From an optimization exercise on the open Yosys and OpenROAD flow, aimed at small area and a short achievable clock period; shortcuts taken in it are not production practice. Where RTL was checked, it was by simulation tests only, not by an equivalence proof against the original. Some runs may be left out. An edit can pass the tests and still lose a function that they never use. For runs 7 to 9, only the layout was checked, not whether the RTL still works.

==> design.v <==
module viterbi_add_select #(
    parameter integer A   = 0,
    parameter integer ODD = 0       
) (
    x,
    y_n,
    bm1,
    bm2,
    bm3,
    df0,
    df1,
    df2,
    df3,
    zero,
    m_lo,
    m_hi,
    d_lo,
    d_hi
);
input  [11:0] x;           
input  [11:0] y_n;         
input  [11:0] bm1;
input  [11:0] bm2;
input  [11:0] bm3;
input  [11:0] df0;
input  [11:0] df1;
input  [11:0] df2;
input  [11:0] df3;
input         zero;      
output [11:0] m_lo;        
output [11:0] m_hi;
output        d_lo;
output        d_hi;
wire [11:0] bma = (A == 0) ? 12'd256 : (A == 1) ? bm1 : (A == 2) ? bm2 : bm3;
wire [11:0] bmb = (A == 3) ? 12'd256 : (A == 2) ? bm1 : (A == 1) ? bm2 : bm3;
wire [11:0] dab = (A == 0) ? df0 : (A == 1) ? df1 : (A == 2) ? df2 : df3;    
wire [11:0] dba = (A == 3) ? df0 : (A == 2) ? df1 : (A == 1) ? df2 : df3;    
wire [11:0] ny = y_n;
wire [11:0] y  = ~y_n;
wire [11:0] s_lo = x ^ ny ^ dab;
wire [11:0] c_lo = (x & ny) | (x & dab) | (ny & dab);
wire [11:0] s_hi = x ^ ny ^ dba;
wire [11:0] c_hi = (x & ny) | (x & dba) | (ny & dba);
wire [11:0] diff_lo = s_lo + {c_lo[10:0], 1'b1};
wire [11:0] diff_hi = s_hi + {c_hi[10:0], 1'b1};
assign d_lo = ~diff_lo[11];
assign d_hi = ~diff_hi[11];
wire [11:0] up_lo = x + bma;
wire [11:0] dn_lo = y + bmb;
wire [11:0] up_hi = x + bmb;
wire [11:0] dn_hi = y + bma;
wire [11:0] nz = {12{~zero}};
wire [11:0] inv = {12{ODD != 0}};
assign m_lo = (d_lo ? (dn_lo & nz) : (up_lo & nz)) ^ inv;
assign m_hi = (d_hi ? (dn_hi & nz) : (up_hi & nz)) ^ inv;
endmodule
module viterbi_data_forward(
    clk,
    rst,
    LLR0,
    LLR1,
    data_in_v,
    tail,
    dec,
    dec_v,
    dec_tail
);
input         clk;
input         rst;
input  [7:0]  LLR0;
input  [7:0]  LLR1;
input         data_in_v;
input         tail;
output [63:0] dec;
output        dec_v;
output        dec_tail;
reg  [7:0]  la, lb;            
reg         v0, t0;
reg  [11:0] bm1, bm2, bm3;    
reg  [11:0] df0, df1, df2, df3;  
reg         v1, t1;
wire [11:0] a = {{4{la[7]}}, la};
wire [11:0] b = {{4{lb[7]}}, lb};
always @(posedge clk) begin
    if (rst) begin
        v0 <= 1'b0;
        t0 <= 1'b0;
        v1 <= 1'b0;
        t1 <= 1'b0;
    end
    else begin
        v0 <= data_in_v;
        t0 <= data_in_v & tail;
        v1 <= v0;
        t1 <= t0;
    end
    la  <= LLR0;
    lb  <= LLR1;
    bm1 <= a + 12'd256;
    bm2 <= b + 12'd256;
    bm3 <= a + b + 12'd256;
    df0 <= -(a + b);
    df1 <= a - b;
    df2 <= b - a;
    df3 <= a + b;
end
wire [64*12-1:0] m_cur;
wire [64*12-1:0] m_new;
wire [63:0]      d_new;
genvar i;
generate
for (i = 0; i < 32; i = i + 1) begin : bf
    localparam [63:0] ATAB = 64'b00_01_00_01_11_10_11_10_11_10_11_10_00_01_00_01_10_11_10_11_01_00_01_00_01_00_01_00_10_11_10_11;
    localparam integer A = (ATAB >> (2*(31-i))) & 3;
    viterbi_add_select #(.A(A), .ODD(i % 2)) u_acs(
        .x      (m_cur[(2*i)*12 +: 12]),
        .y_n    (m_cur[(2*i+1)*12 +: 12]),
        .bm1    (bm1),
        .bm2    (bm2),
        .bm3    (bm3),
        .df0    (df0),
        .df1    (df1),
        .df2    (df2),
        .df3    (df3),
        .zero   (zero),
        .m_lo   (m_new[i*12 +: 12]),
        .m_hi   (m_new[(i+32)*12 +: 12]),
        .d_lo   (d_new[i]),
        .d_hi   (d_new[i+32])
    );
end
endgenerate
reg [64*12-1:0] m;
reg [63:0]      d;
reg             v2, t2;
reg             rst_r;
wire            zero = t1 | rst_r;
assign m_cur = m;
always @(posedge clk) begin
    rst_r <= rst;
    if (rst) begin
        v2 <= 1'b0;
        t2 <= 1'b0;
    end
    else begin
        v2 <= v1;
        t2 <= t1;
    end
    if (v1 | rst_r)
        m <= m_new;
    d <= v1 ? d_new : 64'd0;
end
assign dec      = d;
assign dec_v    = v2;
assign dec_tail = t2;
endmodule
module viterbi_data_back(
    clk,
    rst,
    dec,
    pre_v,
    pre_tail,
    decode_out,
    decode_out_v,
    tail_v,
    tail_length
);
input          clk;
input          rst;
input  [63:0]  dec;         
input          pre_v;       
input          pre_tail;    
output reg [127:0] decode_out;
output reg     decode_out_v;
output reg     tail_v;
output reg [7:0] tail_length;
reg        flush;       
reg        dv, dt;      
reg        step;        
reg [63:0] sel1;        
wire       pol = 1'b0;
reg  [6:0] ucnt;        
reg        ge;          
reg  [7:0] zcnt;        
wire [64*251-1:0] sw;   
genvar j;
generate
for (j = 0; j < 64; j = j + 1) begin : st
    localparam integer P0 = (2 * j) % 64;
    localparam integer P1 = P0 + 1;
    reg [255:6] s;
    assign sw[j*251] = (j % 2) ? pol : ~pol;
    assign sw[j*251+1 +: 250] = s;
    always @(posedge clk)
        if (step)
            s <= ~(sel1[j] ? sw[P1*251 +: 250] : sw[P0*251 +: 250]);
end
endgenerate
wire [127:0] blk_bits;
genvar k;
generate
for (k = 0; k < 128; k = k + 1) begin : ob
    assign blk_bits[k] = sw[255-k-5] ^ pol ^ ((255 - k) % 2);
end
endgenerate
reg blk_v, blk_last;
always @(posedge clk) begin
    decode_out <= blk_bits;
    if (rst) begin
        decode_out_v <= 1'b0;
        tail_v       <= 1'b0;
    end
    else begin
        decode_out_v <= blk_v;
        tail_v       <= blk_last;
    end
end
wire       blk  = (ucnt == 7'd127) & ge;
wire       last = flush & (zcnt[7] | (zcnt == 8'd127));
wire       fin  = blk & last;                   
wire       flush_nx = (dv & dt) | (flush & ~fin);
wire       step_nx  = pre_v | flush_nx;
always @(posedge clk) begin
    if (rst) begin
        flush        <= 1'b0;
        dv           <= 1'b0;
        dt           <= 1'b0;
        ucnt         <= 7'd0;
        ge           <= 1'b0;
        zcnt         <= 8'd0;
        blk_v        <= 1'b0;
        blk_last     <= 1'b0;
    end
    else begin
        flush        <= flush_nx;
        dv           <= pre_v;
        dt           <= pre_tail;
        blk_v        <= step & blk;
        blk_last     <= step & fin;
        if (step) begin
            ucnt <= ucnt + 7'd1;
            if (ucnt == 7'd127)
                ge <= 1'b1;
        end
        if (dv & dt)
            zcnt <= 8'd0;
        else if (flush) begin
            zcnt <= zcnt + 8'd1;
            if (fin) begin
                ucnt <= 7'd0;
                ge   <= 1'b0;
            end
        end
    end
    if (dv & dt)
        tail_length <= {1'b0, ucnt} + 8'd1;
end
always @(posedge clk) begin
    if (rst) begin
        step <= 1'b0;
        sel1 <= 64'd0;
    end
    else begin
        step <= step_nx;
        sel1 <= dec;
    end
end
endmodule
module viterbi_decode(
    clk,
    rst,
    LLR0,
    LLR1,
    data_in_v,
    tail,
    decode_out,
    decode_out_v,
    tail_v,
    tail_length
);
input          clk;
input          rst;
input  [7:0]   LLR0;
input  [7:0]   LLR1;
input          data_in_v;
input          tail;
output [127:0] decode_out;
output         decode_out_v;
output         tail_v;
output [7:0]   tail_length;
wire [63:0] dec;
wire        dec_v;
wire        dec_tail;
viterbi_data_forward u_viterbi_data_forward(
    .clk       (clk),
    .rst       (rst),
    .LLR0      (LLR0),
    .LLR1      (LLR1),
    .data_in_v (data_in_v),
    .tail      (tail),
    .dec       (dec),
    .dec_v     (dec_v),
    .dec_tail  (dec_tail)
);
viterbi_data_back u_viterbi_data_back(
    .clk          (clk),
    .rst          (rst),
    .dec          (dec),
    .pre_v        (dec_v),
    .pre_tail     (dec_tail),
    .decode_out   (decode_out),
    .decode_out_v (decode_out_v),
    .tail_v       (tail_v),
    .tail_length  (tail_length)
);
endmodule
==> run.sh <==
#!/bin/bash
# synth_recipe.tcl (not shown) runs the flow's synth.tcl, then flattens the netlist and writes it again
# the make line also repeats each setting of config.mk as NAME=value (left out here)
make -C /OpenROAD-flow-scripts/flow DESIGN_CONFIG=/design/flow/config.mk WORK_HOME=/design/flow/orfs CLKGATE_MAP_FILE= SYNTH_SCRIPT=/design/flow/synth_recipe.tcl finish
==> config.mk <==
export PLATFORM = sky130hd
export DESIGN_NAME = viterbi_decode
export DESIGN_NICKNAME = viterbi_decode
export VERILOG_FILES = /design/flow/design.v
export SDC_FILE = /design/flow/constraint.sdc
export NUM_CORES = 8
export LEC_CHECK = 0
export CAP_MARGIN = 20
export CORE_MARGIN = 2
export CORE_UTILIZATION = 60
export CTS_BUF_LIST = sky130_fd_sc_hd__clkbuf_16
export CTS_CLUSTER_DIAMETER = 80
export CTS_CLUSTER_SIZE = 24
export SETUP_SLACK_MARGIN = 2.8
export SLEW_MARGIN = 20
export SYNTH_HIERARCHICAL = 1
==> constraint.sdc <==
create_clock -name core_clock -period 6.0 [get_ports {clk}]
set_input_delay 1.2000 -clock core_clock [delete_from_list [all_inputs] [get_ports {clk}]]
set_output_delay 1.2000 -clock core_clock [all_outputs]
set_load 0.01 [all_outputs]
Figure 1. Port wiring (run 1).
(0.5 px per um)
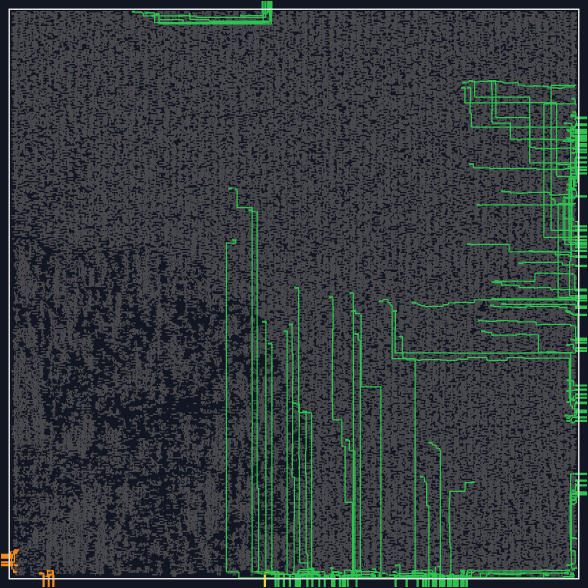
decode_out -> green  # bits 128, direction output, edge 65 right, 57 bottom, 6 top, end cells 128, buffers 130, wire 24.3 mm
LLR1 -> orange  # bits 8, direction input, edge 5 left, 3 bottom, end cells 8, buffers 8, wire 169 um
tail -> yellow  # bits 1, direction input, edge bottom, end cells 1, buffers 1, wire 35.8 um
Top Ports: 158
# port buffers: 157

Figure 2. Clock wiring as the flow saved it (run 1).
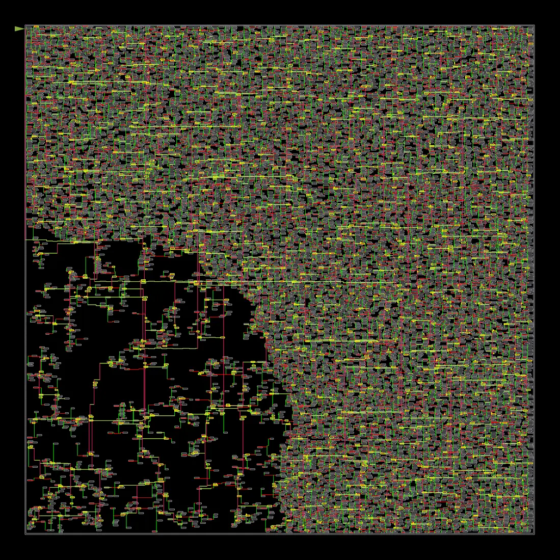
seq_cells: 16,800
CLK BUF: 858

Figure 3. Where the registers sit (run 1).
(0.5 px per um) Other sequential cells in the stronger grey, the rest of the logic in the fainter grey.
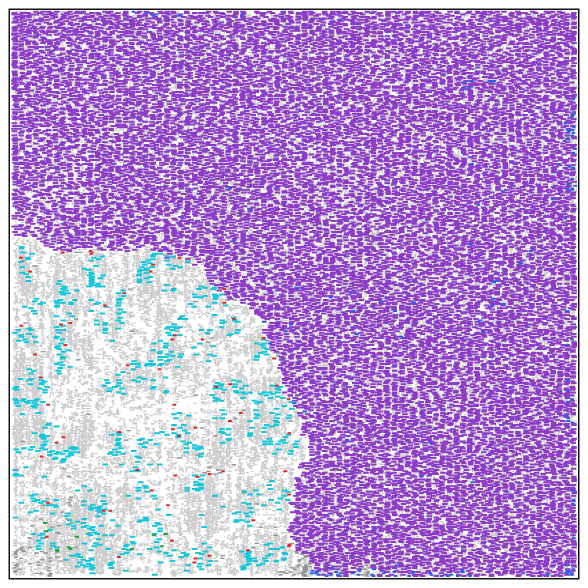
u_viterbi_data_forward.df0 -> green  # placed flops 11, where lower left
u_viterbi_data_forward.m -> cyan  # placed flops 768
u_viterbi_data_back.st.s -> purple  # placed flops 15,679, where all over the die
u_viterbi_data_back.decode_out -> blue  # placed flops 128
u_viterbi_data_forward.d -> red  # placed flops 64
not coloured = 163

==> impl_metrics.toml, run 1 <==
[run_status]
status = "finished clean"

[yosys]
synth_cells = 47500
synth_mux_area_frac = 0.205
ys_top_cells_by_area = "edfxtp_1 64%, mux2i_1 21%, ha_1 2.9%, fa_1 2.1%, buf_2 1.2%"
yosys.area_share.adder = 0.0494
syn_area_per_cell_um2 = 16.2
synth-xor-area-share = 0.0124
synth-edff-count = 16500
synth_seq_cells = 16800
ys.warnings.count = 8
synth_top_area_cell = "edfxtp_1"
synth_top_family_by_area = "multiplexers"
synth_compound_area_frac = 0.0363
ys_async_sr_fraction = 0
synth_flop_cell = "edfxtp_1"
yosysMostFrequentCell = "edfxtp_1"
synthSimpleGateAreaFrac = 0.0224
yosys-top-cells-count = "16,500 x edfxtp_1, 15,800 x mux2i_1, 1,884 x inv_1, 1,768 x buf_2, 1,755 x ha_1"
ys_types = 121
mappedNetlistArea_um2 = 769000
ys_seq_area_frac = 0.652
synth_top_area_share = 0.642

[critical_path]
path_class = "reg2reg"
startpoint = "u_viterbi_data_forward.df3[5]"
endpoint = "u_viterbi_data_forward.m[233]"
worstPathArrival_ns = 4.99
crit_path_max_fanout = 8
regToRegEndpoint = "u_viterbi_data_forward.m[233]"
cp_data_required_time_ns = 7.16
critPathCaptureType = "flop"
rrSetupSlack_ns = 2.18
reg2regPathDepth = 11
r2r_start = "u_viterbi_data_forward.df3[5]"
startpoint_type = "flop"

[global_route]
first_global_vias = 444000
grt_usage = 0.389
grt_max_degree = 198
grt_pass1_wl_mm = 3510
grt_antenna_before_repair = 143
grt_overflow = 0

[finish]
seq_share = 0.589
largest_class = "flip-flops and latches"
largest_register_ffs = 15700
top_register = "u_viterbi_data_back.st.s"
largestRegisters = "u_viterbi_data_back.st.s x15679, u_viterbi_data_forward.m x768, u_viterbi_data_back.decode_out x128"
buf_share = 0.0362
inverters = 1909
multi_input_area_share = 0.311
area_growth_pct = 10.7
signal_buffers = 2628
seqCellArea_um2 = 502000
final_common_cell = "edfxtp_1"
fin_util = 0.665
antenna_cells = 87
nets = 51900
layout-drive-gt1-share = 0.123
num-multi-input-gates = 27100
final_cell_mix = "16,500 x edfxtp_1, 15,700 x mux2i_1, 1,996 x inv_1"
multi_input_area_um2 = 265000
clock_area_frac = 0.0297
fillCellCount = 87700

[route]
viasPerCell = 6.86
wl_per_cell_um = 38.7
drc = 0
vias = 458000
drtIter0Drc = 63000
drt-total-wl_mm = 2590
first_pass_iters = 8
ant_nets = 0

[clocking]
hold_buffers = 0
htreeDepth = 6
ctsRootBufferMaster = "clkbuf_16"
post-cts-setup-buffer-count = 984
clk_path_buf_depth = 5
cts_tree = "yes"
cts_resized = 2776
cts.sinks = 16800
path_clk_slew_ns = 0.09
cts_buffers = 851
clock_latency_ns = 1.32

[die]
nWellTaps = 16900
row_count = 416
die-area_um2 = 1290000
die_w_mm = 1.14
floorplan.initialDensity = 0.601
dieHeight_mm = 1.14
fp.coreArea_um2 = 1280000

[timing]
hold_viol_final = 0
fin_skew_ns = 0.198
fin_ws_ns = 2.18
slew_headroom = 0.0825
finalHoldWorstSlack_ns = 0.305
tightest_slew_ns = 1.38
fin_tns_setup_ns = 0
setup_viol = 0
final_max_slew_viol_count = 0
period_share = 0.637
fin_crit_ns = 3.82
fmax_mhz = 262
rsz0062_at_grt = "true"

[placement]
hpwl_mm = 1680
gp_congestion = 0.951
place_worst_setup_slack_ns = 1.36

[min_path]
hold_path.class = "in2reg"
hold_path_depth = 1
holdCritStartpoint = "LLR0[1]"
min_to = "u_viterbi_data_forward.la[1]"

[job]
cap_violations = 0
[run 1: critical path: stages (launching register included)]
cell	delay, ns
dfxtp_4	0.47
buf_12	0.16
buf_4	0.27
fa_1	0.51
ha_1	0.30
o21ai_0	0.28
a21oi_4	0.10
o211ai_4	0.24
nor2_4	0.08
buf_4	0.13
o211ai_1	0.84
buf_8	0.26
[run 1: per-layer routing]
layer  track usage  share of wire
met1         0.543           0.39
met2         0.587           0.44
met3        0.0839           0.11
met4         0.191          0.062
met5      0.000331        0.00019
[run 1: Yosys stat by module, one instance, submodules excluded, a selection]
| module | cells | flops+latches | times used |
|---|---|---|---|
| viterbi_data_back | 33500 | 15900 | 1 |
| viterbi_data_forward | 1165 | 910 | 1 |
[run 1: through the flow]
stage,instances,cell area (um2)
floorplan,47800,770000
global placement,63900,796000
global route,66800,851000
detailed placement,63900,796000
CTS,66400,842000
finish,66900,852000
Figure 4. Routed clock nets over the placement (run 1).
(0.5 px per um)
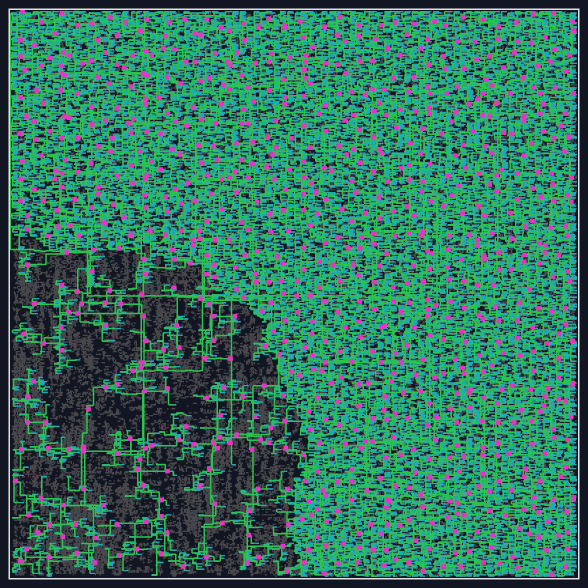

## Run 2: what changed since run 1
--- a/config.mk
+++ b/config.mk
@@ -11,6 +11,5 @@
 export CTS_BUF_LIST = sky130_fd_sc_hd__clkbuf_16
-export CTS_CLUSTER_DIAMETER = 80
-export CTS_CLUSTER_SIZE = 24
+export CTS_CLUSTER_DIAMETER = 100
+export CTS_CLUSTER_SIZE = 30
 export SETUP_SLACK_MARGIN = 2.8
 export SLEW_MARGIN = 20
-export SYNTH_HIERARCHICAL = 1
Figure 5. Routed clock nets over the placement (run 2).
(0.5 px per um)
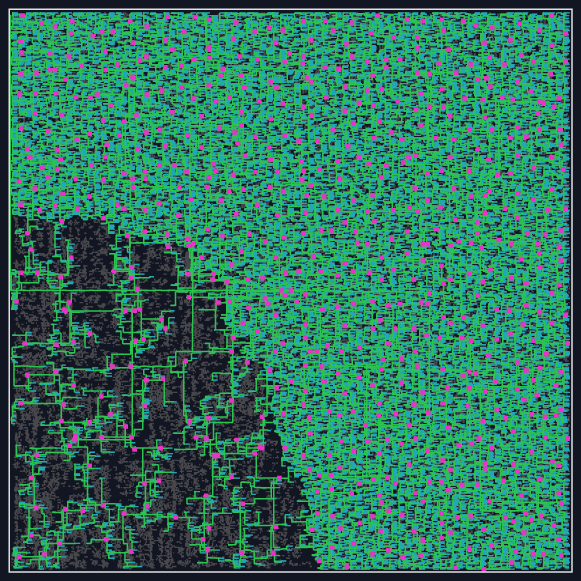
clock-net drivers -> magenta  # count 689
flip-flops -> cyan  # count 16,813
clock wires -> green  # length 170 mm
routed clock nets = 690

Figure 6. Where the registers sit (run 2).
(0.5 px per um) Other sequential cells in the stronger grey, the rest of the logic in the fainter grey.
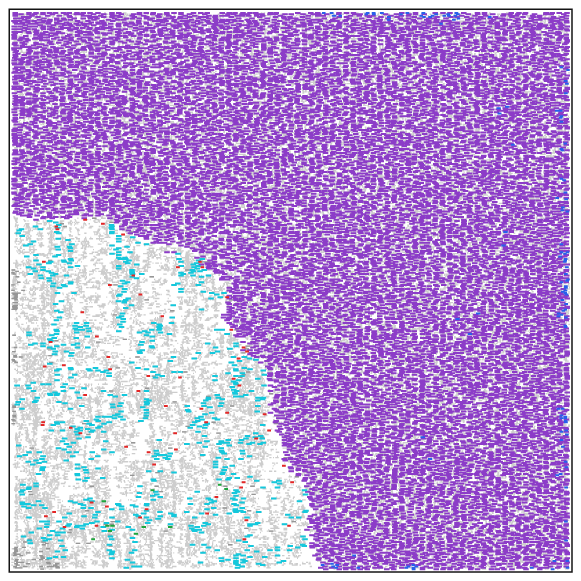
u_viterbi_data_forward.m -> cyan  # placed flops 768
u_viterbi_data_forward.d -> red  # placed flops 64
u_viterbi_data_back.decode_out -> blue  # placed flops 128
u_viterbi_data_forward.df0 -> green  # placed flops 11, where lower left
u_viterbi_data_back.st.s -> purple  # placed flops 15,679, where all over the die
not coloured = 163
sequential share of cell area: 0.609
Storage cell area: 502,000 um2
final core utilization: 0.661

==> run 2 against run 1 <==
  * Highest routed layer unchanged
  * Sequential cell count did not move
  * Count of clock-buffer cells in the layout fell by 156
  * Critical path type unchanged
  * Synthesized cell count is 4.6% lower
  * Now fails the layout checks on slew limit
  * Largest cell class unchanged
  * Worst hold slack improved by 0.051 ns
  * Worst setup slack better by 0.078 ns
==> impl_metrics.toml, run 2 <==
[finish]
fillCellCount = 84900
final_cell_mix = "16,500 x edfxtp_1, 15,700 x mux2i_1, 1,484 x inv_1"
top_register = "u_viterbi_data_back.st.s"
layout-drive-gt1-share = 0.109

[timing]
rsz0062_at_grt = "true"
fmax_mhz = 267
tightest_slew_ns = 1.54
period_share = 0.624
fin_skew_ns = 0.145
final_max_slew_viol_count = 29
slew_headroom = -0.0279

[yosys]
synth_cells = 45300
ys_seq_area_frac = 0.668
yosysMostFrequentCell = "edfxtp_1"
synthSimpleGateAreaFrac = 0.0172
yosys.area_share.adder = 0.0466
synth_mux_area_frac = 0.210
ys_async_sr_fraction = 0
yosys-top-cells-count = "16,500 x edfxtp_1, 15,700 x mux2i_1, 1,563 x ha_1, 1,411 x inv_1, 1,398 x buf_1"
synth_flop_cell = "edfxtp_1"
synth_compound_area_frac = 0.0286
synth_top_family_by_area = "multiplexers"
ys_top_cells_by_area = "edfxtp_1 66%, mux2i_1 21%, ha_1 2.6%, fa_1 2.1%, dfxtp_1 0.95%"
synth_seq_cells = 16800
synth_top_area_share = 0.658
synth_top_area_cell = "edfxtp_1"
synth-xor-area-share = 0.0118
syn_area_per_cell_um2 = 16.6
ys_types = 86

[run_status]
so_faults = "slew limit"
status = "failed layout checks"

[clocking]
cts_tree = "yes"
cts_resized = 2297
path_clk_slew_ns = 0.11
cts_buffers = 689
cts.sinks = 16800
clk_path_buf_depth = 5
clock_latency_ns = 1.28
htreeDepth = 6

[die]
row_count = 410
floorplan.initialDensity = 0.602
ioPinCount = 158
die_w_mm = 1.12
fp.coreArea_um2 = 1250000
dieHeight_mm = 1.12

[critical_path]
cp_data_required_time_ns = 7.05
startpoint = "u_viterbi_data_forward.m[450]"
regToRegEndpoint = "u_viterbi_data_forward.m[604]"
rrSetupSlack_ns = 2.25
reg2regPathDepth = 13
r2r_start = "u_viterbi_data_forward.m[450]"
slowest_stage = "edfxtp_1"
slowest_delay_ns = 0.83
crit_path_max_fanout = 7
critPathCaptureType = "flop"
cp_top_family = "flip-flops"
endpoint = "u_viterbi_data_forward.m[604]"
cp_num_cells = 13

[route]
ant_nets = 0
vias = 435000
wl_per_cell_um = 39.3
m1WireLength_mm = 951
viasPerCell = 6.88
first_pass_iters = 9
drtIter0Drc = 61100
dr_wl_met2_mm = 1130

[placement]
portBuffers = 157
hpwl_mm = 1650
gp_congestion = 0.949

[global_route]
grt.busiest_layer = "met2"
grt_antenna_before_repair = 149
use_met3 = 0.0794
grt_usage = 0.384
first_global_vias = 424000
gr-usage-met1 = 0.528

[job]
cap_violations = 0

[min_path]
hold_path_depth = 1
hold_path.class = "reg2reg"
holdCritStartpoint = "u_viterbi_data_forward.d[43]"
## run 2: changes by cell type in the layout (fill, tap and decap cells not counted), sizes merged, moves of 80 or more
cell    change
clkbuf    -156
a31oi     +206
ha        -192
buf       -362
conb      -288
nand3b     -80
xor2       +94
o21ai     -369
xnor2     -131
inv       -626
a21oi     -421
o211ai     -84
## run 2: cell type report
class | instances | share of cell area
sequential | 16800 | 0.609
multi-input combinational | 25100 | 0.301
timing repair buffer | 2298 | 0.0334
tap | 16500 | 0.0250
clock buffer | 702 | 0.0213
inverter | 1411 | 0.00690
clock inverter | 356 | 0.00309
antenna | 45 | 0.000137
timing repair inverter | 1 | 0.0000243
## run 2: stage by stage
step	area, um2	setup WS [ns]	hold WS [ns]	instances
3_3_place_gp	777000	1.44	0.369	60900
3_5_place_dp	778000	1.40	0.372	60900
2_1_floorplan	751000	-102.91	0.347	45300
4_1_cts	816000	2.38	0.290	62900
5_1_grt	824000	2.23	0.341	63200
6_report	824000	2.25	0.357	63200
Figure 7. Port wiring (run 2).
(0.5 px per um)
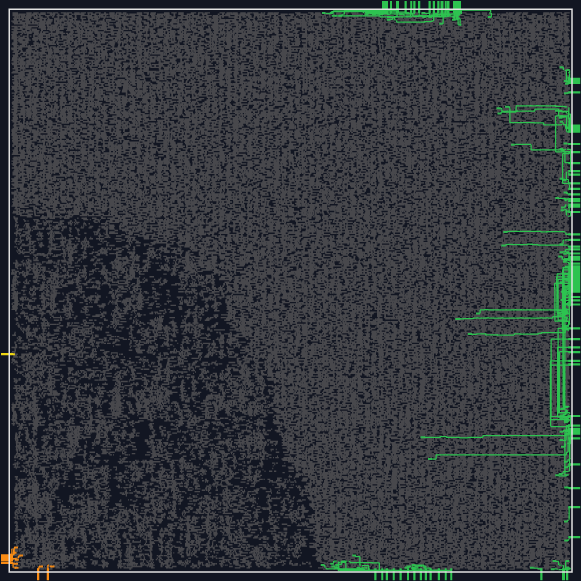

## Run 3: what changed since run 2
--- a/design.v
+++ b/design.v
@@ -80,2 +80,4 @@
 reg  [11:0] df0, df1, df2, df3;  
+reg  [11:0] bm1_b, bm2_b, bm3_b;
+reg  [11:0] df0_b, df1_b, df2_b, df3_b;
 reg         v1, t1;
@@ -105,2 +107,9 @@
     df3 <= a + b;
+    bm1_b <= a - 12'hf00;
+    bm2_b <= b - 12'hf00;
+    bm3_b <= a - (~b) + 12'd255;
+    df0_b <= ~b - a + 12'd1;
+    df1_b <= a + ~b + 12'd1;
+    df2_b <= b + ~a + 12'd1;
+    df3_b <= a - (~b) - 12'd1;
 end
@@ -117,9 +126,9 @@
         .y_n    (m_cur[(2*i+1)*12 +: 12]),
-        .bm1    (bm1),
-        .bm2    (bm2),
-        .bm3    (bm3),
-        .df0    (df0),
-        .df1    (df1),
-        .df2    (df2),
-        .df3    (df3),
+        .bm1    (i < 16 ? bm1 : bm1_b),
+        .bm2    (i < 16 ? bm2 : bm2_b),
+        .bm3    (i < 16 ? bm3 : bm3_b),
+        .df0    (i < 16 ? df0 : df0_b),
+        .df1    (i < 16 ? df1 : df1_b),
+        .df2    (i < 16 ? df2 : df2_b),
+        .df3    (i < 16 ? df3 : df3_b),
         .zero   (zero),
@@ -136,3 +145,4 @@
 reg             rst_r;
-wire            zero = t1 | rst_r;
+wire            zero = t1;
+localparam [64*12-1:0] MZERO = {32{{12{1'b1}}, 12'd0}};
 assign m_cur = m;
@@ -148,3 +158,5 @@
     end
-    if (v1 | rst_r)
+    if (rst_r)
+        m <= MZERO;
+    else if (v1)
         m <= m_new;
--- a/config.mk
+++ b/config.mk
@@ -7,3 +7,3 @@
 export LEC_CHECK = 0
-export CAP_MARGIN = 20
+export CAP_MARGIN = 30
 export CORE_MARGIN = 2
@@ -11,5 +11,6 @@
 export CTS_BUF_LIST = sky130_fd_sc_hd__clkbuf_16
-export CTS_CLUSTER_DIAMETER = 100
-export CTS_CLUSTER_SIZE = 30
-export SETUP_SLACK_MARGIN = 2.8
-export SLEW_MARGIN = 20
+export CTS_CLUSTER_DIAMETER = 80
+export CTS_CLUSTER_SIZE = 24
+export SETUP_SLACK_MARGIN = 3.0
+export SLEW_MARGIN = 40
+export TNS_END_PERCENT = 0
Figure 8. Port wiring (run 3).
(0.5 px per um)
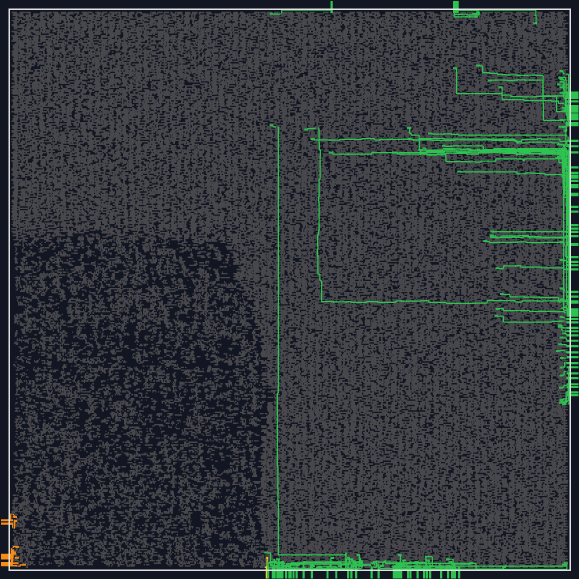
LLR1 -> orange  # bits 8, direction input, edge left, end cells 8, buffers 8, wire 171 um
decode_out -> green  # bits 128, direction output, edge 71 right, 52 bottom, 5 top, end cells 128, buffers 130, wire 17,200 um
tail -> yellow  # bits 1, direction input, edge bottom, end cells 1, buffers 1, wire 27.4 um

Figure 9. Clock wiring as the flow saved it (run 3).
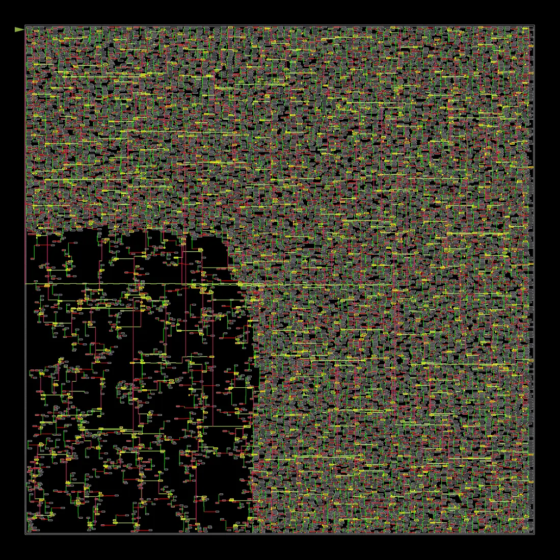
clk latency of the worst-skew pair: 1.34 ns
TritonCTS buffer count: 856
seq_cells: 16,800

==> run 3 against run 2 <==
  * Utilization is 1.2 points lower
  * Now clean on timing, DRC and antenna
  * First-iteration DRC count is 0.13% lower
  * Largest cell class unchanged
  * Sequential cell count is 32 higher
==> impl_metrics.toml, run 3 <==
[clocking]
htreeDepth = 6
cts.sinks = 16800
cts_tree = "yes"
hold_buffers = 0
clk_path_buf_depth = 5
ctsRootBufferMaster = "clkbuf_16"
path_clk_slew_ns = 0.08

[yosys]
ys_types = 89
synth-edff-count = 15700
mappedNetlistArea_um2 = 746000
synth_seq_cells = 16800
synth_top_area_share = 0.632
ys_seq_area_frac = 0.663
yosysMostFrequentCell = "mux2i_1"
syn_area_per_cell_um2 = 16.5
yosys-top-cells-count = "16,100 x mux2i_1, 15,700 x edfxtp_1, 1,609 x ha_1, 1,360 x inv_1, 1,332 x buf_1"
synth_cells = 45200
synth_top_area_cell = "edfxtp_1"
synth_flop_cell = "edfxtp_1"
ys.warnings.count = 2
ys_top_cells_by_area = "edfxtp_1 63%, mux2i_1 22%, dfxtp_1 3.1%, ha_1 2.7%, fa_1 2.1%"

[placement]
dp.cells = 61000
place_worst_setup_slack_ns = 1.69
hpwl_mm = 1710
gp_congestion = 0.953
portBuffers = 157

[timing]
finalHoldWorstSlack_ns = 0.337
fmax_mhz = 273
period_share = 0.610
final_max_slew_viol_count = 0
fin_crit_ns = 3.66
rsz0062_at_grt = "true"
hold_viol_final = 0
tightest_slew_ns = 1.08
fin_skew_ns = 0.214
slew_headroom = 0.263
setup_viol = 0
fin_tns_setup_ns = 0
fin_ws_ns = 2.34

[finish]
layoutNonFillerInstCount = 62700
layout-drive-gt1-share = 0.0670
largestRegisters = "u_viterbi_data_back.st.s x15679, u_viterbi_data_forward.m x768, u_viterbi_data_back.decode_out x128"
nets = 48000
final_cell_mix = "16,000 x mux2i_1, 15,700 x edfxtp_1, 1,618 x inv_1"
fin_util = 0.650
final_common_cell = "mux2i_1"
largest_register_ffs = 15700
area_growth_pct = 8.00
top_register = "u_viterbi_data_back.st.s"

[global_route]
use_met3 = 0.0798
grtUsageMet2 = 0.596
grt_max_degree = 171
gr-usage-met1 = 0.544
grt_pass1_wl_mm = 3380
first_global_vias = 417000
grt_antenna_before_repair = 159
grt_usage = 0.390
grt.busiest_layer = "met2"
grt_overflow = 0

[critical_path]
regToRegEndpoint = "u_viterbi_data_forward.m[116]"
slowest_stage = "fa_1"
crit_path_max_fanout = 7
startpoint = "u_viterbi_data_forward.df2[1]"
cpMostUsedCell = "buf_12"
path_class = "reg2reg"
worstPathArrival_ns = 4.66
critPathCaptureType = "flop"
reg2regPathDepth = 15
cp_data_required_time_ns = 7.00
r2r_start = "u_viterbi_data_forward.df2[1]"
path_cells = "buf_12, buf_12, fa_1, ha_1, nor2b_1, o21a_1, o21a_1, o2111ai_2, a31oi_2, o22ai_2, xnor2_2, buf_6, buf_12, mux2i_1, a22oi_1"
path_buf_inv = 4
slowest_delay_ns = 0.42
startpoint_type = "flop"
cp_num_cells = 15
rrSetupSlack_ns = 2.34
cp_top_family = "compound AO/OA/AOI/OAI gates"
endpoint = "u_viterbi_data_forward.m[116]"

[min_path]
min_to = "u_viterbi_data_forward.la[6]"
holdCritStartpoint = "LLR0[6]"
hold_path.class = "in2reg"
hold_path_depth = 1

[die]
floorplan.initialDensity = 0.602
die_w_mm = 1.12
dieHeight_mm = 1.12
die-area_um2 = 1250000
ioPinCount = 158
fp.coreArea_um2 = 1240000
row_count = 409

[job]
cap_violations = 0

[route]
wl_met3_mm = 265
first_pass_iters = 9
dr_wl_met2_mm = 1120
m1WireLength_mm = 965
vias = 428000
viasPerCell = 6.83
drt-total-wl_mm = 2500
drc = 0
maxUsedRoutingLayer = "met5"
ant_nets = 0
drtIter0Drc = 61000
wl_per_cell_um = 39.9

[run_status]
status = "finished clean"
-- run 3: per-stage QoR --
stage	instance area, um2
after detailed placement	776000
after CTS	804000
after global placement	774000
final	805000
after global routing	805000
after floorplan	746000
-- run 3: cells by family (layout without fill, tap and decap cells) --
kind of cell               Yosys count  count (layout)  synth area share
adders and majority gates         2386            2386            0.0478
and+or+nand+nor                   2069            2069            0.0131
AOI/OAI and AO/OA                 2977            2977            0.0261
xor gates and xnor gates          1282            1289            0.0153
muxes                            16200           16200             0.217
DFF                              16800           16800             0.663
buffers and inverters             3422            4286            0.0176
other                                0             185                 0
-- run 3: layout make-up --
cell class              count  area [um2]
diodes                    185         463
clock buffers             869       21700
clock inverters           445        3240
fillers                 86200      434000
inverters                1363        5190
multi-input cells       24900      240000
flip-flops and latches  16800      495000
well taps               16400       20600
repair buffers           1609       19400
-- run 3: timing repair --
item,CTS,global route
cloned,5,4
pin swaps,20,21
setup endpoints to repair,1048,1389
gates resized for setup,309,51
buffers inserted,92,32
Figure 10. Routed clock nets over the placement (run 3).
(0.5 px per um)
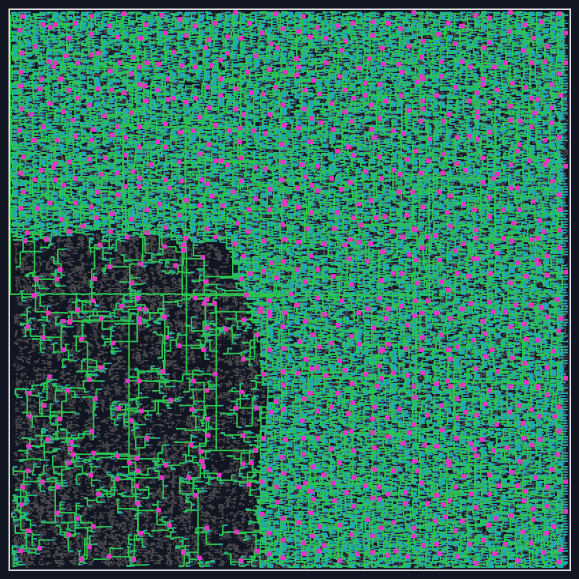

## Run 4: what changed since run 3
--- a/design.v
+++ b/design.v
@@ -14,2 +14,5 @@
     zero,
+    ld,
+    q_lo,
+    q_hi,
     m_lo,
@@ -29,2 +32,5 @@
 input         zero;      
+input         ld;        
+input  [11:0] q_lo;      
+input  [11:0] q_hi;
 output [11:0] m_lo;        
@@ -51,6 +57,10 @@
 wire [11:0] dn_hi = y + bma;
-wire [11:0] nz = {12{~zero}};
 wire [11:0] inv = {12{ODD != 0}};
-assign m_lo = (d_lo ? (dn_lo & nz) : (up_lo & nz)) ^ inv;
-assign m_hi = (d_hi ? (dn_hi & nz) : (up_hi & nz)) ^ inv;
+wire [11:0] zw  = inv;                        
+wire [11:0] lo0 = zero ? zw : ld ? (up_lo ^ inv) : q_lo;
+wire [11:0] lo1 = zero ? zw : ld ? (dn_lo ^ inv) : q_lo;
+wire [11:0] hi0 = zero ? zw : ld ? (up_hi ^ inv) : q_hi;
+wire [11:0] hi1 = zero ? zw : ld ? (dn_hi ^ inv) : q_hi;
+assign m_lo = d_lo ? lo1 : lo0;
+assign m_hi = d_hi ? hi1 : hi0;
 endmodule
@@ -134,2 +144,5 @@
         .zero   (zero),
+        .ld     (ld),
+        .q_lo   (m_cur[i*12 +: 12]),
+        .q_hi   (m_cur[(i+32)*12 +: 12]),
         .m_lo   (m_new[i*12 +: 12]),
@@ -145,4 +158,4 @@
 reg             rst_r;
-wire            zero = t1;
-localparam [64*12-1:0] MZERO = {32{{12{1'b1}}, 12'd0}};
+wire            zero = t1 | rst_r;
+wire            ld   = v1;
 assign m_cur = m;
@@ -158,6 +171,3 @@
     end
-    if (rst_r)
-        m <= MZERO;
-    else if (v1)
-        m <= m_new;
+    m <= m_new;
     d <= v1 ? d_new : 64'd0;
--- a/config.mk
+++ b/config.mk
@@ -15,2 +15,3 @@
 export SLEW_MARGIN = 40
+export SYNTH_HIERARCHICAL = 1
 export TNS_END_PERCENT = 0
Figure 11. Routed clock nets over the placement (run 4).
(0.5 px per um)
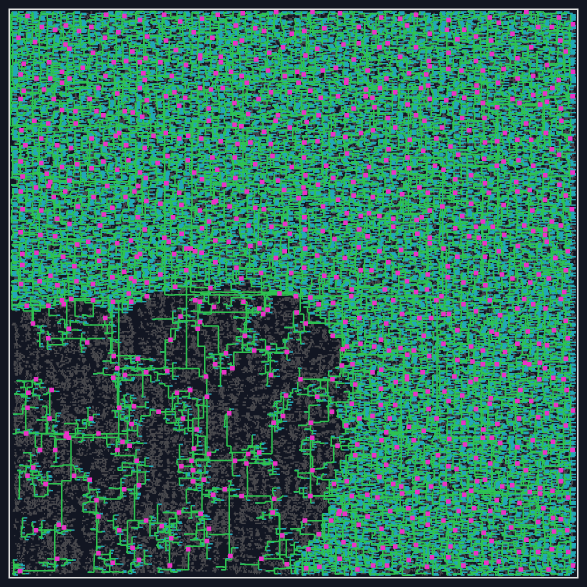
clock wires -> green  # length 177 mm
flip-flops -> cyan  # count 16,845
clock-net drivers -> magenta  # count 858
flops lie = all over the die

==> run 4 against run 3 <==
  * Largest cell class unchanged
  * Via count increased by 6.6%
  * Clock skew down 0.043 ns
  * Maximum frequency rose by 4.2%
==> impl_metrics.toml, run 4 <==
[global_route]
gr-usage-met1 = 0.546
grt_usage = 0.391
grt_pass1_wl_mm = 3510
grt.busiest_layer = "met2"
use_met3 = 0.0772
grt_antenna_before_repair = 176
grt_overflow = 0
first_global_vias = 441000
grtUsageMet2 = 0.599
grt_max_degree = 168

[route]
drt-total-wl_mm = 2580
vias = 456000
viasPerCell = 6.89
drtIter0Drc = 65200
drc = 0
m1WireLength_mm = 1010
dr_wl_met2_mm = 1160
ant_nets = 0
maxUsedRoutingLayer = "met5"
first_pass_iters = 7
wl_per_cell_um = 39.0
wl_met3_mm = 269

[clocking]
hold_buffers = 0
clock_latency_ns = 1.31
cts.sinks = 16800
htreeDepth = 6
cts_resized = 556
cts_tree = "yes"
cts_buffers = 858
post-cts-setup-buffer-count = 247
ctsRootBufferMaster = "clkbuf_16"
path_clk_slew_ns = 0.10
clk_path_buf_depth = 5

[yosys]
synth_top_area_share = 0.615
synth_top_family_by_area = "multiplexers"
yosys-top-cells-count = "15,800 x mux2i_1, 15,700 x edfxtp_1, 1,804 x inv_1, 1,799 x buf_2, 1,770 x ha_1"
ys_types = 123
synth_mux_area_frac = 0.207
ys_async_sr_fraction = 0
synthSimpleGateAreaFrac = 0.0227
ys_top_cells_by_area = "edfxtp_1 61%, mux2i_1 21%, dfxtp_1 3.0%, ha_1 2.9%, fa_1 2.1%"
yosysMostFrequentCell = "mux2i_1"
synth_compound_area_frac = 0.0389
synth-xor-area-share = 0.0132
yosys.area_share.adder = 0.0500
synth_top_area_cell = "edfxtp_1"
ys.warnings.count = 8
synth_seq_cells = 16800
synth-edff-count = 15700
syn_area_per_cell_um2 = 15.9
mappedNetlistArea_um2 = 766000
synth_cells = 48100
synth_flop_cell = "edfxtp_1"
ys_seq_area_frac = 0.645

[timing]
fin_skew_ns = 0.171
fmax_mhz = 285
period_share = 0.586
fin_crit_ns = 3.51
setup_viol = 0
tightest_slew_ns = 1.13
hold_viol_final = 0
finalHoldWorstSlack_ns = 0.378
rsz0062_at_grt = "true"
fin_ws_ns = 2.49
fin_tns_setup_ns = 0
final_max_slew_viol_count = 0
slew_headroom = 0.248

[critical_path]
slowest_delay_ns = 0.51
critPathCaptureType = "flop"
regToRegEndpoint = "u_viterbi_data_forward.m[70]"
reg2regPathDepth = 10
path_cells = "buf_12, buf_16, ha_1, nor2b_1, o31a_1, o31ai_1, a21boi_1, o21ai_0, a41oi_1, a221o_1"
endpoint = "u_viterbi_data_forward.m[70]"
crit_path_max_fanout = 21
worstPathArrival_ns = 4.58
rrSetupSlack_ns = 2.49
slowest_stage = "dfxtp_4"
startpoint = "u_viterbi_data_forward.bm1_b[2]"
r2r_start = "u_viterbi_data_forward.bm1_b[2]"
path_class = "reg2reg"
startpoint_type = "flop"
cp_data_required_time_ns = 7.07

[placement]
gp_congestion = 0.974
place_worst_setup_slack_ns = 1.75
dp.cells = 64500
place_area_um2 = 795000
portBuffers = 157
hpwl_mm = 1760

[finish]
fin_area_um2 = 826000
buf_share = 0.0247
seq_cell_count = 16800
multi_input_area_share = 0.311
clock_area_frac = 0.0306
antenna_cells = 190
top_register = "u_viterbi_data_back.st.s"
fillCellCount = 89700
layoutNonFillerInstCount = 66300
inverters = 1827
final_common_cell = "mux2i_1"
largestRegisters = "u_viterbi_data_back.st.s x15679, u_viterbi_data_forward.m x768, u_viterbi_data_back.decode_out x128"
multi_input_area_um2 = 257000
area_growth_pct = 7.81
num-multi-input-gates = 27500
final_cell_mix = "15,800 x mux2i_1, 15,700 x edfxtp_1, 2,035 x inv_1"
largest_class = "flip-flops and latches"
nets = 51300
layout-drive-gt1-share = 0.0729
largest_register_ffs = 15700
signal_buffers = 1746
nClkBuffers = 867

[die]
nWellTaps = 16900
die_w_mm = 1.13
ioPinCount = 158
floorplan.initialDensity = 0.601
die-area_um2 = 1290000
dieHeight_mm = 1.13
row_count = 415
fp.coreArea_um2 = 1280000

[job]
cap_violations = 0

[run_status]
status = "finished clean"

[min_path]
hold_path.class = "reg2reg"
Figure 12. Where the registers sit (run 4).
(0.5 px per um) Other sequential cells in the stronger grey, the rest of the logic in the fainter grey.
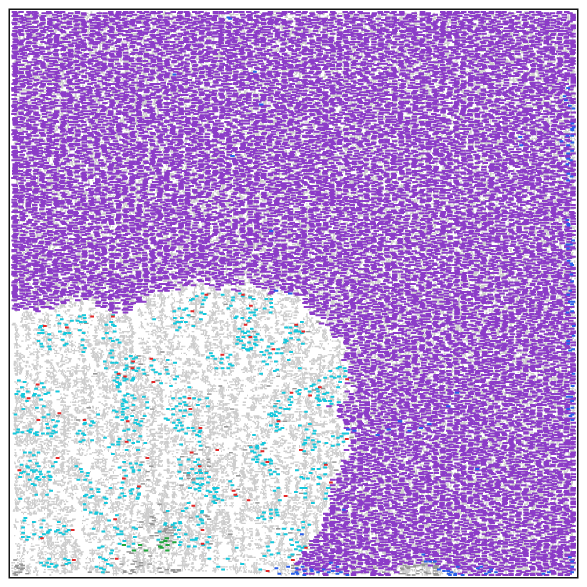
u_viterbi_data_forward.d -> red  # placed flops 64
u_viterbi_data_back.st.s -> purple  # placed flops 15,679, where all over the die
u_viterbi_data_forward.m -> cyan  # placed flops 768
u_viterbi_data_forward.df3_b -> green  # placed flops 12, where lower left
u_viterbi_data_back.decode_out -> blue  # placed flops 128
not coloured = 194
final core utilization: 0.648
sequential share of cell area: 0.599
Storage cell area: 495,000 um2

[run 4: per-module statistics from Yosys (local to each module, per instance), excerpt]
module | times used | flops+latches
viterbi_data_forward | 1 | 942
viterbi_data_back | 1 | 15900
[run 4: worst min path at each step]
| stage | startpoint | endpoint | slack (ns) | depth (start not counted) |
|---|---|---|---|---|
| after floorplan | u_viterbi_data_back.st[0].s[254] | u_viterbi_data_back.decode_out[1] | 0.35 | 0 |
| after global placement | u_viterbi_data_back.st[0].s[254] | u_viterbi_data_back.decode_out[1] | 0.35 | 0 |
| after detailed placement | u_viterbi_data_back.st[0].s[254] | u_viterbi_data_back.decode_out[1] | 0.36 | 0 |
| after CTS | LLR1[3] | u_viterbi_data_forward.lb[3] | 0.31 | 1 |
| after global routing | LLR1[0] | u_viterbi_data_forward.lb[0] | 0.37 | 1 |
| final | u_viterbi_data_forward.v0 | u_viterbi_data_forward.v1 | 0.38 | 1 |
[run 4: critical path, delay by kind of cell, from the launching register on]
kind,cells,cell delay (ns)
flops,1,0.51
fa+ha+maj,1,0.36
buf+inv,2,0.55
compound gates,6,1.55
simple gates,1,0.20
Figure 13. Clock wiring as the flow saved it (run 4).
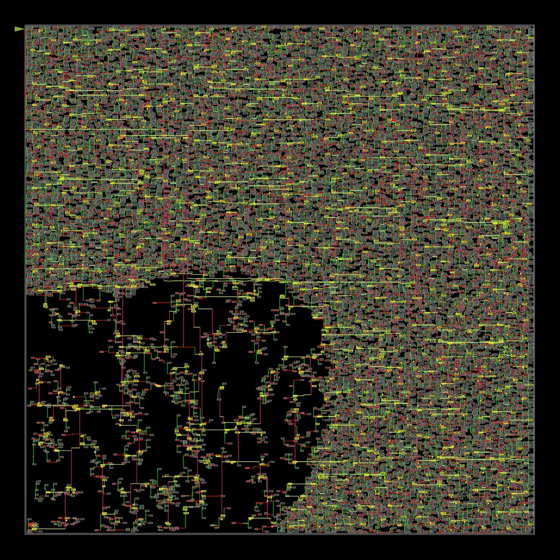

## Run 5: what changed since run 4
--- a/config.mk
+++ b/config.mk
@@ -9,3 +9,3 @@
 export CORE_MARGIN = 2
-export CORE_UTILIZATION = 60
+export CORE_UTILIZATION = 66
 export CTS_BUF_LIST = sky130_fd_sc_hd__clkbuf_16
Figure 14. Clock wiring as the flow saved it (run 5).
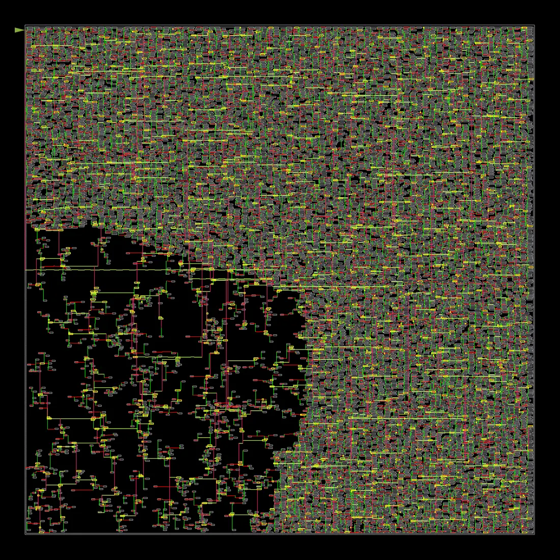
CTS sink count: 16,800
TritonCTS buffer count: 854
clk latency of the worst-skew pair: 1.32 ns
final setup skew: 0.168 ns

Figure 15. Routed clock nets over the placement (run 5).
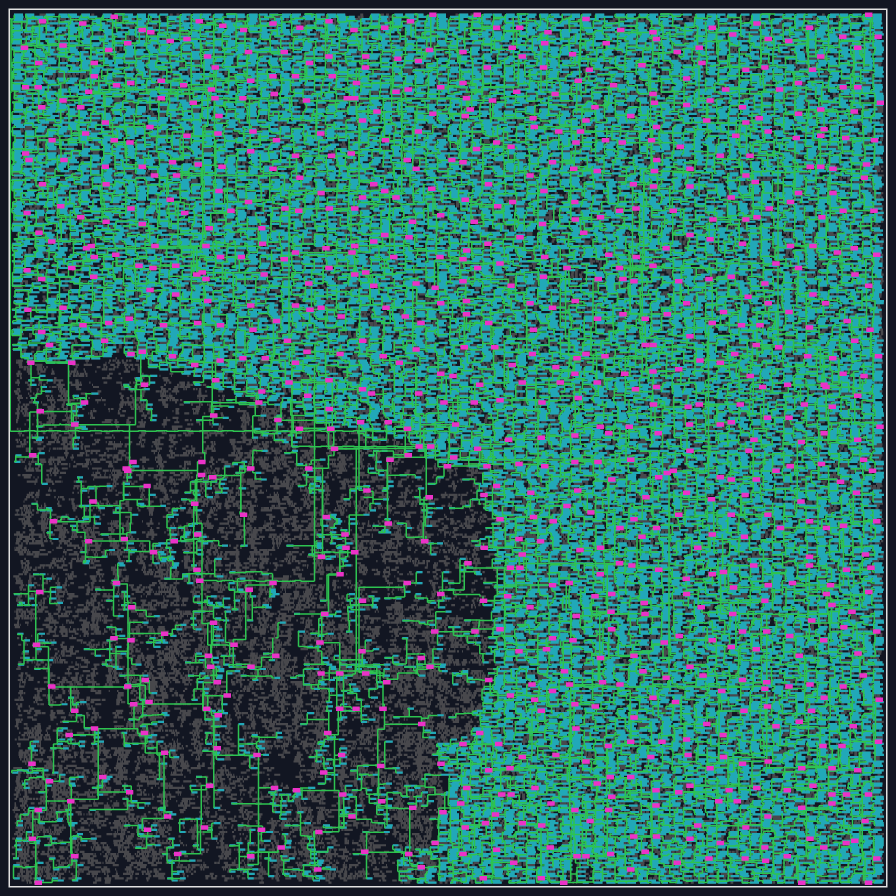
flip-flops -> cyan  # count 16,845
clock wires -> green  # length 169 mm
clock-net drivers -> magenta  # count 854
flops lie = all over the die

==> run 5 against run 4 <==
  * Final cell count down 2.0%
  * Still clean on timing, DRC and antenna
  * Register-to-register slack better by 0.04 ns
  * Die area down 9.1%
  * Critical endpoint is now u_viterbi_data_forward.m[347]
==> impl_metrics.toml, run 5 <==
[run_status]
status = "finished clean"

[route]
maxUsedRoutingLayer = "met5"
first_pass_iters = 9
drc = 0
m1WireLength_mm = 929
dr_wl_met2_mm = 1110
vias = 463000
ant_nets = 0

[critical_path]
rrSetupSlack_ns = 2.53
cp_top_family = "buffers and inverters"
reg2regPathDepth = 6
crit_path_max_fanout = 66
slowest_delay_ns = 0.71
path_class = "reg2reg"
slowest_stage = "dfxtp_4"
worstPathArrival_ns = 4.54
endpoint = "u_viterbi_data_forward.m[347]"
r2r_start = "u_viterbi_data_forward.v1"
regToRegEndpoint = "u_viterbi_data_forward.m[347]"
cp_data_required_time_ns = 7.07
path_buf_inv = 3
critPathCaptureType = "flop"

[yosys]
ys_seq_area_frac = 0.645
ys.warnings.count = 8
synth-edff-count = 15700
syn_area_per_cell_um2 = 15.9
ys_types = 123
synth_flop_cell = "edfxtp_1"
ys_top_cells_by_area = "edfxtp_1 61%, mux2i_1 21%, dfxtp_1 3.0%, ha_1 2.9%, fa_1 2.1%"
mappedNetlistArea_um2 = 766000
synth_seq_cells = 16800
synth_compound_area_frac = 0.0389
yosysMostFrequentCell = "mux2i_1"
ys_async_sr_fraction = 0
synth_top_area_share = 0.615
synth_top_area_cell = "edfxtp_1"
yosys-top-cells-count = "15,800 x mux2i_1, 15,700 x edfxtp_1, 1,804 x inv_1, 1,799 x buf_2, 1,770 x ha_1"
synth-xor-area-share = 0.0132
synthSimpleGateAreaFrac = 0.0227
synth_cells = 48100

[die]
die_w_mm = 1.08
fp.coreArea_um2 = 1160000
row_count = 395
floorplan.initialDensity = 0.662
nWellTaps = 15500
die-area_um2 = 1170000

[finish]
largest_class = "flip-flops and latches"
final_cell_mix = "15,800 x mux2i_1, 15,700 x edfxtp_1, 2,061 x inv_1"
layoutNonFillerInstCount = 64900
area_growth_pct = 7.58
signal_buffers = 1757
fin_area_um2 = 824000
num-multi-input-gates = 27500
final_common_cell = "mux2i_1"
nets = 51300
multi_input_area_share = 0.312
multi_input_area_um2 = 257000
layout-drive-gt1-share = 0.0729
seq_cell_count = 16800
top_register = "u_viterbi_data_back.st.s"
largestRegisters = "u_viterbi_data_back.st.s x15679, u_viterbi_data_forward.m x768, u_viterbi_data_back.decode_out x128"
largest_register_ffs = 15700
seq_share = 0.601
fin_util = 0.712
antenna_cells = 250

[clocking]
cts_tree = "yes"
hold_buffers = 0
cts_resized = 611
clk_path_buf_depth = 5
htreeDepth = 6
path_clk_slew_ns = 0.09

[job]
cap_violations = 0

[timing]
setup_viol = 0
fin_ws_ns = 2.53
finalHoldWorstSlack_ns = 0.345
tightest_slew_ns = 1.08
rsz0062_at_grt = "true"
fin_tns_setup_ns = 0
period_share = 0.578
fin_crit_ns = 3.47
slew_headroom = 0.282
final_max_slew_viol_count = 0

[min_path]
hold_path_depth = 1
holdCritStartpoint = "u_viterbi_data_back.blk_last"
min_to = "u_viterbi_data_back.tail_v"
hold_path.class = "reg2reg"

[placement]
place_worst_setup_slack_ns = 1.82
hpwl_mm = 1720
place_area_um2 = 793000
portBuffers = 157
gp_congestion = 0.983
dp.cells = 63000

[global_route]
grt_overflow = 0
first_global_vias = 447000
grt_antenna_before_repair = 203
-- run 5: cell count changes in the layout (fill, tap and decap cells not counted), sizes merged --
cell,delta
inv,+38
xnor2,+1
o41a,+1
clkdlybuf4s15,+14
bufbuf,-1
clkbuf,-9
or3,-1
bufinv,-4
clkinvlp,+5
buf,+20
diode,+60
clkinv,-22
clkdlybuf4s50,-18
dlygate4sd2,-4
-- run 5: cells by family (layout without fill, tap and decap cells) --
| family | Yosys count | count (layout) |
|---|---|---|
| AO/OA/AOI/OAI | 4348 | 4350 |
| buffers and inverters | 4024 | 4902 |
| adder cells (fa/ha/maj) | 2577 | 2577 |
| XOR/XNOR | 1114 | 1118 |
| other | 1 | 490 |
| AND/OR/NAND/NOR | 3328 | 3329 |
| flip-flops | 16800 | 16800 |
| multiplexers | 15900 | 15900 |
-- run 5: metal layers --
layer	GRT usage	vias to the layer above
met5	0	-
met4	0.238	115
met3	0.116	6293
met2	0.624	34400
met1	0.586	236000
li1	-	186000
-- run 5: modules after synthesis (local to each module, per instance), excerpt --
module	cell area [um2]	cells	flip-flops and latches	times used
viterbi_data_forward	21400	1313	942	1
viterbi_data_back	642000	33500	15900	1
Figure 16. Port wiring (run 5).
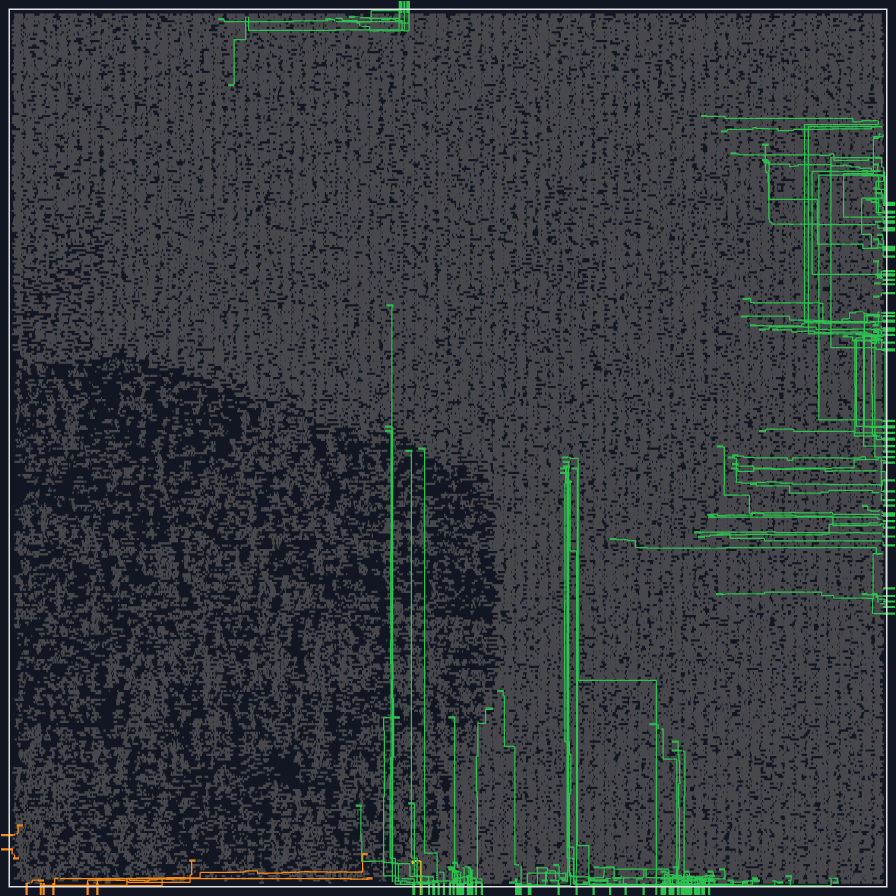

## Run 6: what changed since run 5
--- a/config.mk
+++ b/config.mk
@@ -9,6 +9,6 @@
 export CORE_MARGIN = 2
-export CORE_UTILIZATION = 66
+export CORE_UTILIZATION = 60
 export CTS_BUF_LIST = sky130_fd_sc_hd__clkbuf_16
-export CTS_CLUSTER_DIAMETER = 80
-export CTS_CLUSTER_SIZE = 24
+export CTS_CLUSTER_DIAMETER = 90
+export CTS_CLUSTER_SIZE = 27
 export SETUP_SLACK_MARGIN = 3.0
Figure 17. Port wiring (run 6).
(0.5 px per um)
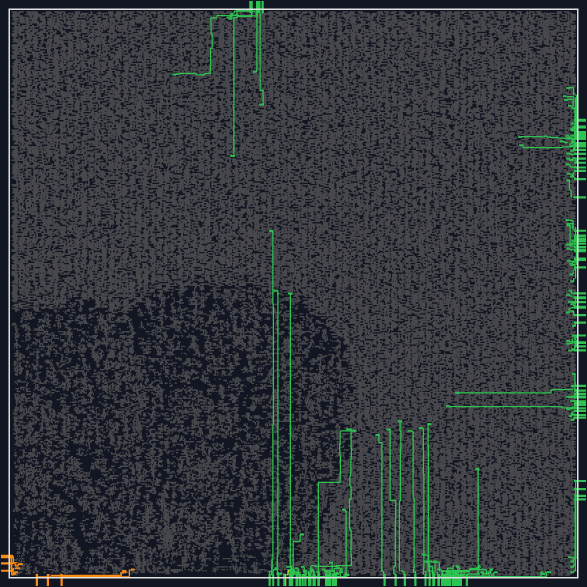
LLR1 -> orange  # bits 8, direction input, edge 5 left, 3 bottom, end cells 8, buffers 8, wire 634 um
decode_out -> green  # bits 128, direction output, edge 65 right, 57 bottom, 6 top, end cells 128, buffers 128, wire 10,900 um
tail -> yellow  # bits 1, direction input, edge bottom, end cells 1, buffers 1, wire 13.5 um

==> run 6 against run 5 <==
  * Still clean
  * Register-to-register slack lost 0.08 ns
  * Worst setup slack got worse by 0.082 ns
  * Global-route usage is 3.6 points lower
  * Area after synthesis stayed put
  * Count of clock-buffer cells in the layout fell by 85
  * Maximum frequency is 2.3% lower
  * Final area down 0.10%
  * Critical path type unchanged
==> impl_metrics.toml, run 6 <==
[run_status]
status = "finished clean"

[finish]
largestRegisters = "u_viterbi_data_back.st.s x15679, u_viterbi_data_forward.m x768, u_viterbi_data_back.decode_out x128"
layout-drive-gt1-share = 0.0716
area_growth_pct = 7.47
fin_area_um2 = 823000
largest_register_ffs = 15700
top_register = "u_viterbi_data_back.st.s"
final_common_cell = "mux2i_1"
nets = 51300

[placement]
gp_congestion = 0.974
place_area_um2 = 795000
dp.cells = 64500
portBuffers = 157

[global_route]
grtUsageMet2 = 0.600
grt_antenna_before_repair = 176
grt_max_degree = 168
grt_usage = 0.391
grt_pass1_wl_mm = 3510
gr-usage-met1 = 0.545
first_global_vias = 439000

[clocking]
ctsRootBufferMaster = "clkbuf_16"
cts_resized = 578
clk_path_buf_depth = 5
hold_buffers = 0
cts_tree = "yes"

[yosys]
ys_async_sr_fraction = 0
synth-xor-area-share = 0.0132
syn_area_per_cell_um2 = 15.9
synth_top_area_share = 0.615
synth_compound_area_frac = 0.0389
ys.warnings.count = 8
ys_seq_area_frac = 0.645
synth_seq_cells = 16800
synth_top_area_cell = "edfxtp_1"
synth_flop_cell = "edfxtp_1"
ys_top_cells_by_area = "edfxtp_1 61%, mux2i_1 21%, dfxtp_1 3.0%, ha_1 2.9%, fa_1 2.1%"
synthSimpleGateAreaFrac = 0.0227
synth_top_family_by_area = "multiplexers"
synth_mux_area_frac = 0.207

[route]
vias = 455000
m1WireLength_mm = 1010
drc = 0
maxUsedRoutingLayer = "met5"
drtIter0Drc = 64900
wl_met3_mm = 267
ant_nets = 0
drt-total-wl_mm = 2580
dr_wl_met2_mm = 1160

[critical_path]
reg2regPathDepth = 10
rrSetupSlack_ns = 2.45
endpoint = "u_viterbi_data_forward.m[728]"
startpoint_type = "flop"
r2r_start = "u_viterbi_data_forward.bm1_b[0]"
worstPathArrival_ns = 4.60
path_class = "reg2reg"
crit_path_max_fanout = 14
slowest_delay_ns = 0.74

[die]
die_w_mm = 1.13
die-area_um2 = 1290000
ioPinCount = 158
floorplan.initialDensity = 0.601

[min_path]
hold_path.class = "reg2reg"
hold_path_depth = 1

[timing]
final_max_slew_viol_count = 0
slew_headroom = 0.198
fin_tns_setup_ns = 0

[job]
cap_violations = 0
Figure 18. Clock wiring as the flow saved it (run 6).
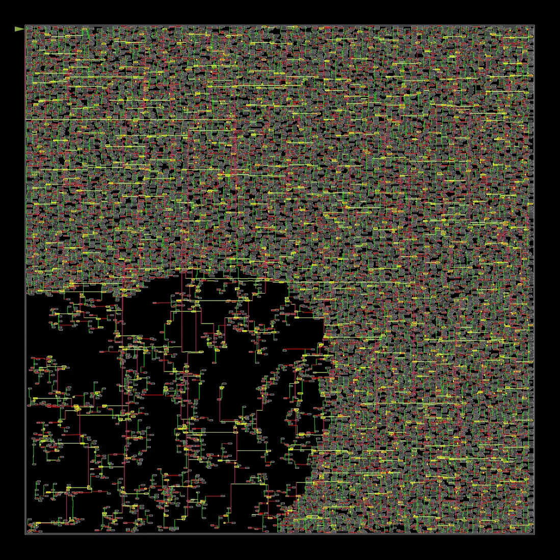
CLK BUF: 773
TritonCTS buffer count: 764

run 6: changes by cell type in the layout (fill, tap and decap cells not counted), moves of 9 or more:
cell             delta
clkbuf_16          -85
inv_1              -41
diode_2            -37
dfxtp_2            +23
dfxtp_4            -19
buf_6              +18
inv_16             -16
dlygate4sd2_1      +13
clkdlybuf4s15_2    -12
clkdlybuf4s50_1     +9
clkinv_2            +9
run 6: critical path, delay by kind of cell (launching register included):
kind                     cells  cell delay (ns)
flip-flops                   1             0.42
buffers and inverters        1             0.20
XOR/XNOR                     1             0.22
AO/OA/AOI/OAI                6             1.73
adder cells (fa/ha/maj)      2             0.73
run 6: layout make-up:
cell class / instances / area (um2) / share of cell area
inverter: 1827 / 6940 / 0.00843
multi-input combinational: 27500 / 257000 / 0.312
tap: 16900 / 21100 / 0.0257
clock buffer: 773 / 19300 / 0.0235
timing repair buffer: 1778 / 20700 / 0.0251
clock inverter: 391 / 2850 / 0.00347
sequential: 16800 / 495000 / 0.601
antenna: 213 / 533 / 0.000647
run 6: modules after synthesis (local to each module, per instance), a selection:
module	cells inside	cell area, um2	flops+latches
viterbi_data_forward	1313	21400	942
viterbi_data_back	33500	642000	15900
Figure 19. Where the registers sit (run 6).
(0.5 px per um) Other sequential cells in the stronger grey, the rest of the logic in the fainter grey.
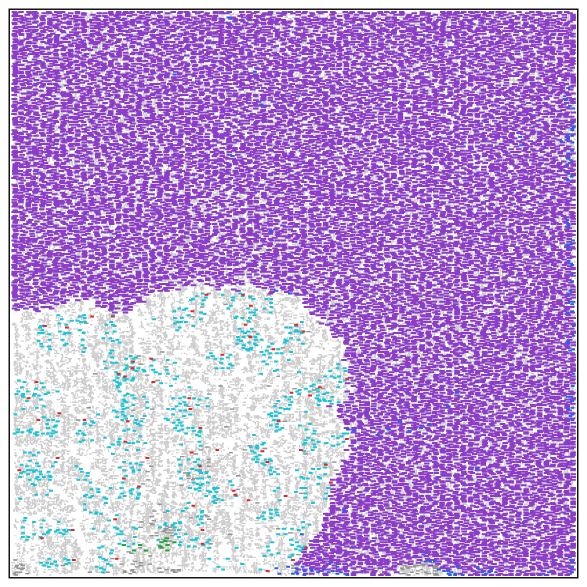

--- run 7 (changed files replaced; the others as in run 6) ---
==> design.v <==
module viterbi_add_select(
    x,
    y,
    bma,
    bmb,
    dab,
    dba,
    m_lo,
    m_hi,
    d_lo,
    d_hi
);
input  [11:0] x;
input  [11:0] y;
input  [11:0] bma;
input  [11:0] bmb;
input  [11:0] dab;      
input  [11:0] dba;      
output [11:0] m_lo;
output [11:0] m_hi;
output        d_lo;
output        d_hi;
wire [11:0] ny = ~y;
wire [11:0] nd = dba;
wire [11:0] s_lo = x ^ ny ^ dab;
wire [11:0] c_lo = (x & ny) | (x & dab) | (ny & dab);
wire [11:0] s_hi = x ^ ny ^ nd;
wire [11:0] c_hi = (x & ny) | (x & nd) | (ny & nd);
wire [11:0] diff_lo = s_lo + {c_lo[10:0], 1'b1};
wire [11:0] diff_hi = s_hi + {c_hi[10:0], 1'b1};
assign d_lo = ~diff_lo[11];
assign d_hi = ~diff_hi[11];
wire [11:0] up_lo = x + bma;
wire [11:0] dn_lo = y + bmb;
wire [11:0] up_hi = x + bmb;
wire [11:0] dn_hi = y + bma;
assign m_lo = d_lo ? dn_lo : up_lo;
assign m_hi = d_hi ? dn_hi : up_hi;
endmodule
module viterbi_data_forward(
    clk,
    rst,
    LLR0,
    LLR1,
    data_in_v,
    tail,
    dec,
    dec_v,
    dec_tail
);
input         clk;
input         rst;
input  [7:0]  LLR0;
input  [7:0]  LLR1;
input         data_in_v;
input         tail;
output [63:0] dec;
output        dec_v;
output        dec_tail;
reg  [11:0] bm1, bm2, bm3;    
reg  [11:0] df0, df1, df2;    
reg         v1, t1;
wire [11:0] a = {{4{LLR0[7]}}, LLR0};
wire [11:0] b = {{4{LLR1[7]}}, LLR1};
always @(posedge clk) begin
    if (rst) begin
        v1 <= 1'b0;
        t1 <= 1'b0;
    end
    else begin
        v1 <= data_in_v;
        t1 <= data_in_v & tail;
    end
    if (data_in_v) begin
        bm1 <= a;
        bm2 <= b;
        bm3 <= a + b;
        df0 <= -(a + b);
        df1 <= a - b;
        df2 <= b - a;
    end
end
wire [64*12-1:0] m_cur;
wire [64*12-1:0] m_new;
wire [63:0]      d_new;
genvar i;
generate
for (i = 0; i < 32; i = i + 1) begin : bf
    localparam [63:0] ATAB = 64'b00_01_00_01_11_10_11_10_11_10_11_10_00_01_00_01_10_11_10_11_01_00_01_00_01_00_01_00_10_11_10_11;
    localparam integer A = (ATAB >> (2*(31-i))) & 3;
    wire [11:0] bma = (A == 0) ? 12'd0 : (A == 1) ? bm1 : (A == 2) ? bm2 : bm3;
    wire [11:0] bmb = (A == 3) ? 12'd0 : (A == 2) ? bm1 : (A == 1) ? bm2 : bm3;
    wire [11:0] dab = (A == 0) ? df0 : (A == 1) ? df1 : (A == 2) ? df2 : bm3;
    wire [11:0] dba = (A == 3) ? df0 : (A == 2) ? df1 : (A == 1) ? df2 : bm3;
    viterbi_add_select u_acs(
        .x      (m_cur[(2*i)*12 +: 12]),
        .y      (m_cur[(2*i+1)*12 +: 12]),
        .bma    (bma),
        .bmb    (bmb),
        .dab    (dab),
        .dba    (dba),
        .m_lo   (m_new[i*12 +: 12]),
        .m_hi   (m_new[(i+32)*12 +: 12]),
        .d_lo   (d_new[i]),
        .d_hi   (d_new[i+32])
    );
end
endgenerate
reg [64*12-1:0] m;
reg [63:0]      d;
reg             v2, t2;
assign m_cur = m;
always @(posedge clk) begin
    if (rst) begin
        m  <= {64*12{1'b0}};
        v2 <= 1'b0;
        t2 <= 1'b0;
    end
    else begin
        v2 <= v1;
        t2 <= t1;
        if (v1)
            m <= t1 ? {64*12{1'b0}} : m_new;
    end
    if (v1)
        d <= d_new;
end
assign dec      = d;
assign dec_v    = v2;
assign dec_tail = t2;
endmodule
module viterbi_data_back(
    clk,
    rst,
    dec,
    dec_v,
    dec_tail,
    decode_out,
    decode_out_v,
    tail_v,
    tail_length
);
input          clk;
input          rst;
input  [63:0]  dec;
input          dec_v;
input          dec_tail;
output [127:0] decode_out;
output reg     decode_out_v;
output reg     tail_v;
output reg [7:0] tail_length;
reg        flush;       
reg  [6:0] ucnt;        
reg        ge;          
reg  [7:0] zcnt;        
wire       step = dec_v | flush;
wire [63:0] d = flush ? 64'd0 : dec;
wire [64*250-1:0] pw;
genvar j;
generate
for (j = 0; j < 64; j = j + 1) begin : st
    localparam integer P0 = (2 * j) % 64;
    localparam integer P1 = P0 + 1;
    reg [255:6] p;
    always @(posedge clk) begin
        if (step)
            p <= {d[j] ? pw[P1*250 +: 249] : pw[P0*250 +: 249], d[j]};
    end
    assign pw[j*250 +: 250] = p;
end
endgenerate
genvar k;
generate
for (k = 0; k < 128; k = k + 1) begin : ob
    assign decode_out[k] = pw[255-k-6];
end
endgenerate
wire       blk  = (ucnt == 7'd127) & ge;
wire       last = flush & zcnt[7] | flush & (zcnt == 8'd127);
always @(posedge clk) begin
    if (rst) begin
        flush        <= 1'b0;
        ucnt         <= 7'd0;
        ge           <= 1'b0;
        zcnt         <= 8'd0;
        decode_out_v <= 1'b0;
        tail_v       <= 1'b0;
    end
    else begin
        decode_out_v <= step & blk;
        tail_v       <= step & blk & last;
        if (step) begin
            ucnt <= ucnt + 7'd1;
            if (ucnt == 7'd127)
                ge <= 1'b1;
        end
        if (dec_v & dec_tail) begin
            flush <= 1'b1;
            zcnt  <= 8'd0;
        end
        else if (flush) begin
            zcnt <= zcnt + 8'd1;
            if (blk & last) begin
                flush <= 1'b0;
                ucnt  <= 7'd0;
                ge    <= 1'b0;
            end
        end
    end
    if (dec_v & dec_tail)
        tail_length <= {1'b0, ucnt} + 8'd1;
end
endmodule
module viterbi_decode(
    clk,
    rst,
    LLR0,
    LLR1,
    data_in_v,
    tail,
    decode_out,
    decode_out_v,
    tail_v,
    tail_length
);
input          clk;
input          rst;
input  [7:0]   LLR0;
input  [7:0]   LLR1;
input          data_in_v;
input          tail;
output [127:0] decode_out;
output         decode_out_v;
output         tail_v;
output [7:0]   tail_length;
wire [63:0] dec;
wire        dec_v;
wire        dec_tail;
viterbi_data_forward u_viterbi_data_forward(
    .clk       (clk),
    .rst       (rst),
    .LLR0      (LLR0),
    .LLR1      (LLR1),
    .data_in_v (data_in_v),
    .tail      (tail),
    .dec       (dec),
    .dec_v     (dec_v),
    .dec_tail  (dec_tail)
);
viterbi_data_back u_viterbi_data_back(
    .clk          (clk),
    .rst          (rst),
    .dec          (dec),
    .dec_v        (dec_v),
    .dec_tail     (dec_tail),
    .decode_out   (decode_out),
    .decode_out_v (decode_out_v),
    .tail_v       (tail_v),
    .tail_length  (tail_length)
);
endmodule
==> config.mk <==
export PLATFORM = sky130hd
export DESIGN_NAME = viterbi_decode
export DESIGN_NICKNAME = viterbi_decode
export VERILOG_FILES = /design/flow/design.v
export SDC_FILE = /design/flow/constraint.sdc
export NUM_CORES = 8
export LEC_CHECK = 0
export CAP_MARGIN = 20
export CORE_MARGIN = 2
export CORE_UTILIZATION = 40
export SLEW_MARGIN = 20
export SYNTH_MEMORY_MAX_BITS = 65536
Figure 20. Where the registers sit (run 7).
(0.5 px per um) Other sequential cells in the stronger grey, the rest of the logic in the fainter grey.
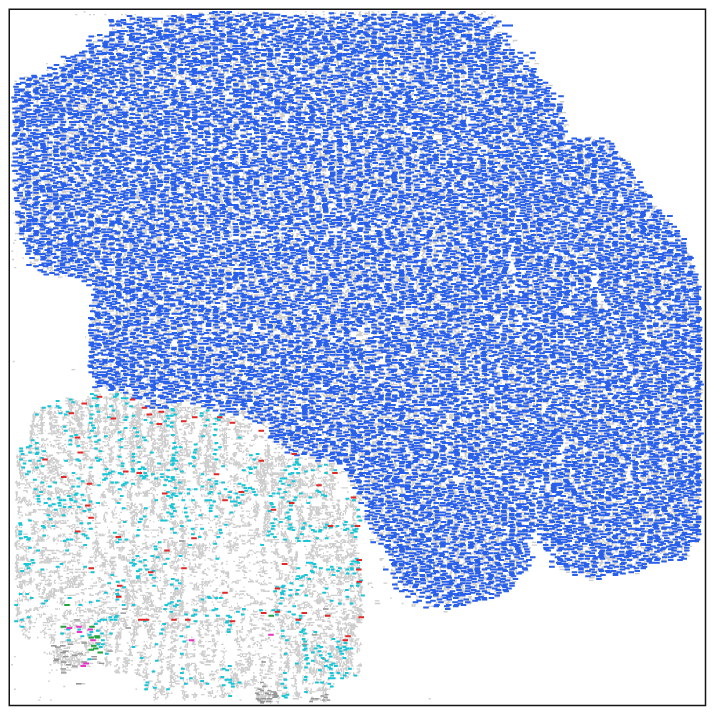
u_viterbi_data_forward.m -> cyan  # placed flops 768
u_viterbi_data_forward.df2 -> magenta  # placed flops 9, where lower left
u_viterbi_data_forward.d -> red  # placed flops 64
u_viterbi_data_forward.df0 -> green  # placed flops 11, where lower left
u_viterbi_data_back.st.p -> blue  # placed flops 15,679
Storage cell area: 490,000 um2
sequential share of cell area: 0.566
final core utilization: 0.452

==> run 7 against run 6 <==
  * Highest routed layer unchanged
  * Critical endpoint is now u_viterbi_data_forward.m[241]
  * Non-clock buffer count fell by 238
  * Clock skew rose by 0.076 ns
  * Largest cell class unchanged
  * Still clean
==> impl_metrics.toml, run 7 <==
[critical_path]
critPathCaptureType = "flop"
r2r_start = "u_viterbi_data_forward.df1[4]"
reg2regPathDepth = 11
crit_path_max_fanout = 15
regToRegEndpoint = "u_viterbi_data_forward.m[241]"
startpoint_type = "flop"
cp_data_required_time_ns = 7.31
rrSetupSlack_ns = 1.09
path_class = "reg2reg"
slowest_stage = "mux2i_1"
slowest_delay_ns = 0.90
endpoint = "u_viterbi_data_forward.m[241]"
worstPathArrival_ns = 6.22
path_cells = "buf_4, fa_1, ha_1, o211ai_1, a21oi_1, o21ai_1, a21oi_1, xnor2_2, buf_4, mux2i_1, a22o_1"
startpoint = "u_viterbi_data_forward.df1[4]"

[clocking]
clock_latency_ns = 1.53
cts_resized = 0
cts.sinks = 16600
clk_path_buf_depth = 6
path_clk_slew_ns = 0.06
cts_buffers = 1776
post-cts-setup-buffer-count = 0
hold_buffers = 1
cts_tree = "yes"

[global_route]
grt.busiest_layer = "met2"
grt_usage = 0.258
grtUsageMet2 = 0.419
grt_antenna_before_repair = 147
grt_pass1_wl_mm = 3530
gr-usage-met1 = 0.359
use_met3 = 0.0345
grt_overflow = 0
first_global_vias = 429000
grt_max_degree = 187

[yosys]
yosys.area_share.adder = 0.0510
ys.warnings.count = 2
synth_compound_area_frac = 0.0263
ys_async_sr_fraction = 0
yosysMostFrequentCell = "edfxtp_1"
ys_types = 87
synth_mux_area_frac = 0.236
yosys-top-cells-count = "15,800 x edfxtp_1, 15,600 x mux2_2, 1,899 x ha_1, 1,602 x inv_1, 1,545 x clkbuf_1"
synth_cells = 46000
synth-xor-area-share = 0.0145
ys_seq_area_frac = 0.638
syn_area_per_cell_um2 = 16.7
synth_flop_cell = "edfxtp_1"
mappedNetlistArea_um2 = 768000
synth_top_area_share = 0.618
synth_top_area_cell = "edfxtp_1"
synth_seq_cells = 16600
synth-edff-count = 15800
ys_top_cells_by_area = "edfxtp_1 62%, mux2_2 23%, ha_1 3.1%, dfxtp_1 2.1%, fa_1 2.0%"
synthSimpleGateAreaFrac = 0.0141
synth_top_family_by_area = "multiplexers"

[die]
die_w_mm = 1.39
ioPinCount = 158
row_count = 509
die-area_um2 = 1930000
fp.coreArea_um2 = 1920000
dieHeight_mm = 1.39
floorplan.initialDensity = 0.401
nWellTaps = 25600

[finish]
layout-drive-gt1-share = 0.404
area_growth_pct = 12.8
multi_input_area_um2 = 264000
multi_input_area_share = 0.304
inverters = 1604
fin_area_um2 = 866000
clock_area_frac = 0.0654
signal_buffers = 1540
final_cell_mix = "15,800 x edfxtp_1, 15,600 x mux2_2, 1,899 x ha_1"
top_register = "u_viterbi_data_back.st.p"
antenna_cells = 58
final_common_cell = "edfxtp_1"
largest_class = "flip-flops and latches"
largest_register_ffs = 15700
fillCellCount = 164000
buf_share = 0.0202
nets = 49900
num-multi-input-gates = 25700

[route]
drtIter0Drc = 46500
ant_nets = 0
drt-total-wl_mm = 2580
wl_met3_mm = 151
first_pass_iters = 6
viasPerCell = 5.74
vias = 426000
maxUsedRoutingLayer = "met5"
drc = 0
dr_wl_met2_mm = 1210
m1WireLength_mm = 1120

[timing]
tightest_slew_ns = 1.42
setup_viol = 0
fin_crit_ns = 4.91
rsz0062_at_grt = "false"
period_share = 0.819
hold_viol_final = 0
fin_skew_ns = 0.201
fmax_mhz = 204
slew_headroom = 0.0524
fin_tns_setup_ns = 0
final_max_slew_viol_count = 0

[placement]
gp_congestion = 0.901
hpwl_mm = 1730
portBuffers = 157
place_area_um2 = 809000

[job]
cap_violations = 0

[min_path]
min_to = "u_viterbi_data_forward.t2"
hold_path.class = "in2reg"
holdCritStartpoint = "rst"
hold_path_depth = 3

[run_status]
status = "finished clean"
Figure 21. Clock wiring as the flow saved it (run 7).
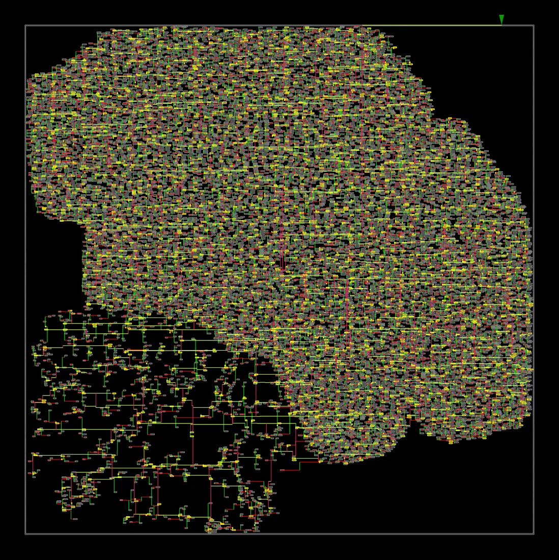
seq_cells: 16,600
CLK BUF: 2,172

[run 7: changes by cell type in the layout (fill, tap and decap cells not counted), moves of 427 or more]
cell       previous run  this run
nand2_1             397       967
mux2i_1           15767       538
inv_1              2020      1587
mux2_2               40     15621
clkbuf_16           774      1793
o21ai_0             620      1047
[run 7: worst max-delay path: cells and delay by family (launching register included)]
| family | cells | cell delay (ns) |
|---|---|---|
| buffers and inverters | 2 | 1.08 |
| muxes | 1 | 0.90 |
| DFF | 1 | 0.88 |
| AOI/OAI and AO/OA | 5 | 0.86 |
| adders and majority gates | 2 | 0.83 |
| xor gates and xnor gates | 1 | 0.13 |
[run 7: per-stage QoR]
step	hold WS, ns	setup slack [ns]	util	cells
3_5_place_dp	0.458	1.17	0.422	71000
3_3_place_gp	0.450	0.114	0.422	70900
4_1_cts	0.208	1.05	0.452	74200
2_1_floorplan	0.438	-27.03	-	46000
6_report	0.350	1.09	0.452	74200
5_1_grt	0.291	0.952	0.452	74200
[run 7: cell families after synthesis]
family	count (synthesis)
muxes	16200
adders and majority gates	2670
AOI/OAI and AO/OA	3208
buffers and inverters	3769
xor gates and xnor gates	1261
and+or+nand+nor	2369
DFF	16600
Figure 22. Routed clock nets over the placement (run 7).
(0.5 px per um)
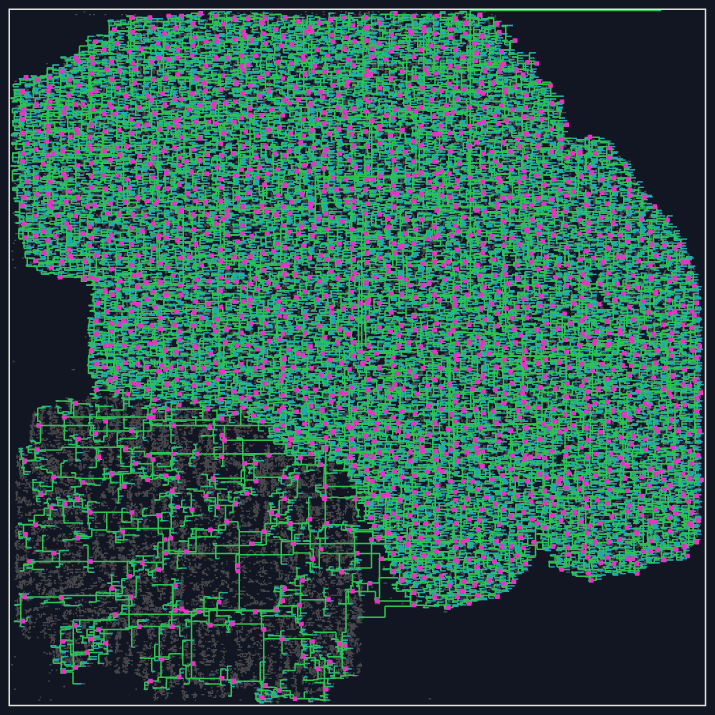

## Run 8: what changed since run 7
--- a/design.v
+++ b/design.v
@@ -48,3 +48,4 @@
     dec_v,
-    dec_tail
+    dec_tail,
+    pre_v
 );
@@ -59,2 +60,5 @@
 output        dec_tail;
+output        pre_v;
+reg  [7:0]  la, lb;            
+reg         v0, t0;
 reg  [11:0] bm1, bm2, bm3;    
@@ -62,6 +66,8 @@
 reg         v1, t1;
-wire [11:0] a = {{4{LLR0[7]}}, LLR0};
-wire [11:0] b = {{4{LLR1[7]}}, LLR1};
+wire [11:0] a = {{4{la[7]}}, la};
+wire [11:0] b = {{4{lb[7]}}, lb};
 always @(posedge clk) begin
     if (rst) begin
+        v0 <= 1'b0;
+        t0 <= 1'b0;
         v1 <= 1'b0;
@@ -70,6 +76,12 @@
     else begin
-        v1 <= data_in_v;
-        t1 <= data_in_v & tail;
+        v0 <= data_in_v;
+        t0 <= data_in_v & tail;
+        v1 <= v0;
+        t1 <= t0;
     end
     if (data_in_v) begin
+        la <= LLR0;
+        lb <= LLR1;
+    end
+    if (v0) begin
         bm1 <= a;
@@ -109,4 +121,4 @@
 reg [64*12-1:0] m;
-reg [63:0]      d;
-reg             v2, t2;
+reg [63:0]      d, d2;
+reg             v2, t2, v3, t3;
 assign m_cur = m;
@@ -117,2 +129,4 @@
         t2 <= 1'b0;
+        v3 <= 1'b0;
+        t3 <= 1'b0;
     end
@@ -121,2 +135,4 @@
         t2 <= t1;
+        v3 <= v2;
+        t3 <= t2;
         if (v1)
@@ -124,8 +140,9 @@
     end
-    if (v1)
-        d <= d_new;
-end
-assign dec      = d;
-assign dec_v    = v2;
-assign dec_tail = t2;
+    d  <= v1 ? d_new : 64'd0;
+    d2 <= d;
+end
+assign dec      = d2;
+assign dec_v    = v3;
+assign dec_tail = t3;
+assign pre_v    = v2;
 endmodule
@@ -137,2 +154,3 @@
     dec_tail,
+    pre_v,
     decode_out,
@@ -147,2 +165,3 @@
 input          dec_tail;
+input          pre_v;       
 output [127:0] decode_out;
@@ -152,2 +171,3 @@
 reg        flush;       
+reg        step;        
 reg  [6:0] ucnt;        
@@ -155,5 +175,3 @@
 reg  [7:0] zcnt;        
-wire       step = dec_v | flush;
-wire [63:0] d = flush ? 64'd0 : dec;
-wire [64*250-1:0] pw;
+wire [64*250-1:0] qw;
 genvar j;
@@ -163,8 +181,8 @@
     localparam integer P1 = P0 + 1;
-    reg [255:6] p;
+    reg [255:6] q;
     always @(posedge clk) begin
         if (step)
-            p <= {d[j] ? pw[P1*250 +: 249] : pw[P0*250 +: 249], d[j]};
-    end
-    assign pw[j*250 +: 250] = p;
+            q <= {~(dec[j] ? qw[P1*250 +: 249] : qw[P0*250 +: 249]), dec[j]};
+    end
+    assign qw[j*250 +: 250] = q;
 end
@@ -174,3 +192,6 @@
 for (k = 0; k < 128; k = k + 1) begin : ob
-    assign decode_out[k] = pw[255-k-6];
+    if ((255 - k) % 2)
+        assign decode_out[k] = ~qw[255-k-6];
+    else
+        assign decode_out[k] = qw[255-k-6];
 end
@@ -178,3 +199,5 @@
 wire       blk  = (ucnt == 7'd127) & ge;
-wire       last = flush & zcnt[7] | flush & (zcnt == 8'd127);
+wire       last = flush & (zcnt[7] | (zcnt == 8'd127));
+wire       fin  = blk & last;                   
+wire       flush_nx = (dec_v & dec_tail) | (flush & ~fin);
 always @(posedge clk) begin
@@ -182,2 +205,3 @@
         flush        <= 1'b0;
+        step         <= 1'b0;
         ucnt         <= 7'd0;
@@ -189,4 +213,6 @@
     else begin
+        flush        <= flush_nx;
+        step         <= pre_v | flush_nx;
         decode_out_v <= step & blk;
-        tail_v       <= step & blk & last;
+        tail_v       <= step & fin;
         if (step) begin
@@ -196,12 +222,9 @@
         end
-        if (dec_v & dec_tail) begin
-            flush <= 1'b1;
-            zcnt  <= 8'd0;
-        end
+        if (dec_v & dec_tail)
+            zcnt <= 8'd0;
         else if (flush) begin
             zcnt <= zcnt + 8'd1;
-            if (blk & last) begin
-                flush <= 1'b0;
-                ucnt  <= 7'd0;
-                ge    <= 1'b0;
+            if (fin) begin
+                ucnt <= 7'd0;
+                ge   <= 1'b0;
             end
@@ -238,2 +261,3 @@
 wire        dec_tail;
+wire        pre_v;
 viterbi_data_forward u_viterbi_data_forward(
@@ -247,3 +271,4 @@
     .dec_v     (dec_v),
-    .dec_tail  (dec_tail)
+    .dec_tail  (dec_tail),
+    .pre_v     (pre_v)
 );
@@ -255,2 +280,3 @@
     .dec_tail     (dec_tail),
+    .pre_v        (pre_v),
     .decode_out   (decode_out),
--- a/config.mk
+++ b/config.mk
@@ -9,3 +9,4 @@
 export CORE_MARGIN = 2
-export CORE_UTILIZATION = 40
+export CORE_UTILIZATION = 60
+export CTS_BUF_LIST = sky130_fd_sc_hd__clkbuf_4 sky130_fd_sc_hd__clkbuf_8
 export SLEW_MARGIN = 20
Figure 23. Routed clock nets over the placement (run 8).
(0.5 px per um)
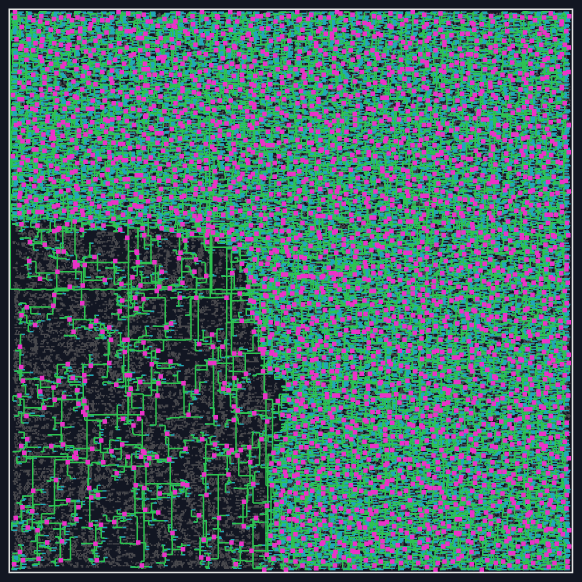
clock wires -> green  # length 215 mm
flip-flops -> cyan  # count 16,679
clock-net drivers -> magenta  # count 2,711
flops lie = all over the die
routed clock nets = 2,712

==> run 8 against run 7 <==
  * Worst setup slack got worse by 0.21 ns
  * Highest routed layer unchanged
  * Sequential share of layout area is 2.5 points higher
  * First-iteration DRC count rose by 39%
  * Wire length down 3.4%
  * Sequential cell count grew 85
  * Final area shrank 3.9%
  * Register-to-register slack got worse by 0.21 ns
  * Synthesized cell count increased by 0.83%
  * Final cell count shrank 9.4%
==> impl_metrics.toml, run 8 <==
[timing]
tightest_slew_ns = 1.28
rsz0062_at_grt = "false"
fin_tns_setup_ns = 0
slew_headroom = 0.144
fmax_mhz = 195
fin_ws_ns = 0.873
setup_viol = 0
hold_viol_final = 0
final_max_slew_viol_count = 0
fin_crit_ns = 5.13
period_share = 0.855
fin_skew_ns = 0.231
finalHoldWorstSlack_ns = 0.167

[job]
cap_violations = 0

[finish]
fillCellCount = 85400
nets = 51100
inverters = 1635
largest_class = "flip-flops and latches"
fin_area_um2 = 832000
top_register = "u_viterbi_data_back.st.q"
final_common_cell = "mux2i_1"
seq_share = 0.591
area_growth_pct = 10.7
signal_buffers = 1390
layoutNonFillerInstCount = 67200
multi_input_area_um2 = 246000
final_cell_mix = "16,300 x mux2i_1, 15,800 x edfxtp_1, 2,801 x clkbuf_8"
seq_cell_count = 16700
seqCellArea_um2 = 492000
largestRegisters = "u_viterbi_data_back.st.q x15679, u_viterbi_data_forward.m x768"
antenna_cells = 62
nClkBuffers = 3612
layout-drive-gt1-share = 0.109
buf_share = 0.0190
clock_area_frac = 0.0614
num-multi-input-gates = 26000
multi_input_area_share = 0.296
largest_register_ffs = 15700
fin_util = 0.665

[global_route]
grt_max_degree = 193
grt_antenna_before_repair = 118
grt_overflow = 0
grt_usage = 0.386
grt_pass1_wl_mm = 3410

[placement]
hpwl_mm = 1650
place_area_um2 = 781000
place_worst_setup_slack_ns = 1.14
gp_congestion = 0.931
dp.cells = 62400
portBuffers = 157

[yosys]
synth_top_area_share = 0.629
yosys-top-cells-count = "16,300 x mux2i_1, 15,800 x edfxtp_1, 1,899 x ha_1, 1,634 x inv_1, 1,328 x buf_1"
ys_top_cells_by_area = "edfxtp_1 63%, mux2i_1 22%, ha_1 3.2%, dfxtp_1 2.5%, fa_1 2.1%"
synth_compound_area_frac = 0.0263
yosysMostFrequentCell = "mux2i_1"
synth-xor-area-share = 0.0133
synth_seq_cells = 16700
synth_top_area_cell = "edfxtp_1"
synth_top_family_by_area = "multiplexers"
synth_mux_area_frac = 0.217
yosys.area_share.adder = 0.0521
synth_flop_cell = "edfxtp_1"
mappedNetlistArea_um2 = 752000
synth_cells = 46400
ys_seq_area_frac = 0.654
ys_types = 90
ys_async_sr_fraction = 0
ys.warnings.count = 2
synthSimpleGateAreaFrac = 0.0183
syn_area_per_cell_um2 = 16.2
synth-edff-count = 15800

[clocking]
cts_tree = "yes"
clk_path_buf_depth = 6
path_clk_slew_ns = 0.06
clock_latency_ns = 1.65
cts.sinks = 16700
htreeDepth = 8
cts_buffers = 2711
ctsRootBufferMaster = "clkbuf_8"
cts_resized = 0

[min_path]
hold_path.class = "in2reg"

[route]
first_pass_iters = 8
drc = 0
ant_nets = 0
drt-total-wl_mm = 2490
maxUsedRoutingLayer = "met5"
dr_wl_met2_mm = 1110
wl_per_cell_um = 37.1
m1WireLength_mm = 984
vias = 446000
drtIter0Drc = 64700
wl_met3_mm = 282

[critical_path]
rrSetupSlack_ns = 0.87
path_class = "reg2reg"
worstPathArrival_ns = 6.48
path_buf_inv = 3
startpoint_type = "flop"
critPathCaptureType = "flop"
slowest_delay_ns = 0.87
cpMostUsedCell = "a21oi_1"
cp_data_required_time_ns = 7.35
cp_top_family = "buffers and inverters"
slowest_stage = "xnor2_2"
path_cells = "clkinv_1, buf_4, fa_1, inv_1, ha_1, a21o_1, a211oi_1, a21oi_1, o211ai_1, a21oi_1, xnor2_2, mux2_2, o22ai_1"
crit_path_max_fanout = 14

[die]
die-area_um2 = 1260000
floorplan.initialDensity = 0.601
die_w_mm = 1.12
nWellTaps = 16700
ioPinCount = 158
dieHeight_mm = 1.12
row_count = 411

[run_status]
status = "finished clean"
Figure 24. Port wiring (run 8).
(0.5 px per um)
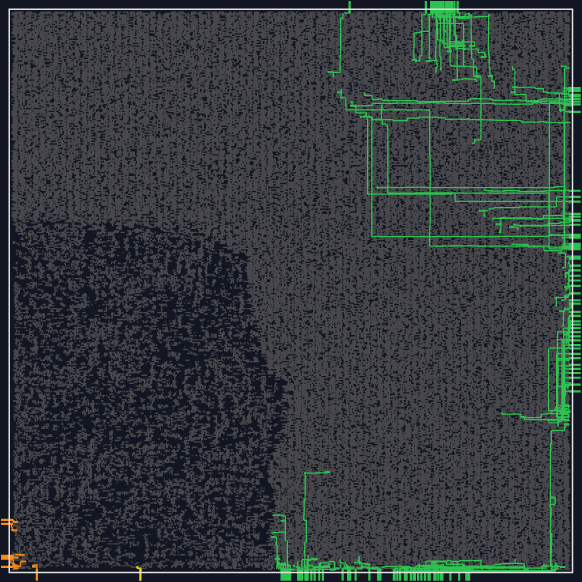
tail -> yellow  # bits 1, direction input, edge bottom, end cells 1, buffers 1, wire 20.9 um
decode_out -> green  # bits 128, direction output, edge 55 right, 52 bottom, 21 top, end cells 128, buffers 128, wire 19,300 um
LLR1 -> orange  # bits 8, direction input, edge 7 left, 1 bottom, end cells 8, buffers 8, wire 150 um

==> run 8: per-layer routing <==
layer  up-vias  GRT usage
li1     183000          -
met1    231000      0.544
met2     28300      0.579
met3      4764     0.0958
met4        56      0.162
met5         -          0
==> run 8: repair_timing <==
action | 4_1_cts | 5_1_grt
hold buffers | 1 | 0
buffers inserted | 0 | 0
hold endpoints to repair | 6 | 0
==> run 8: kinds of logic (layout without fill, tap and decap cells) <==
kind of cell,count (synthesis),in the layout
adder cells (fa/ha/maj),2670,2670
other,0,62
AND/OR/NAND/NOR,2887,2887
AO/OA/AOI/OAI,3044,3044
XOR/XNOR,1123,1123
multiplexers,16300,16300
buffers and inverters,3724,7750
flip-flops,16700,16700
==> run 8: final timing paths <==
| path | start | endpoint | cells past startpoint |
|---|---|---|---|
| worst min register to register | u_viterbi_data_forward.d[20] | u_viterbi_data_forward.d2[20] | 0 |
| worst max-delay path | u_viterbi_data_forward.df1[3] | u_viterbi_data_forward.m[157] | 13 |
| worst min-delay path | LLR1[7] | u_viterbi_data_forward.lb[7] | 1 |
| worst max register to register | u_viterbi_data_forward.df1[3] | u_viterbi_data_forward.m[157] | 13 |
Figure 25. Clock wiring as the flow saved it (run 8).
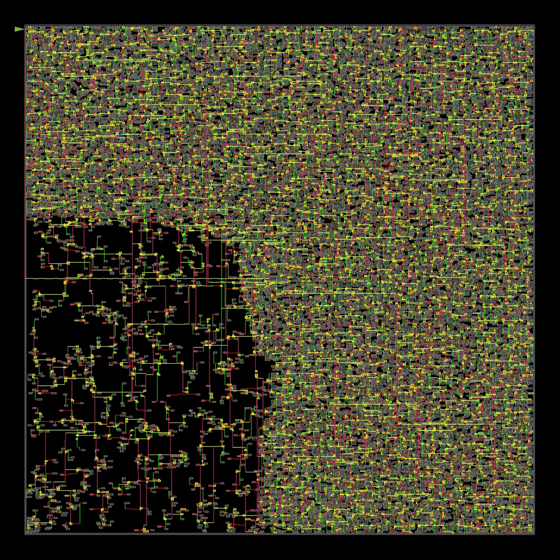

## Run 9: what changed since run 8
--- a/config.mk
+++ b/config.mk
@@ -7,2 +7,3 @@
 export LEC_CHECK = 0
+export ABC_CLOCK_PERIOD_IN_PS = 2500
 export CAP_MARGIN = 20
@@ -11,2 +12,3 @@
 export CTS_BUF_LIST = sky130_fd_sc_hd__clkbuf_4 sky130_fd_sc_hd__clkbuf_8
+export SETUP_SLACK_MARGIN = 3.0
 export SLEW_MARGIN = 20
Figure 26. Clock wiring as the flow saved it (run 9).
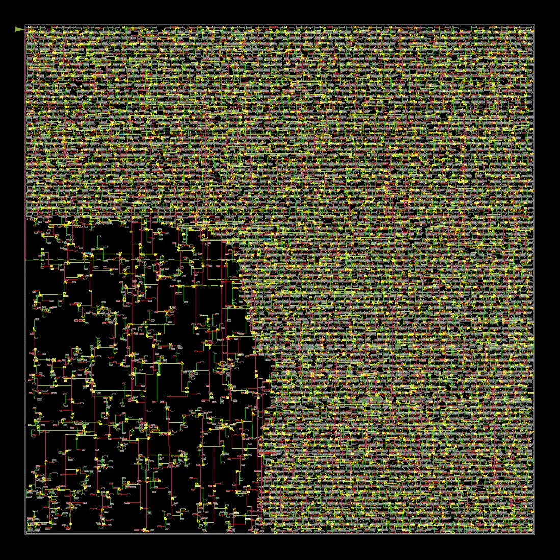
CLK BUF: 3,612
clk latency of the worst-skew pair: 1.64 ns
TritonCTS buffer count: 2,711
CTS sink count: 16,700

==> run 9 against run 8 <==
  * Still clean
  * Sequential cell count stayed put
  * Final cell count rose by 1.4%
  * Maximum frequency increased by 29%
  * Area after synthesis unchanged
  * Synthesized cell count stayed put
  * Highest routed layer unchanged
  * Wire length increased by 2.2%
==> impl_metrics.toml, run 9 <==
[run_status]
status = "finished clean"

[yosys]
yosys-top-cells-count = "16,300 x mux2i_1, 15,800 x edfxtp_1, 1,899 x ha_1, 1,634 x inv_1, 1,328 x buf_1"
synth-edff-count = 15800
synth_seq_cells = 16700
ys_async_sr_fraction = 0
ys_top_cells_by_area = "edfxtp_1 63%, mux2i_1 22%, ha_1 3.2%, dfxtp_1 2.5%, fa_1 2.1%"
synth_top_area_cell = "edfxtp_1"
ys_seq_area_frac = 0.654
synth_flop_cell = "edfxtp_1"
synth_cells = 46400
ys.warnings.count = 2
mappedNetlistArea_um2 = 752000
yosysMostFrequentCell = "mux2i_1"
ys_types = 90
syn_area_per_cell_um2 = 16.2
synth_top_area_share = 0.629

[route]
wl_met3_mm = 296
wl_per_cell_um = 37.4
drc = 0
maxUsedRoutingLayer = "met5"
drt-total-wl_mm = 2550
vias = 452000
first_pass_iters = 6
drtIter0Drc = 64900
dr_wl_met2_mm = 1120
m1WireLength_mm = 992
viasPerCell = 6.63
ant_nets = 0

[global_route]
grt_antenna_before_repair = 117
grtUsageMet2 = 0.584
grt_max_degree = 193
gr-usage-met1 = 0.552
grt_overflow = 0
first_global_vias = 445000
grt_usage = 0.394
grt_pass1_wl_mm = 3470
grt.busiest_layer = "met2"
use_met3 = 0.0990

[finish]
largestRegisters = "u_viterbi_data_back.st.q x15679, u_viterbi_data_forward.m x768"
multi_input_area_um2 = 255000
seq_share = 0.577
top_register = "u_viterbi_data_back.st.q"
fin_util = 0.682
area_growth_pct = 13.5
fillCellCount = 83800
fin_area_um2 = 853000
largest_register_ffs = 15700
inverters = 1639
seqCellArea_um2 = 492000
antenna_cells = 59
seq_cell_count = 16700
layoutNonFillerInstCount = 68200
nets = 52100
final_cell_mix = "16,100 x mux2i_1, 15,800 x edfxtp_1, 2,801 x clkbuf_8"
signal_buffers = 2311
buf_share = 0.0326
largest_class = "flip-flops and latches"
layout-drive-gt1-share = 0.153
final_common_cell = "mux2i_1"
multi_input_area_share = 0.299
num-multi-input-gates = 26000
clock_area_frac = 0.0599

[critical_path]
startpoint_type = "flop"
crit_path_max_fanout = 2
path_class = "reg2out"
worstPathArrival_ns = 2.77
cp_data_required_time_ns = 4.80
critPathCaptureType = "output port"

[die]
dieHeight_mm = 1.12
die_w_mm = 1.12
fp.coreArea_um2 = 1250000
floorplan.initialDensity = 0.601
row_count = 411
ioPinCount = 158
die-area_um2 = 1260000
nWellTaps = 16700

[clocking]
ctsRootBufferMaster = "clkbuf_8"
hold_buffers = 1
clk_path_buf_depth = 6
htreeDepth = 8
path_clk_slew_ns = 0.06
cts_resized = 2543
cts_tree = "yes"
post-cts-setup-buffer-count = 671

[placement]
dp.cells = 62400
place_area_um2 = 781000
portBuffers = 157
place_worst_setup_slack_ns = 1.14
hpwl_mm = 1650
gp_congestion = 0.931

[timing]
slew_headroom = 0.107
fmax_mhz = 252
fin_tns_setup_ns = 0
setup_viol = 0
hold_viol_final = 0
fin_skew_ns = 0.228
period_share = 0.662
fin_crit_ns = 3.97
finalHoldWorstSlack_ns = 0.166
fin_ws_ns = 2.03
tightest_slew_ns = 1.34
final_max_slew_viol_count = 0
rsz0062_at_grt = "true"

[min_path]
hold_path.class = "in2reg"

[job]
cap_violations = 0
Figure 27. Port wiring (run 9).
(0.5 px per um)
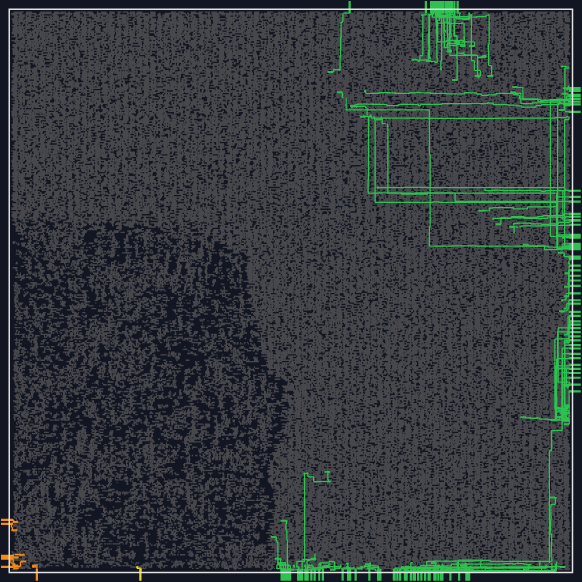
LLR1 -> orange  # bits 8, direction input, edge 7 left, 1 bottom, end cells 8, buffers 8, wire 150 um
tail -> yellow  # bits 1, direction input, edge bottom, end cells 1, buffers 1, wire 20.9 um
decode_out -> green  # bits 128, direction output, edge 55 right, 52 bottom, 21 top, end cells 128, buffers 133, wire 17,900 um

-- run 9: cell counts after synthesis --
Identical to the previous run, type by type.
-- run 9: cell families (layout without fill, tap and decap cells) --
group | count (synthesis) | count (layout) | synth area share
fa+ha+maj | 2670 | 2670 | 0.0521
xor+xnor | 1123 | 1128 | 0.0133
flops | 16700 | 16700 | 0.654
simple gates | 2887 | 2890 | 0.0183
mux | 16300 | 16300 | 0.217
other cells | 0 | 59 | 0
buf+inv | 3724 | 8675 | 0.0193
compound gates | 3044 | 3044 | 0.0263
-- run 9: path summary, 6_finish.rpt --
kind	slack, ns	cells after the start	end	start
setup / recovery	2.03	2	decode_out[126]	u_viterbi_data_back.st[0].q[129]
hold / removal	0.17	1	u_viterbi_data_forward.lb[7]	LLR1[7]
setup reg to reg	2.23	14	u_viterbi_data_forward.m[103]	u_viterbi_data_forward.bm3[2]
hold reg to reg	0.30	0	u_viterbi_data_forward.d2[20]	u_viterbi_data_forward.d[20]
-- run 9: critical path, cell delays in order, from the launching register on --
cell and delay [ns]:
edfxtp_1 0.46, clkinvlp_4 0.43, buf_12 0.32

## Gallery

Where the registers sit.
shot_01.png
(0.5 px per um) Other sequential cells in the stronger grey, the rest of the logic in the fainter grey.
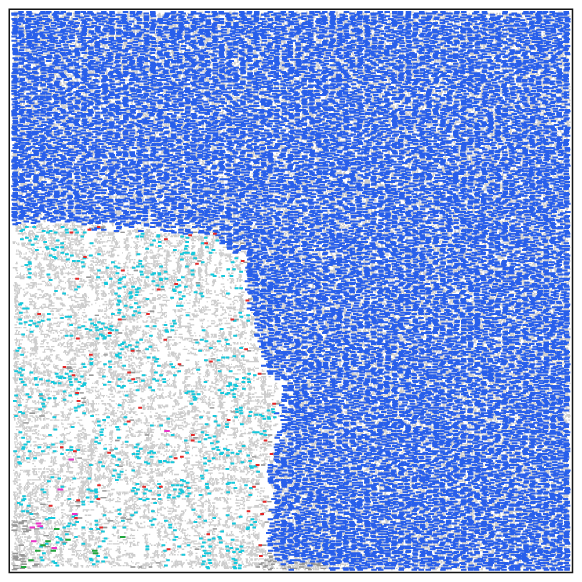
shot_02.png
Other sequential cells in the stronger grey, the rest of the logic in the fainter grey.
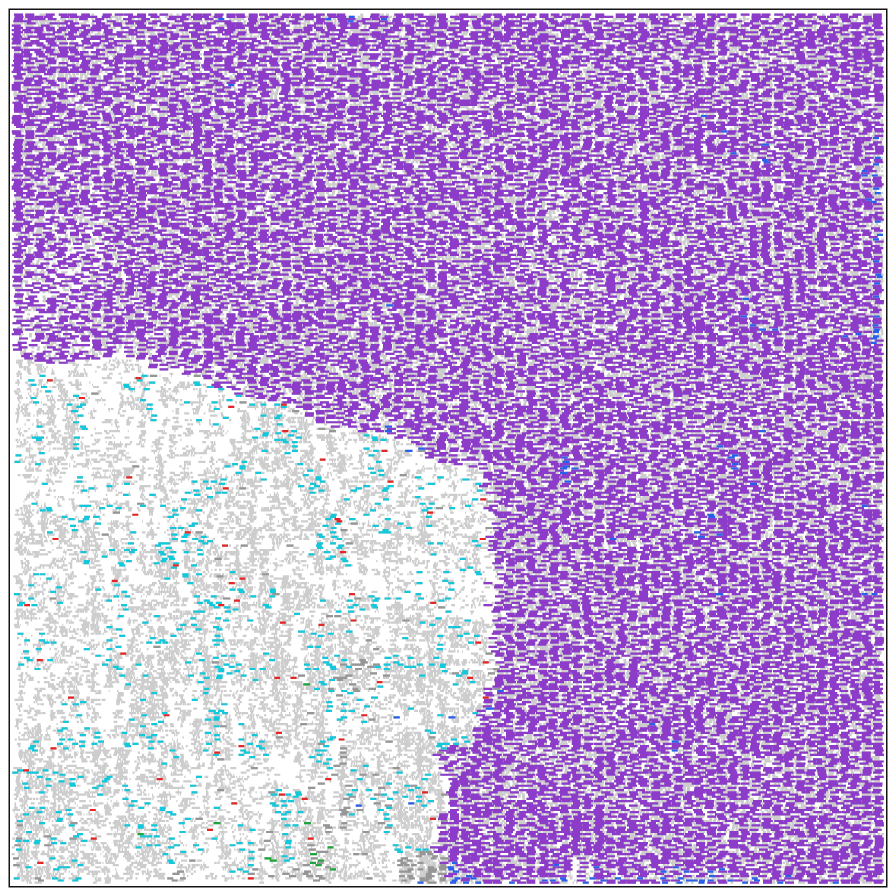
shot_03.png
(0.5 px per um) Other sequential cells in the stronger grey, the rest of the logic in the fainter grey.
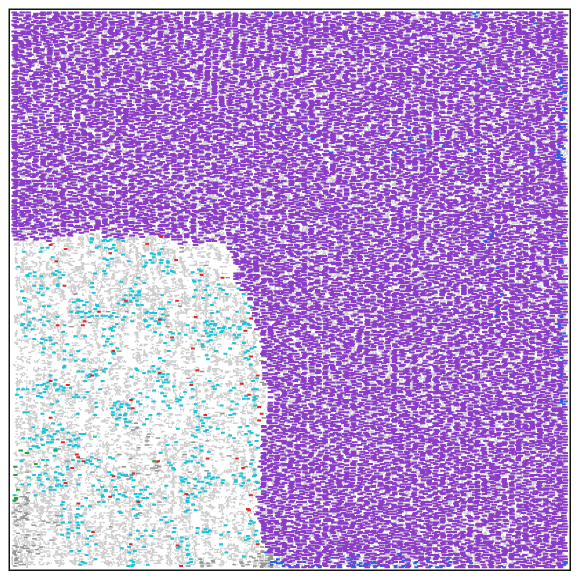
shot_02.png: run 5
shot_01.png: run 8
shot_03.png: run 3

==> afterwards: timing with drivers on the ports <==
How much do the figures lean on ideal ports? The routed layouts below were timed once more, with nothing changed but the port constraints. Step 1 sets driving cells, clkbuf_16 on the clock port and buf_2 on the other inputs (assumed; they add their load-dependent delay and slew). Step 2 moves the port delays by t, midway between the first and last clock arrival at a register: inputs arrive t later, outputs are due t later. That takes back most of the time a late clock gives input paths. Slacks: ideal / step 1 / step 2; pairs: ideal / step 1.
| run | t (ns) | setup slack, ns | worst slew at a driven data input, ns |
|---|---|---|---|
| run 1 | 1.398 | 2.177 / 2.177 / 2.177 | 0.05 |
| run 2 | 1.385 | 2.254 / 2.254 / 2.254 | 0.03 |
| run 3 | 1.415 | 2.338 / 2.293 / 2.338 | 0.04 |
| run 4 | 1.425 | 2.486 / 2.458 / 2.486 | 0.29 |
| run 5 | 1.405 | 2.530 / 2.398 / 2.530 | 0.13 |
| run 6 | 1.417 | 2.449 / 2.449 / 2.449 | 0.29 |
| run 7 | 1.619 | 1.088 / 1.088 / 0.928 | 0.08 |
| run 8 | 1.702 | 0.873 / 0.873 / 0.873 | 0.04 |
| run 9 | 1.708 | 2.031 / 1.855 / 1.575 | 0.04 |
For run 9, which loses most, drivers alone change the setup slack by -0.176 ns; drivers and shift together by -0.456 ns.
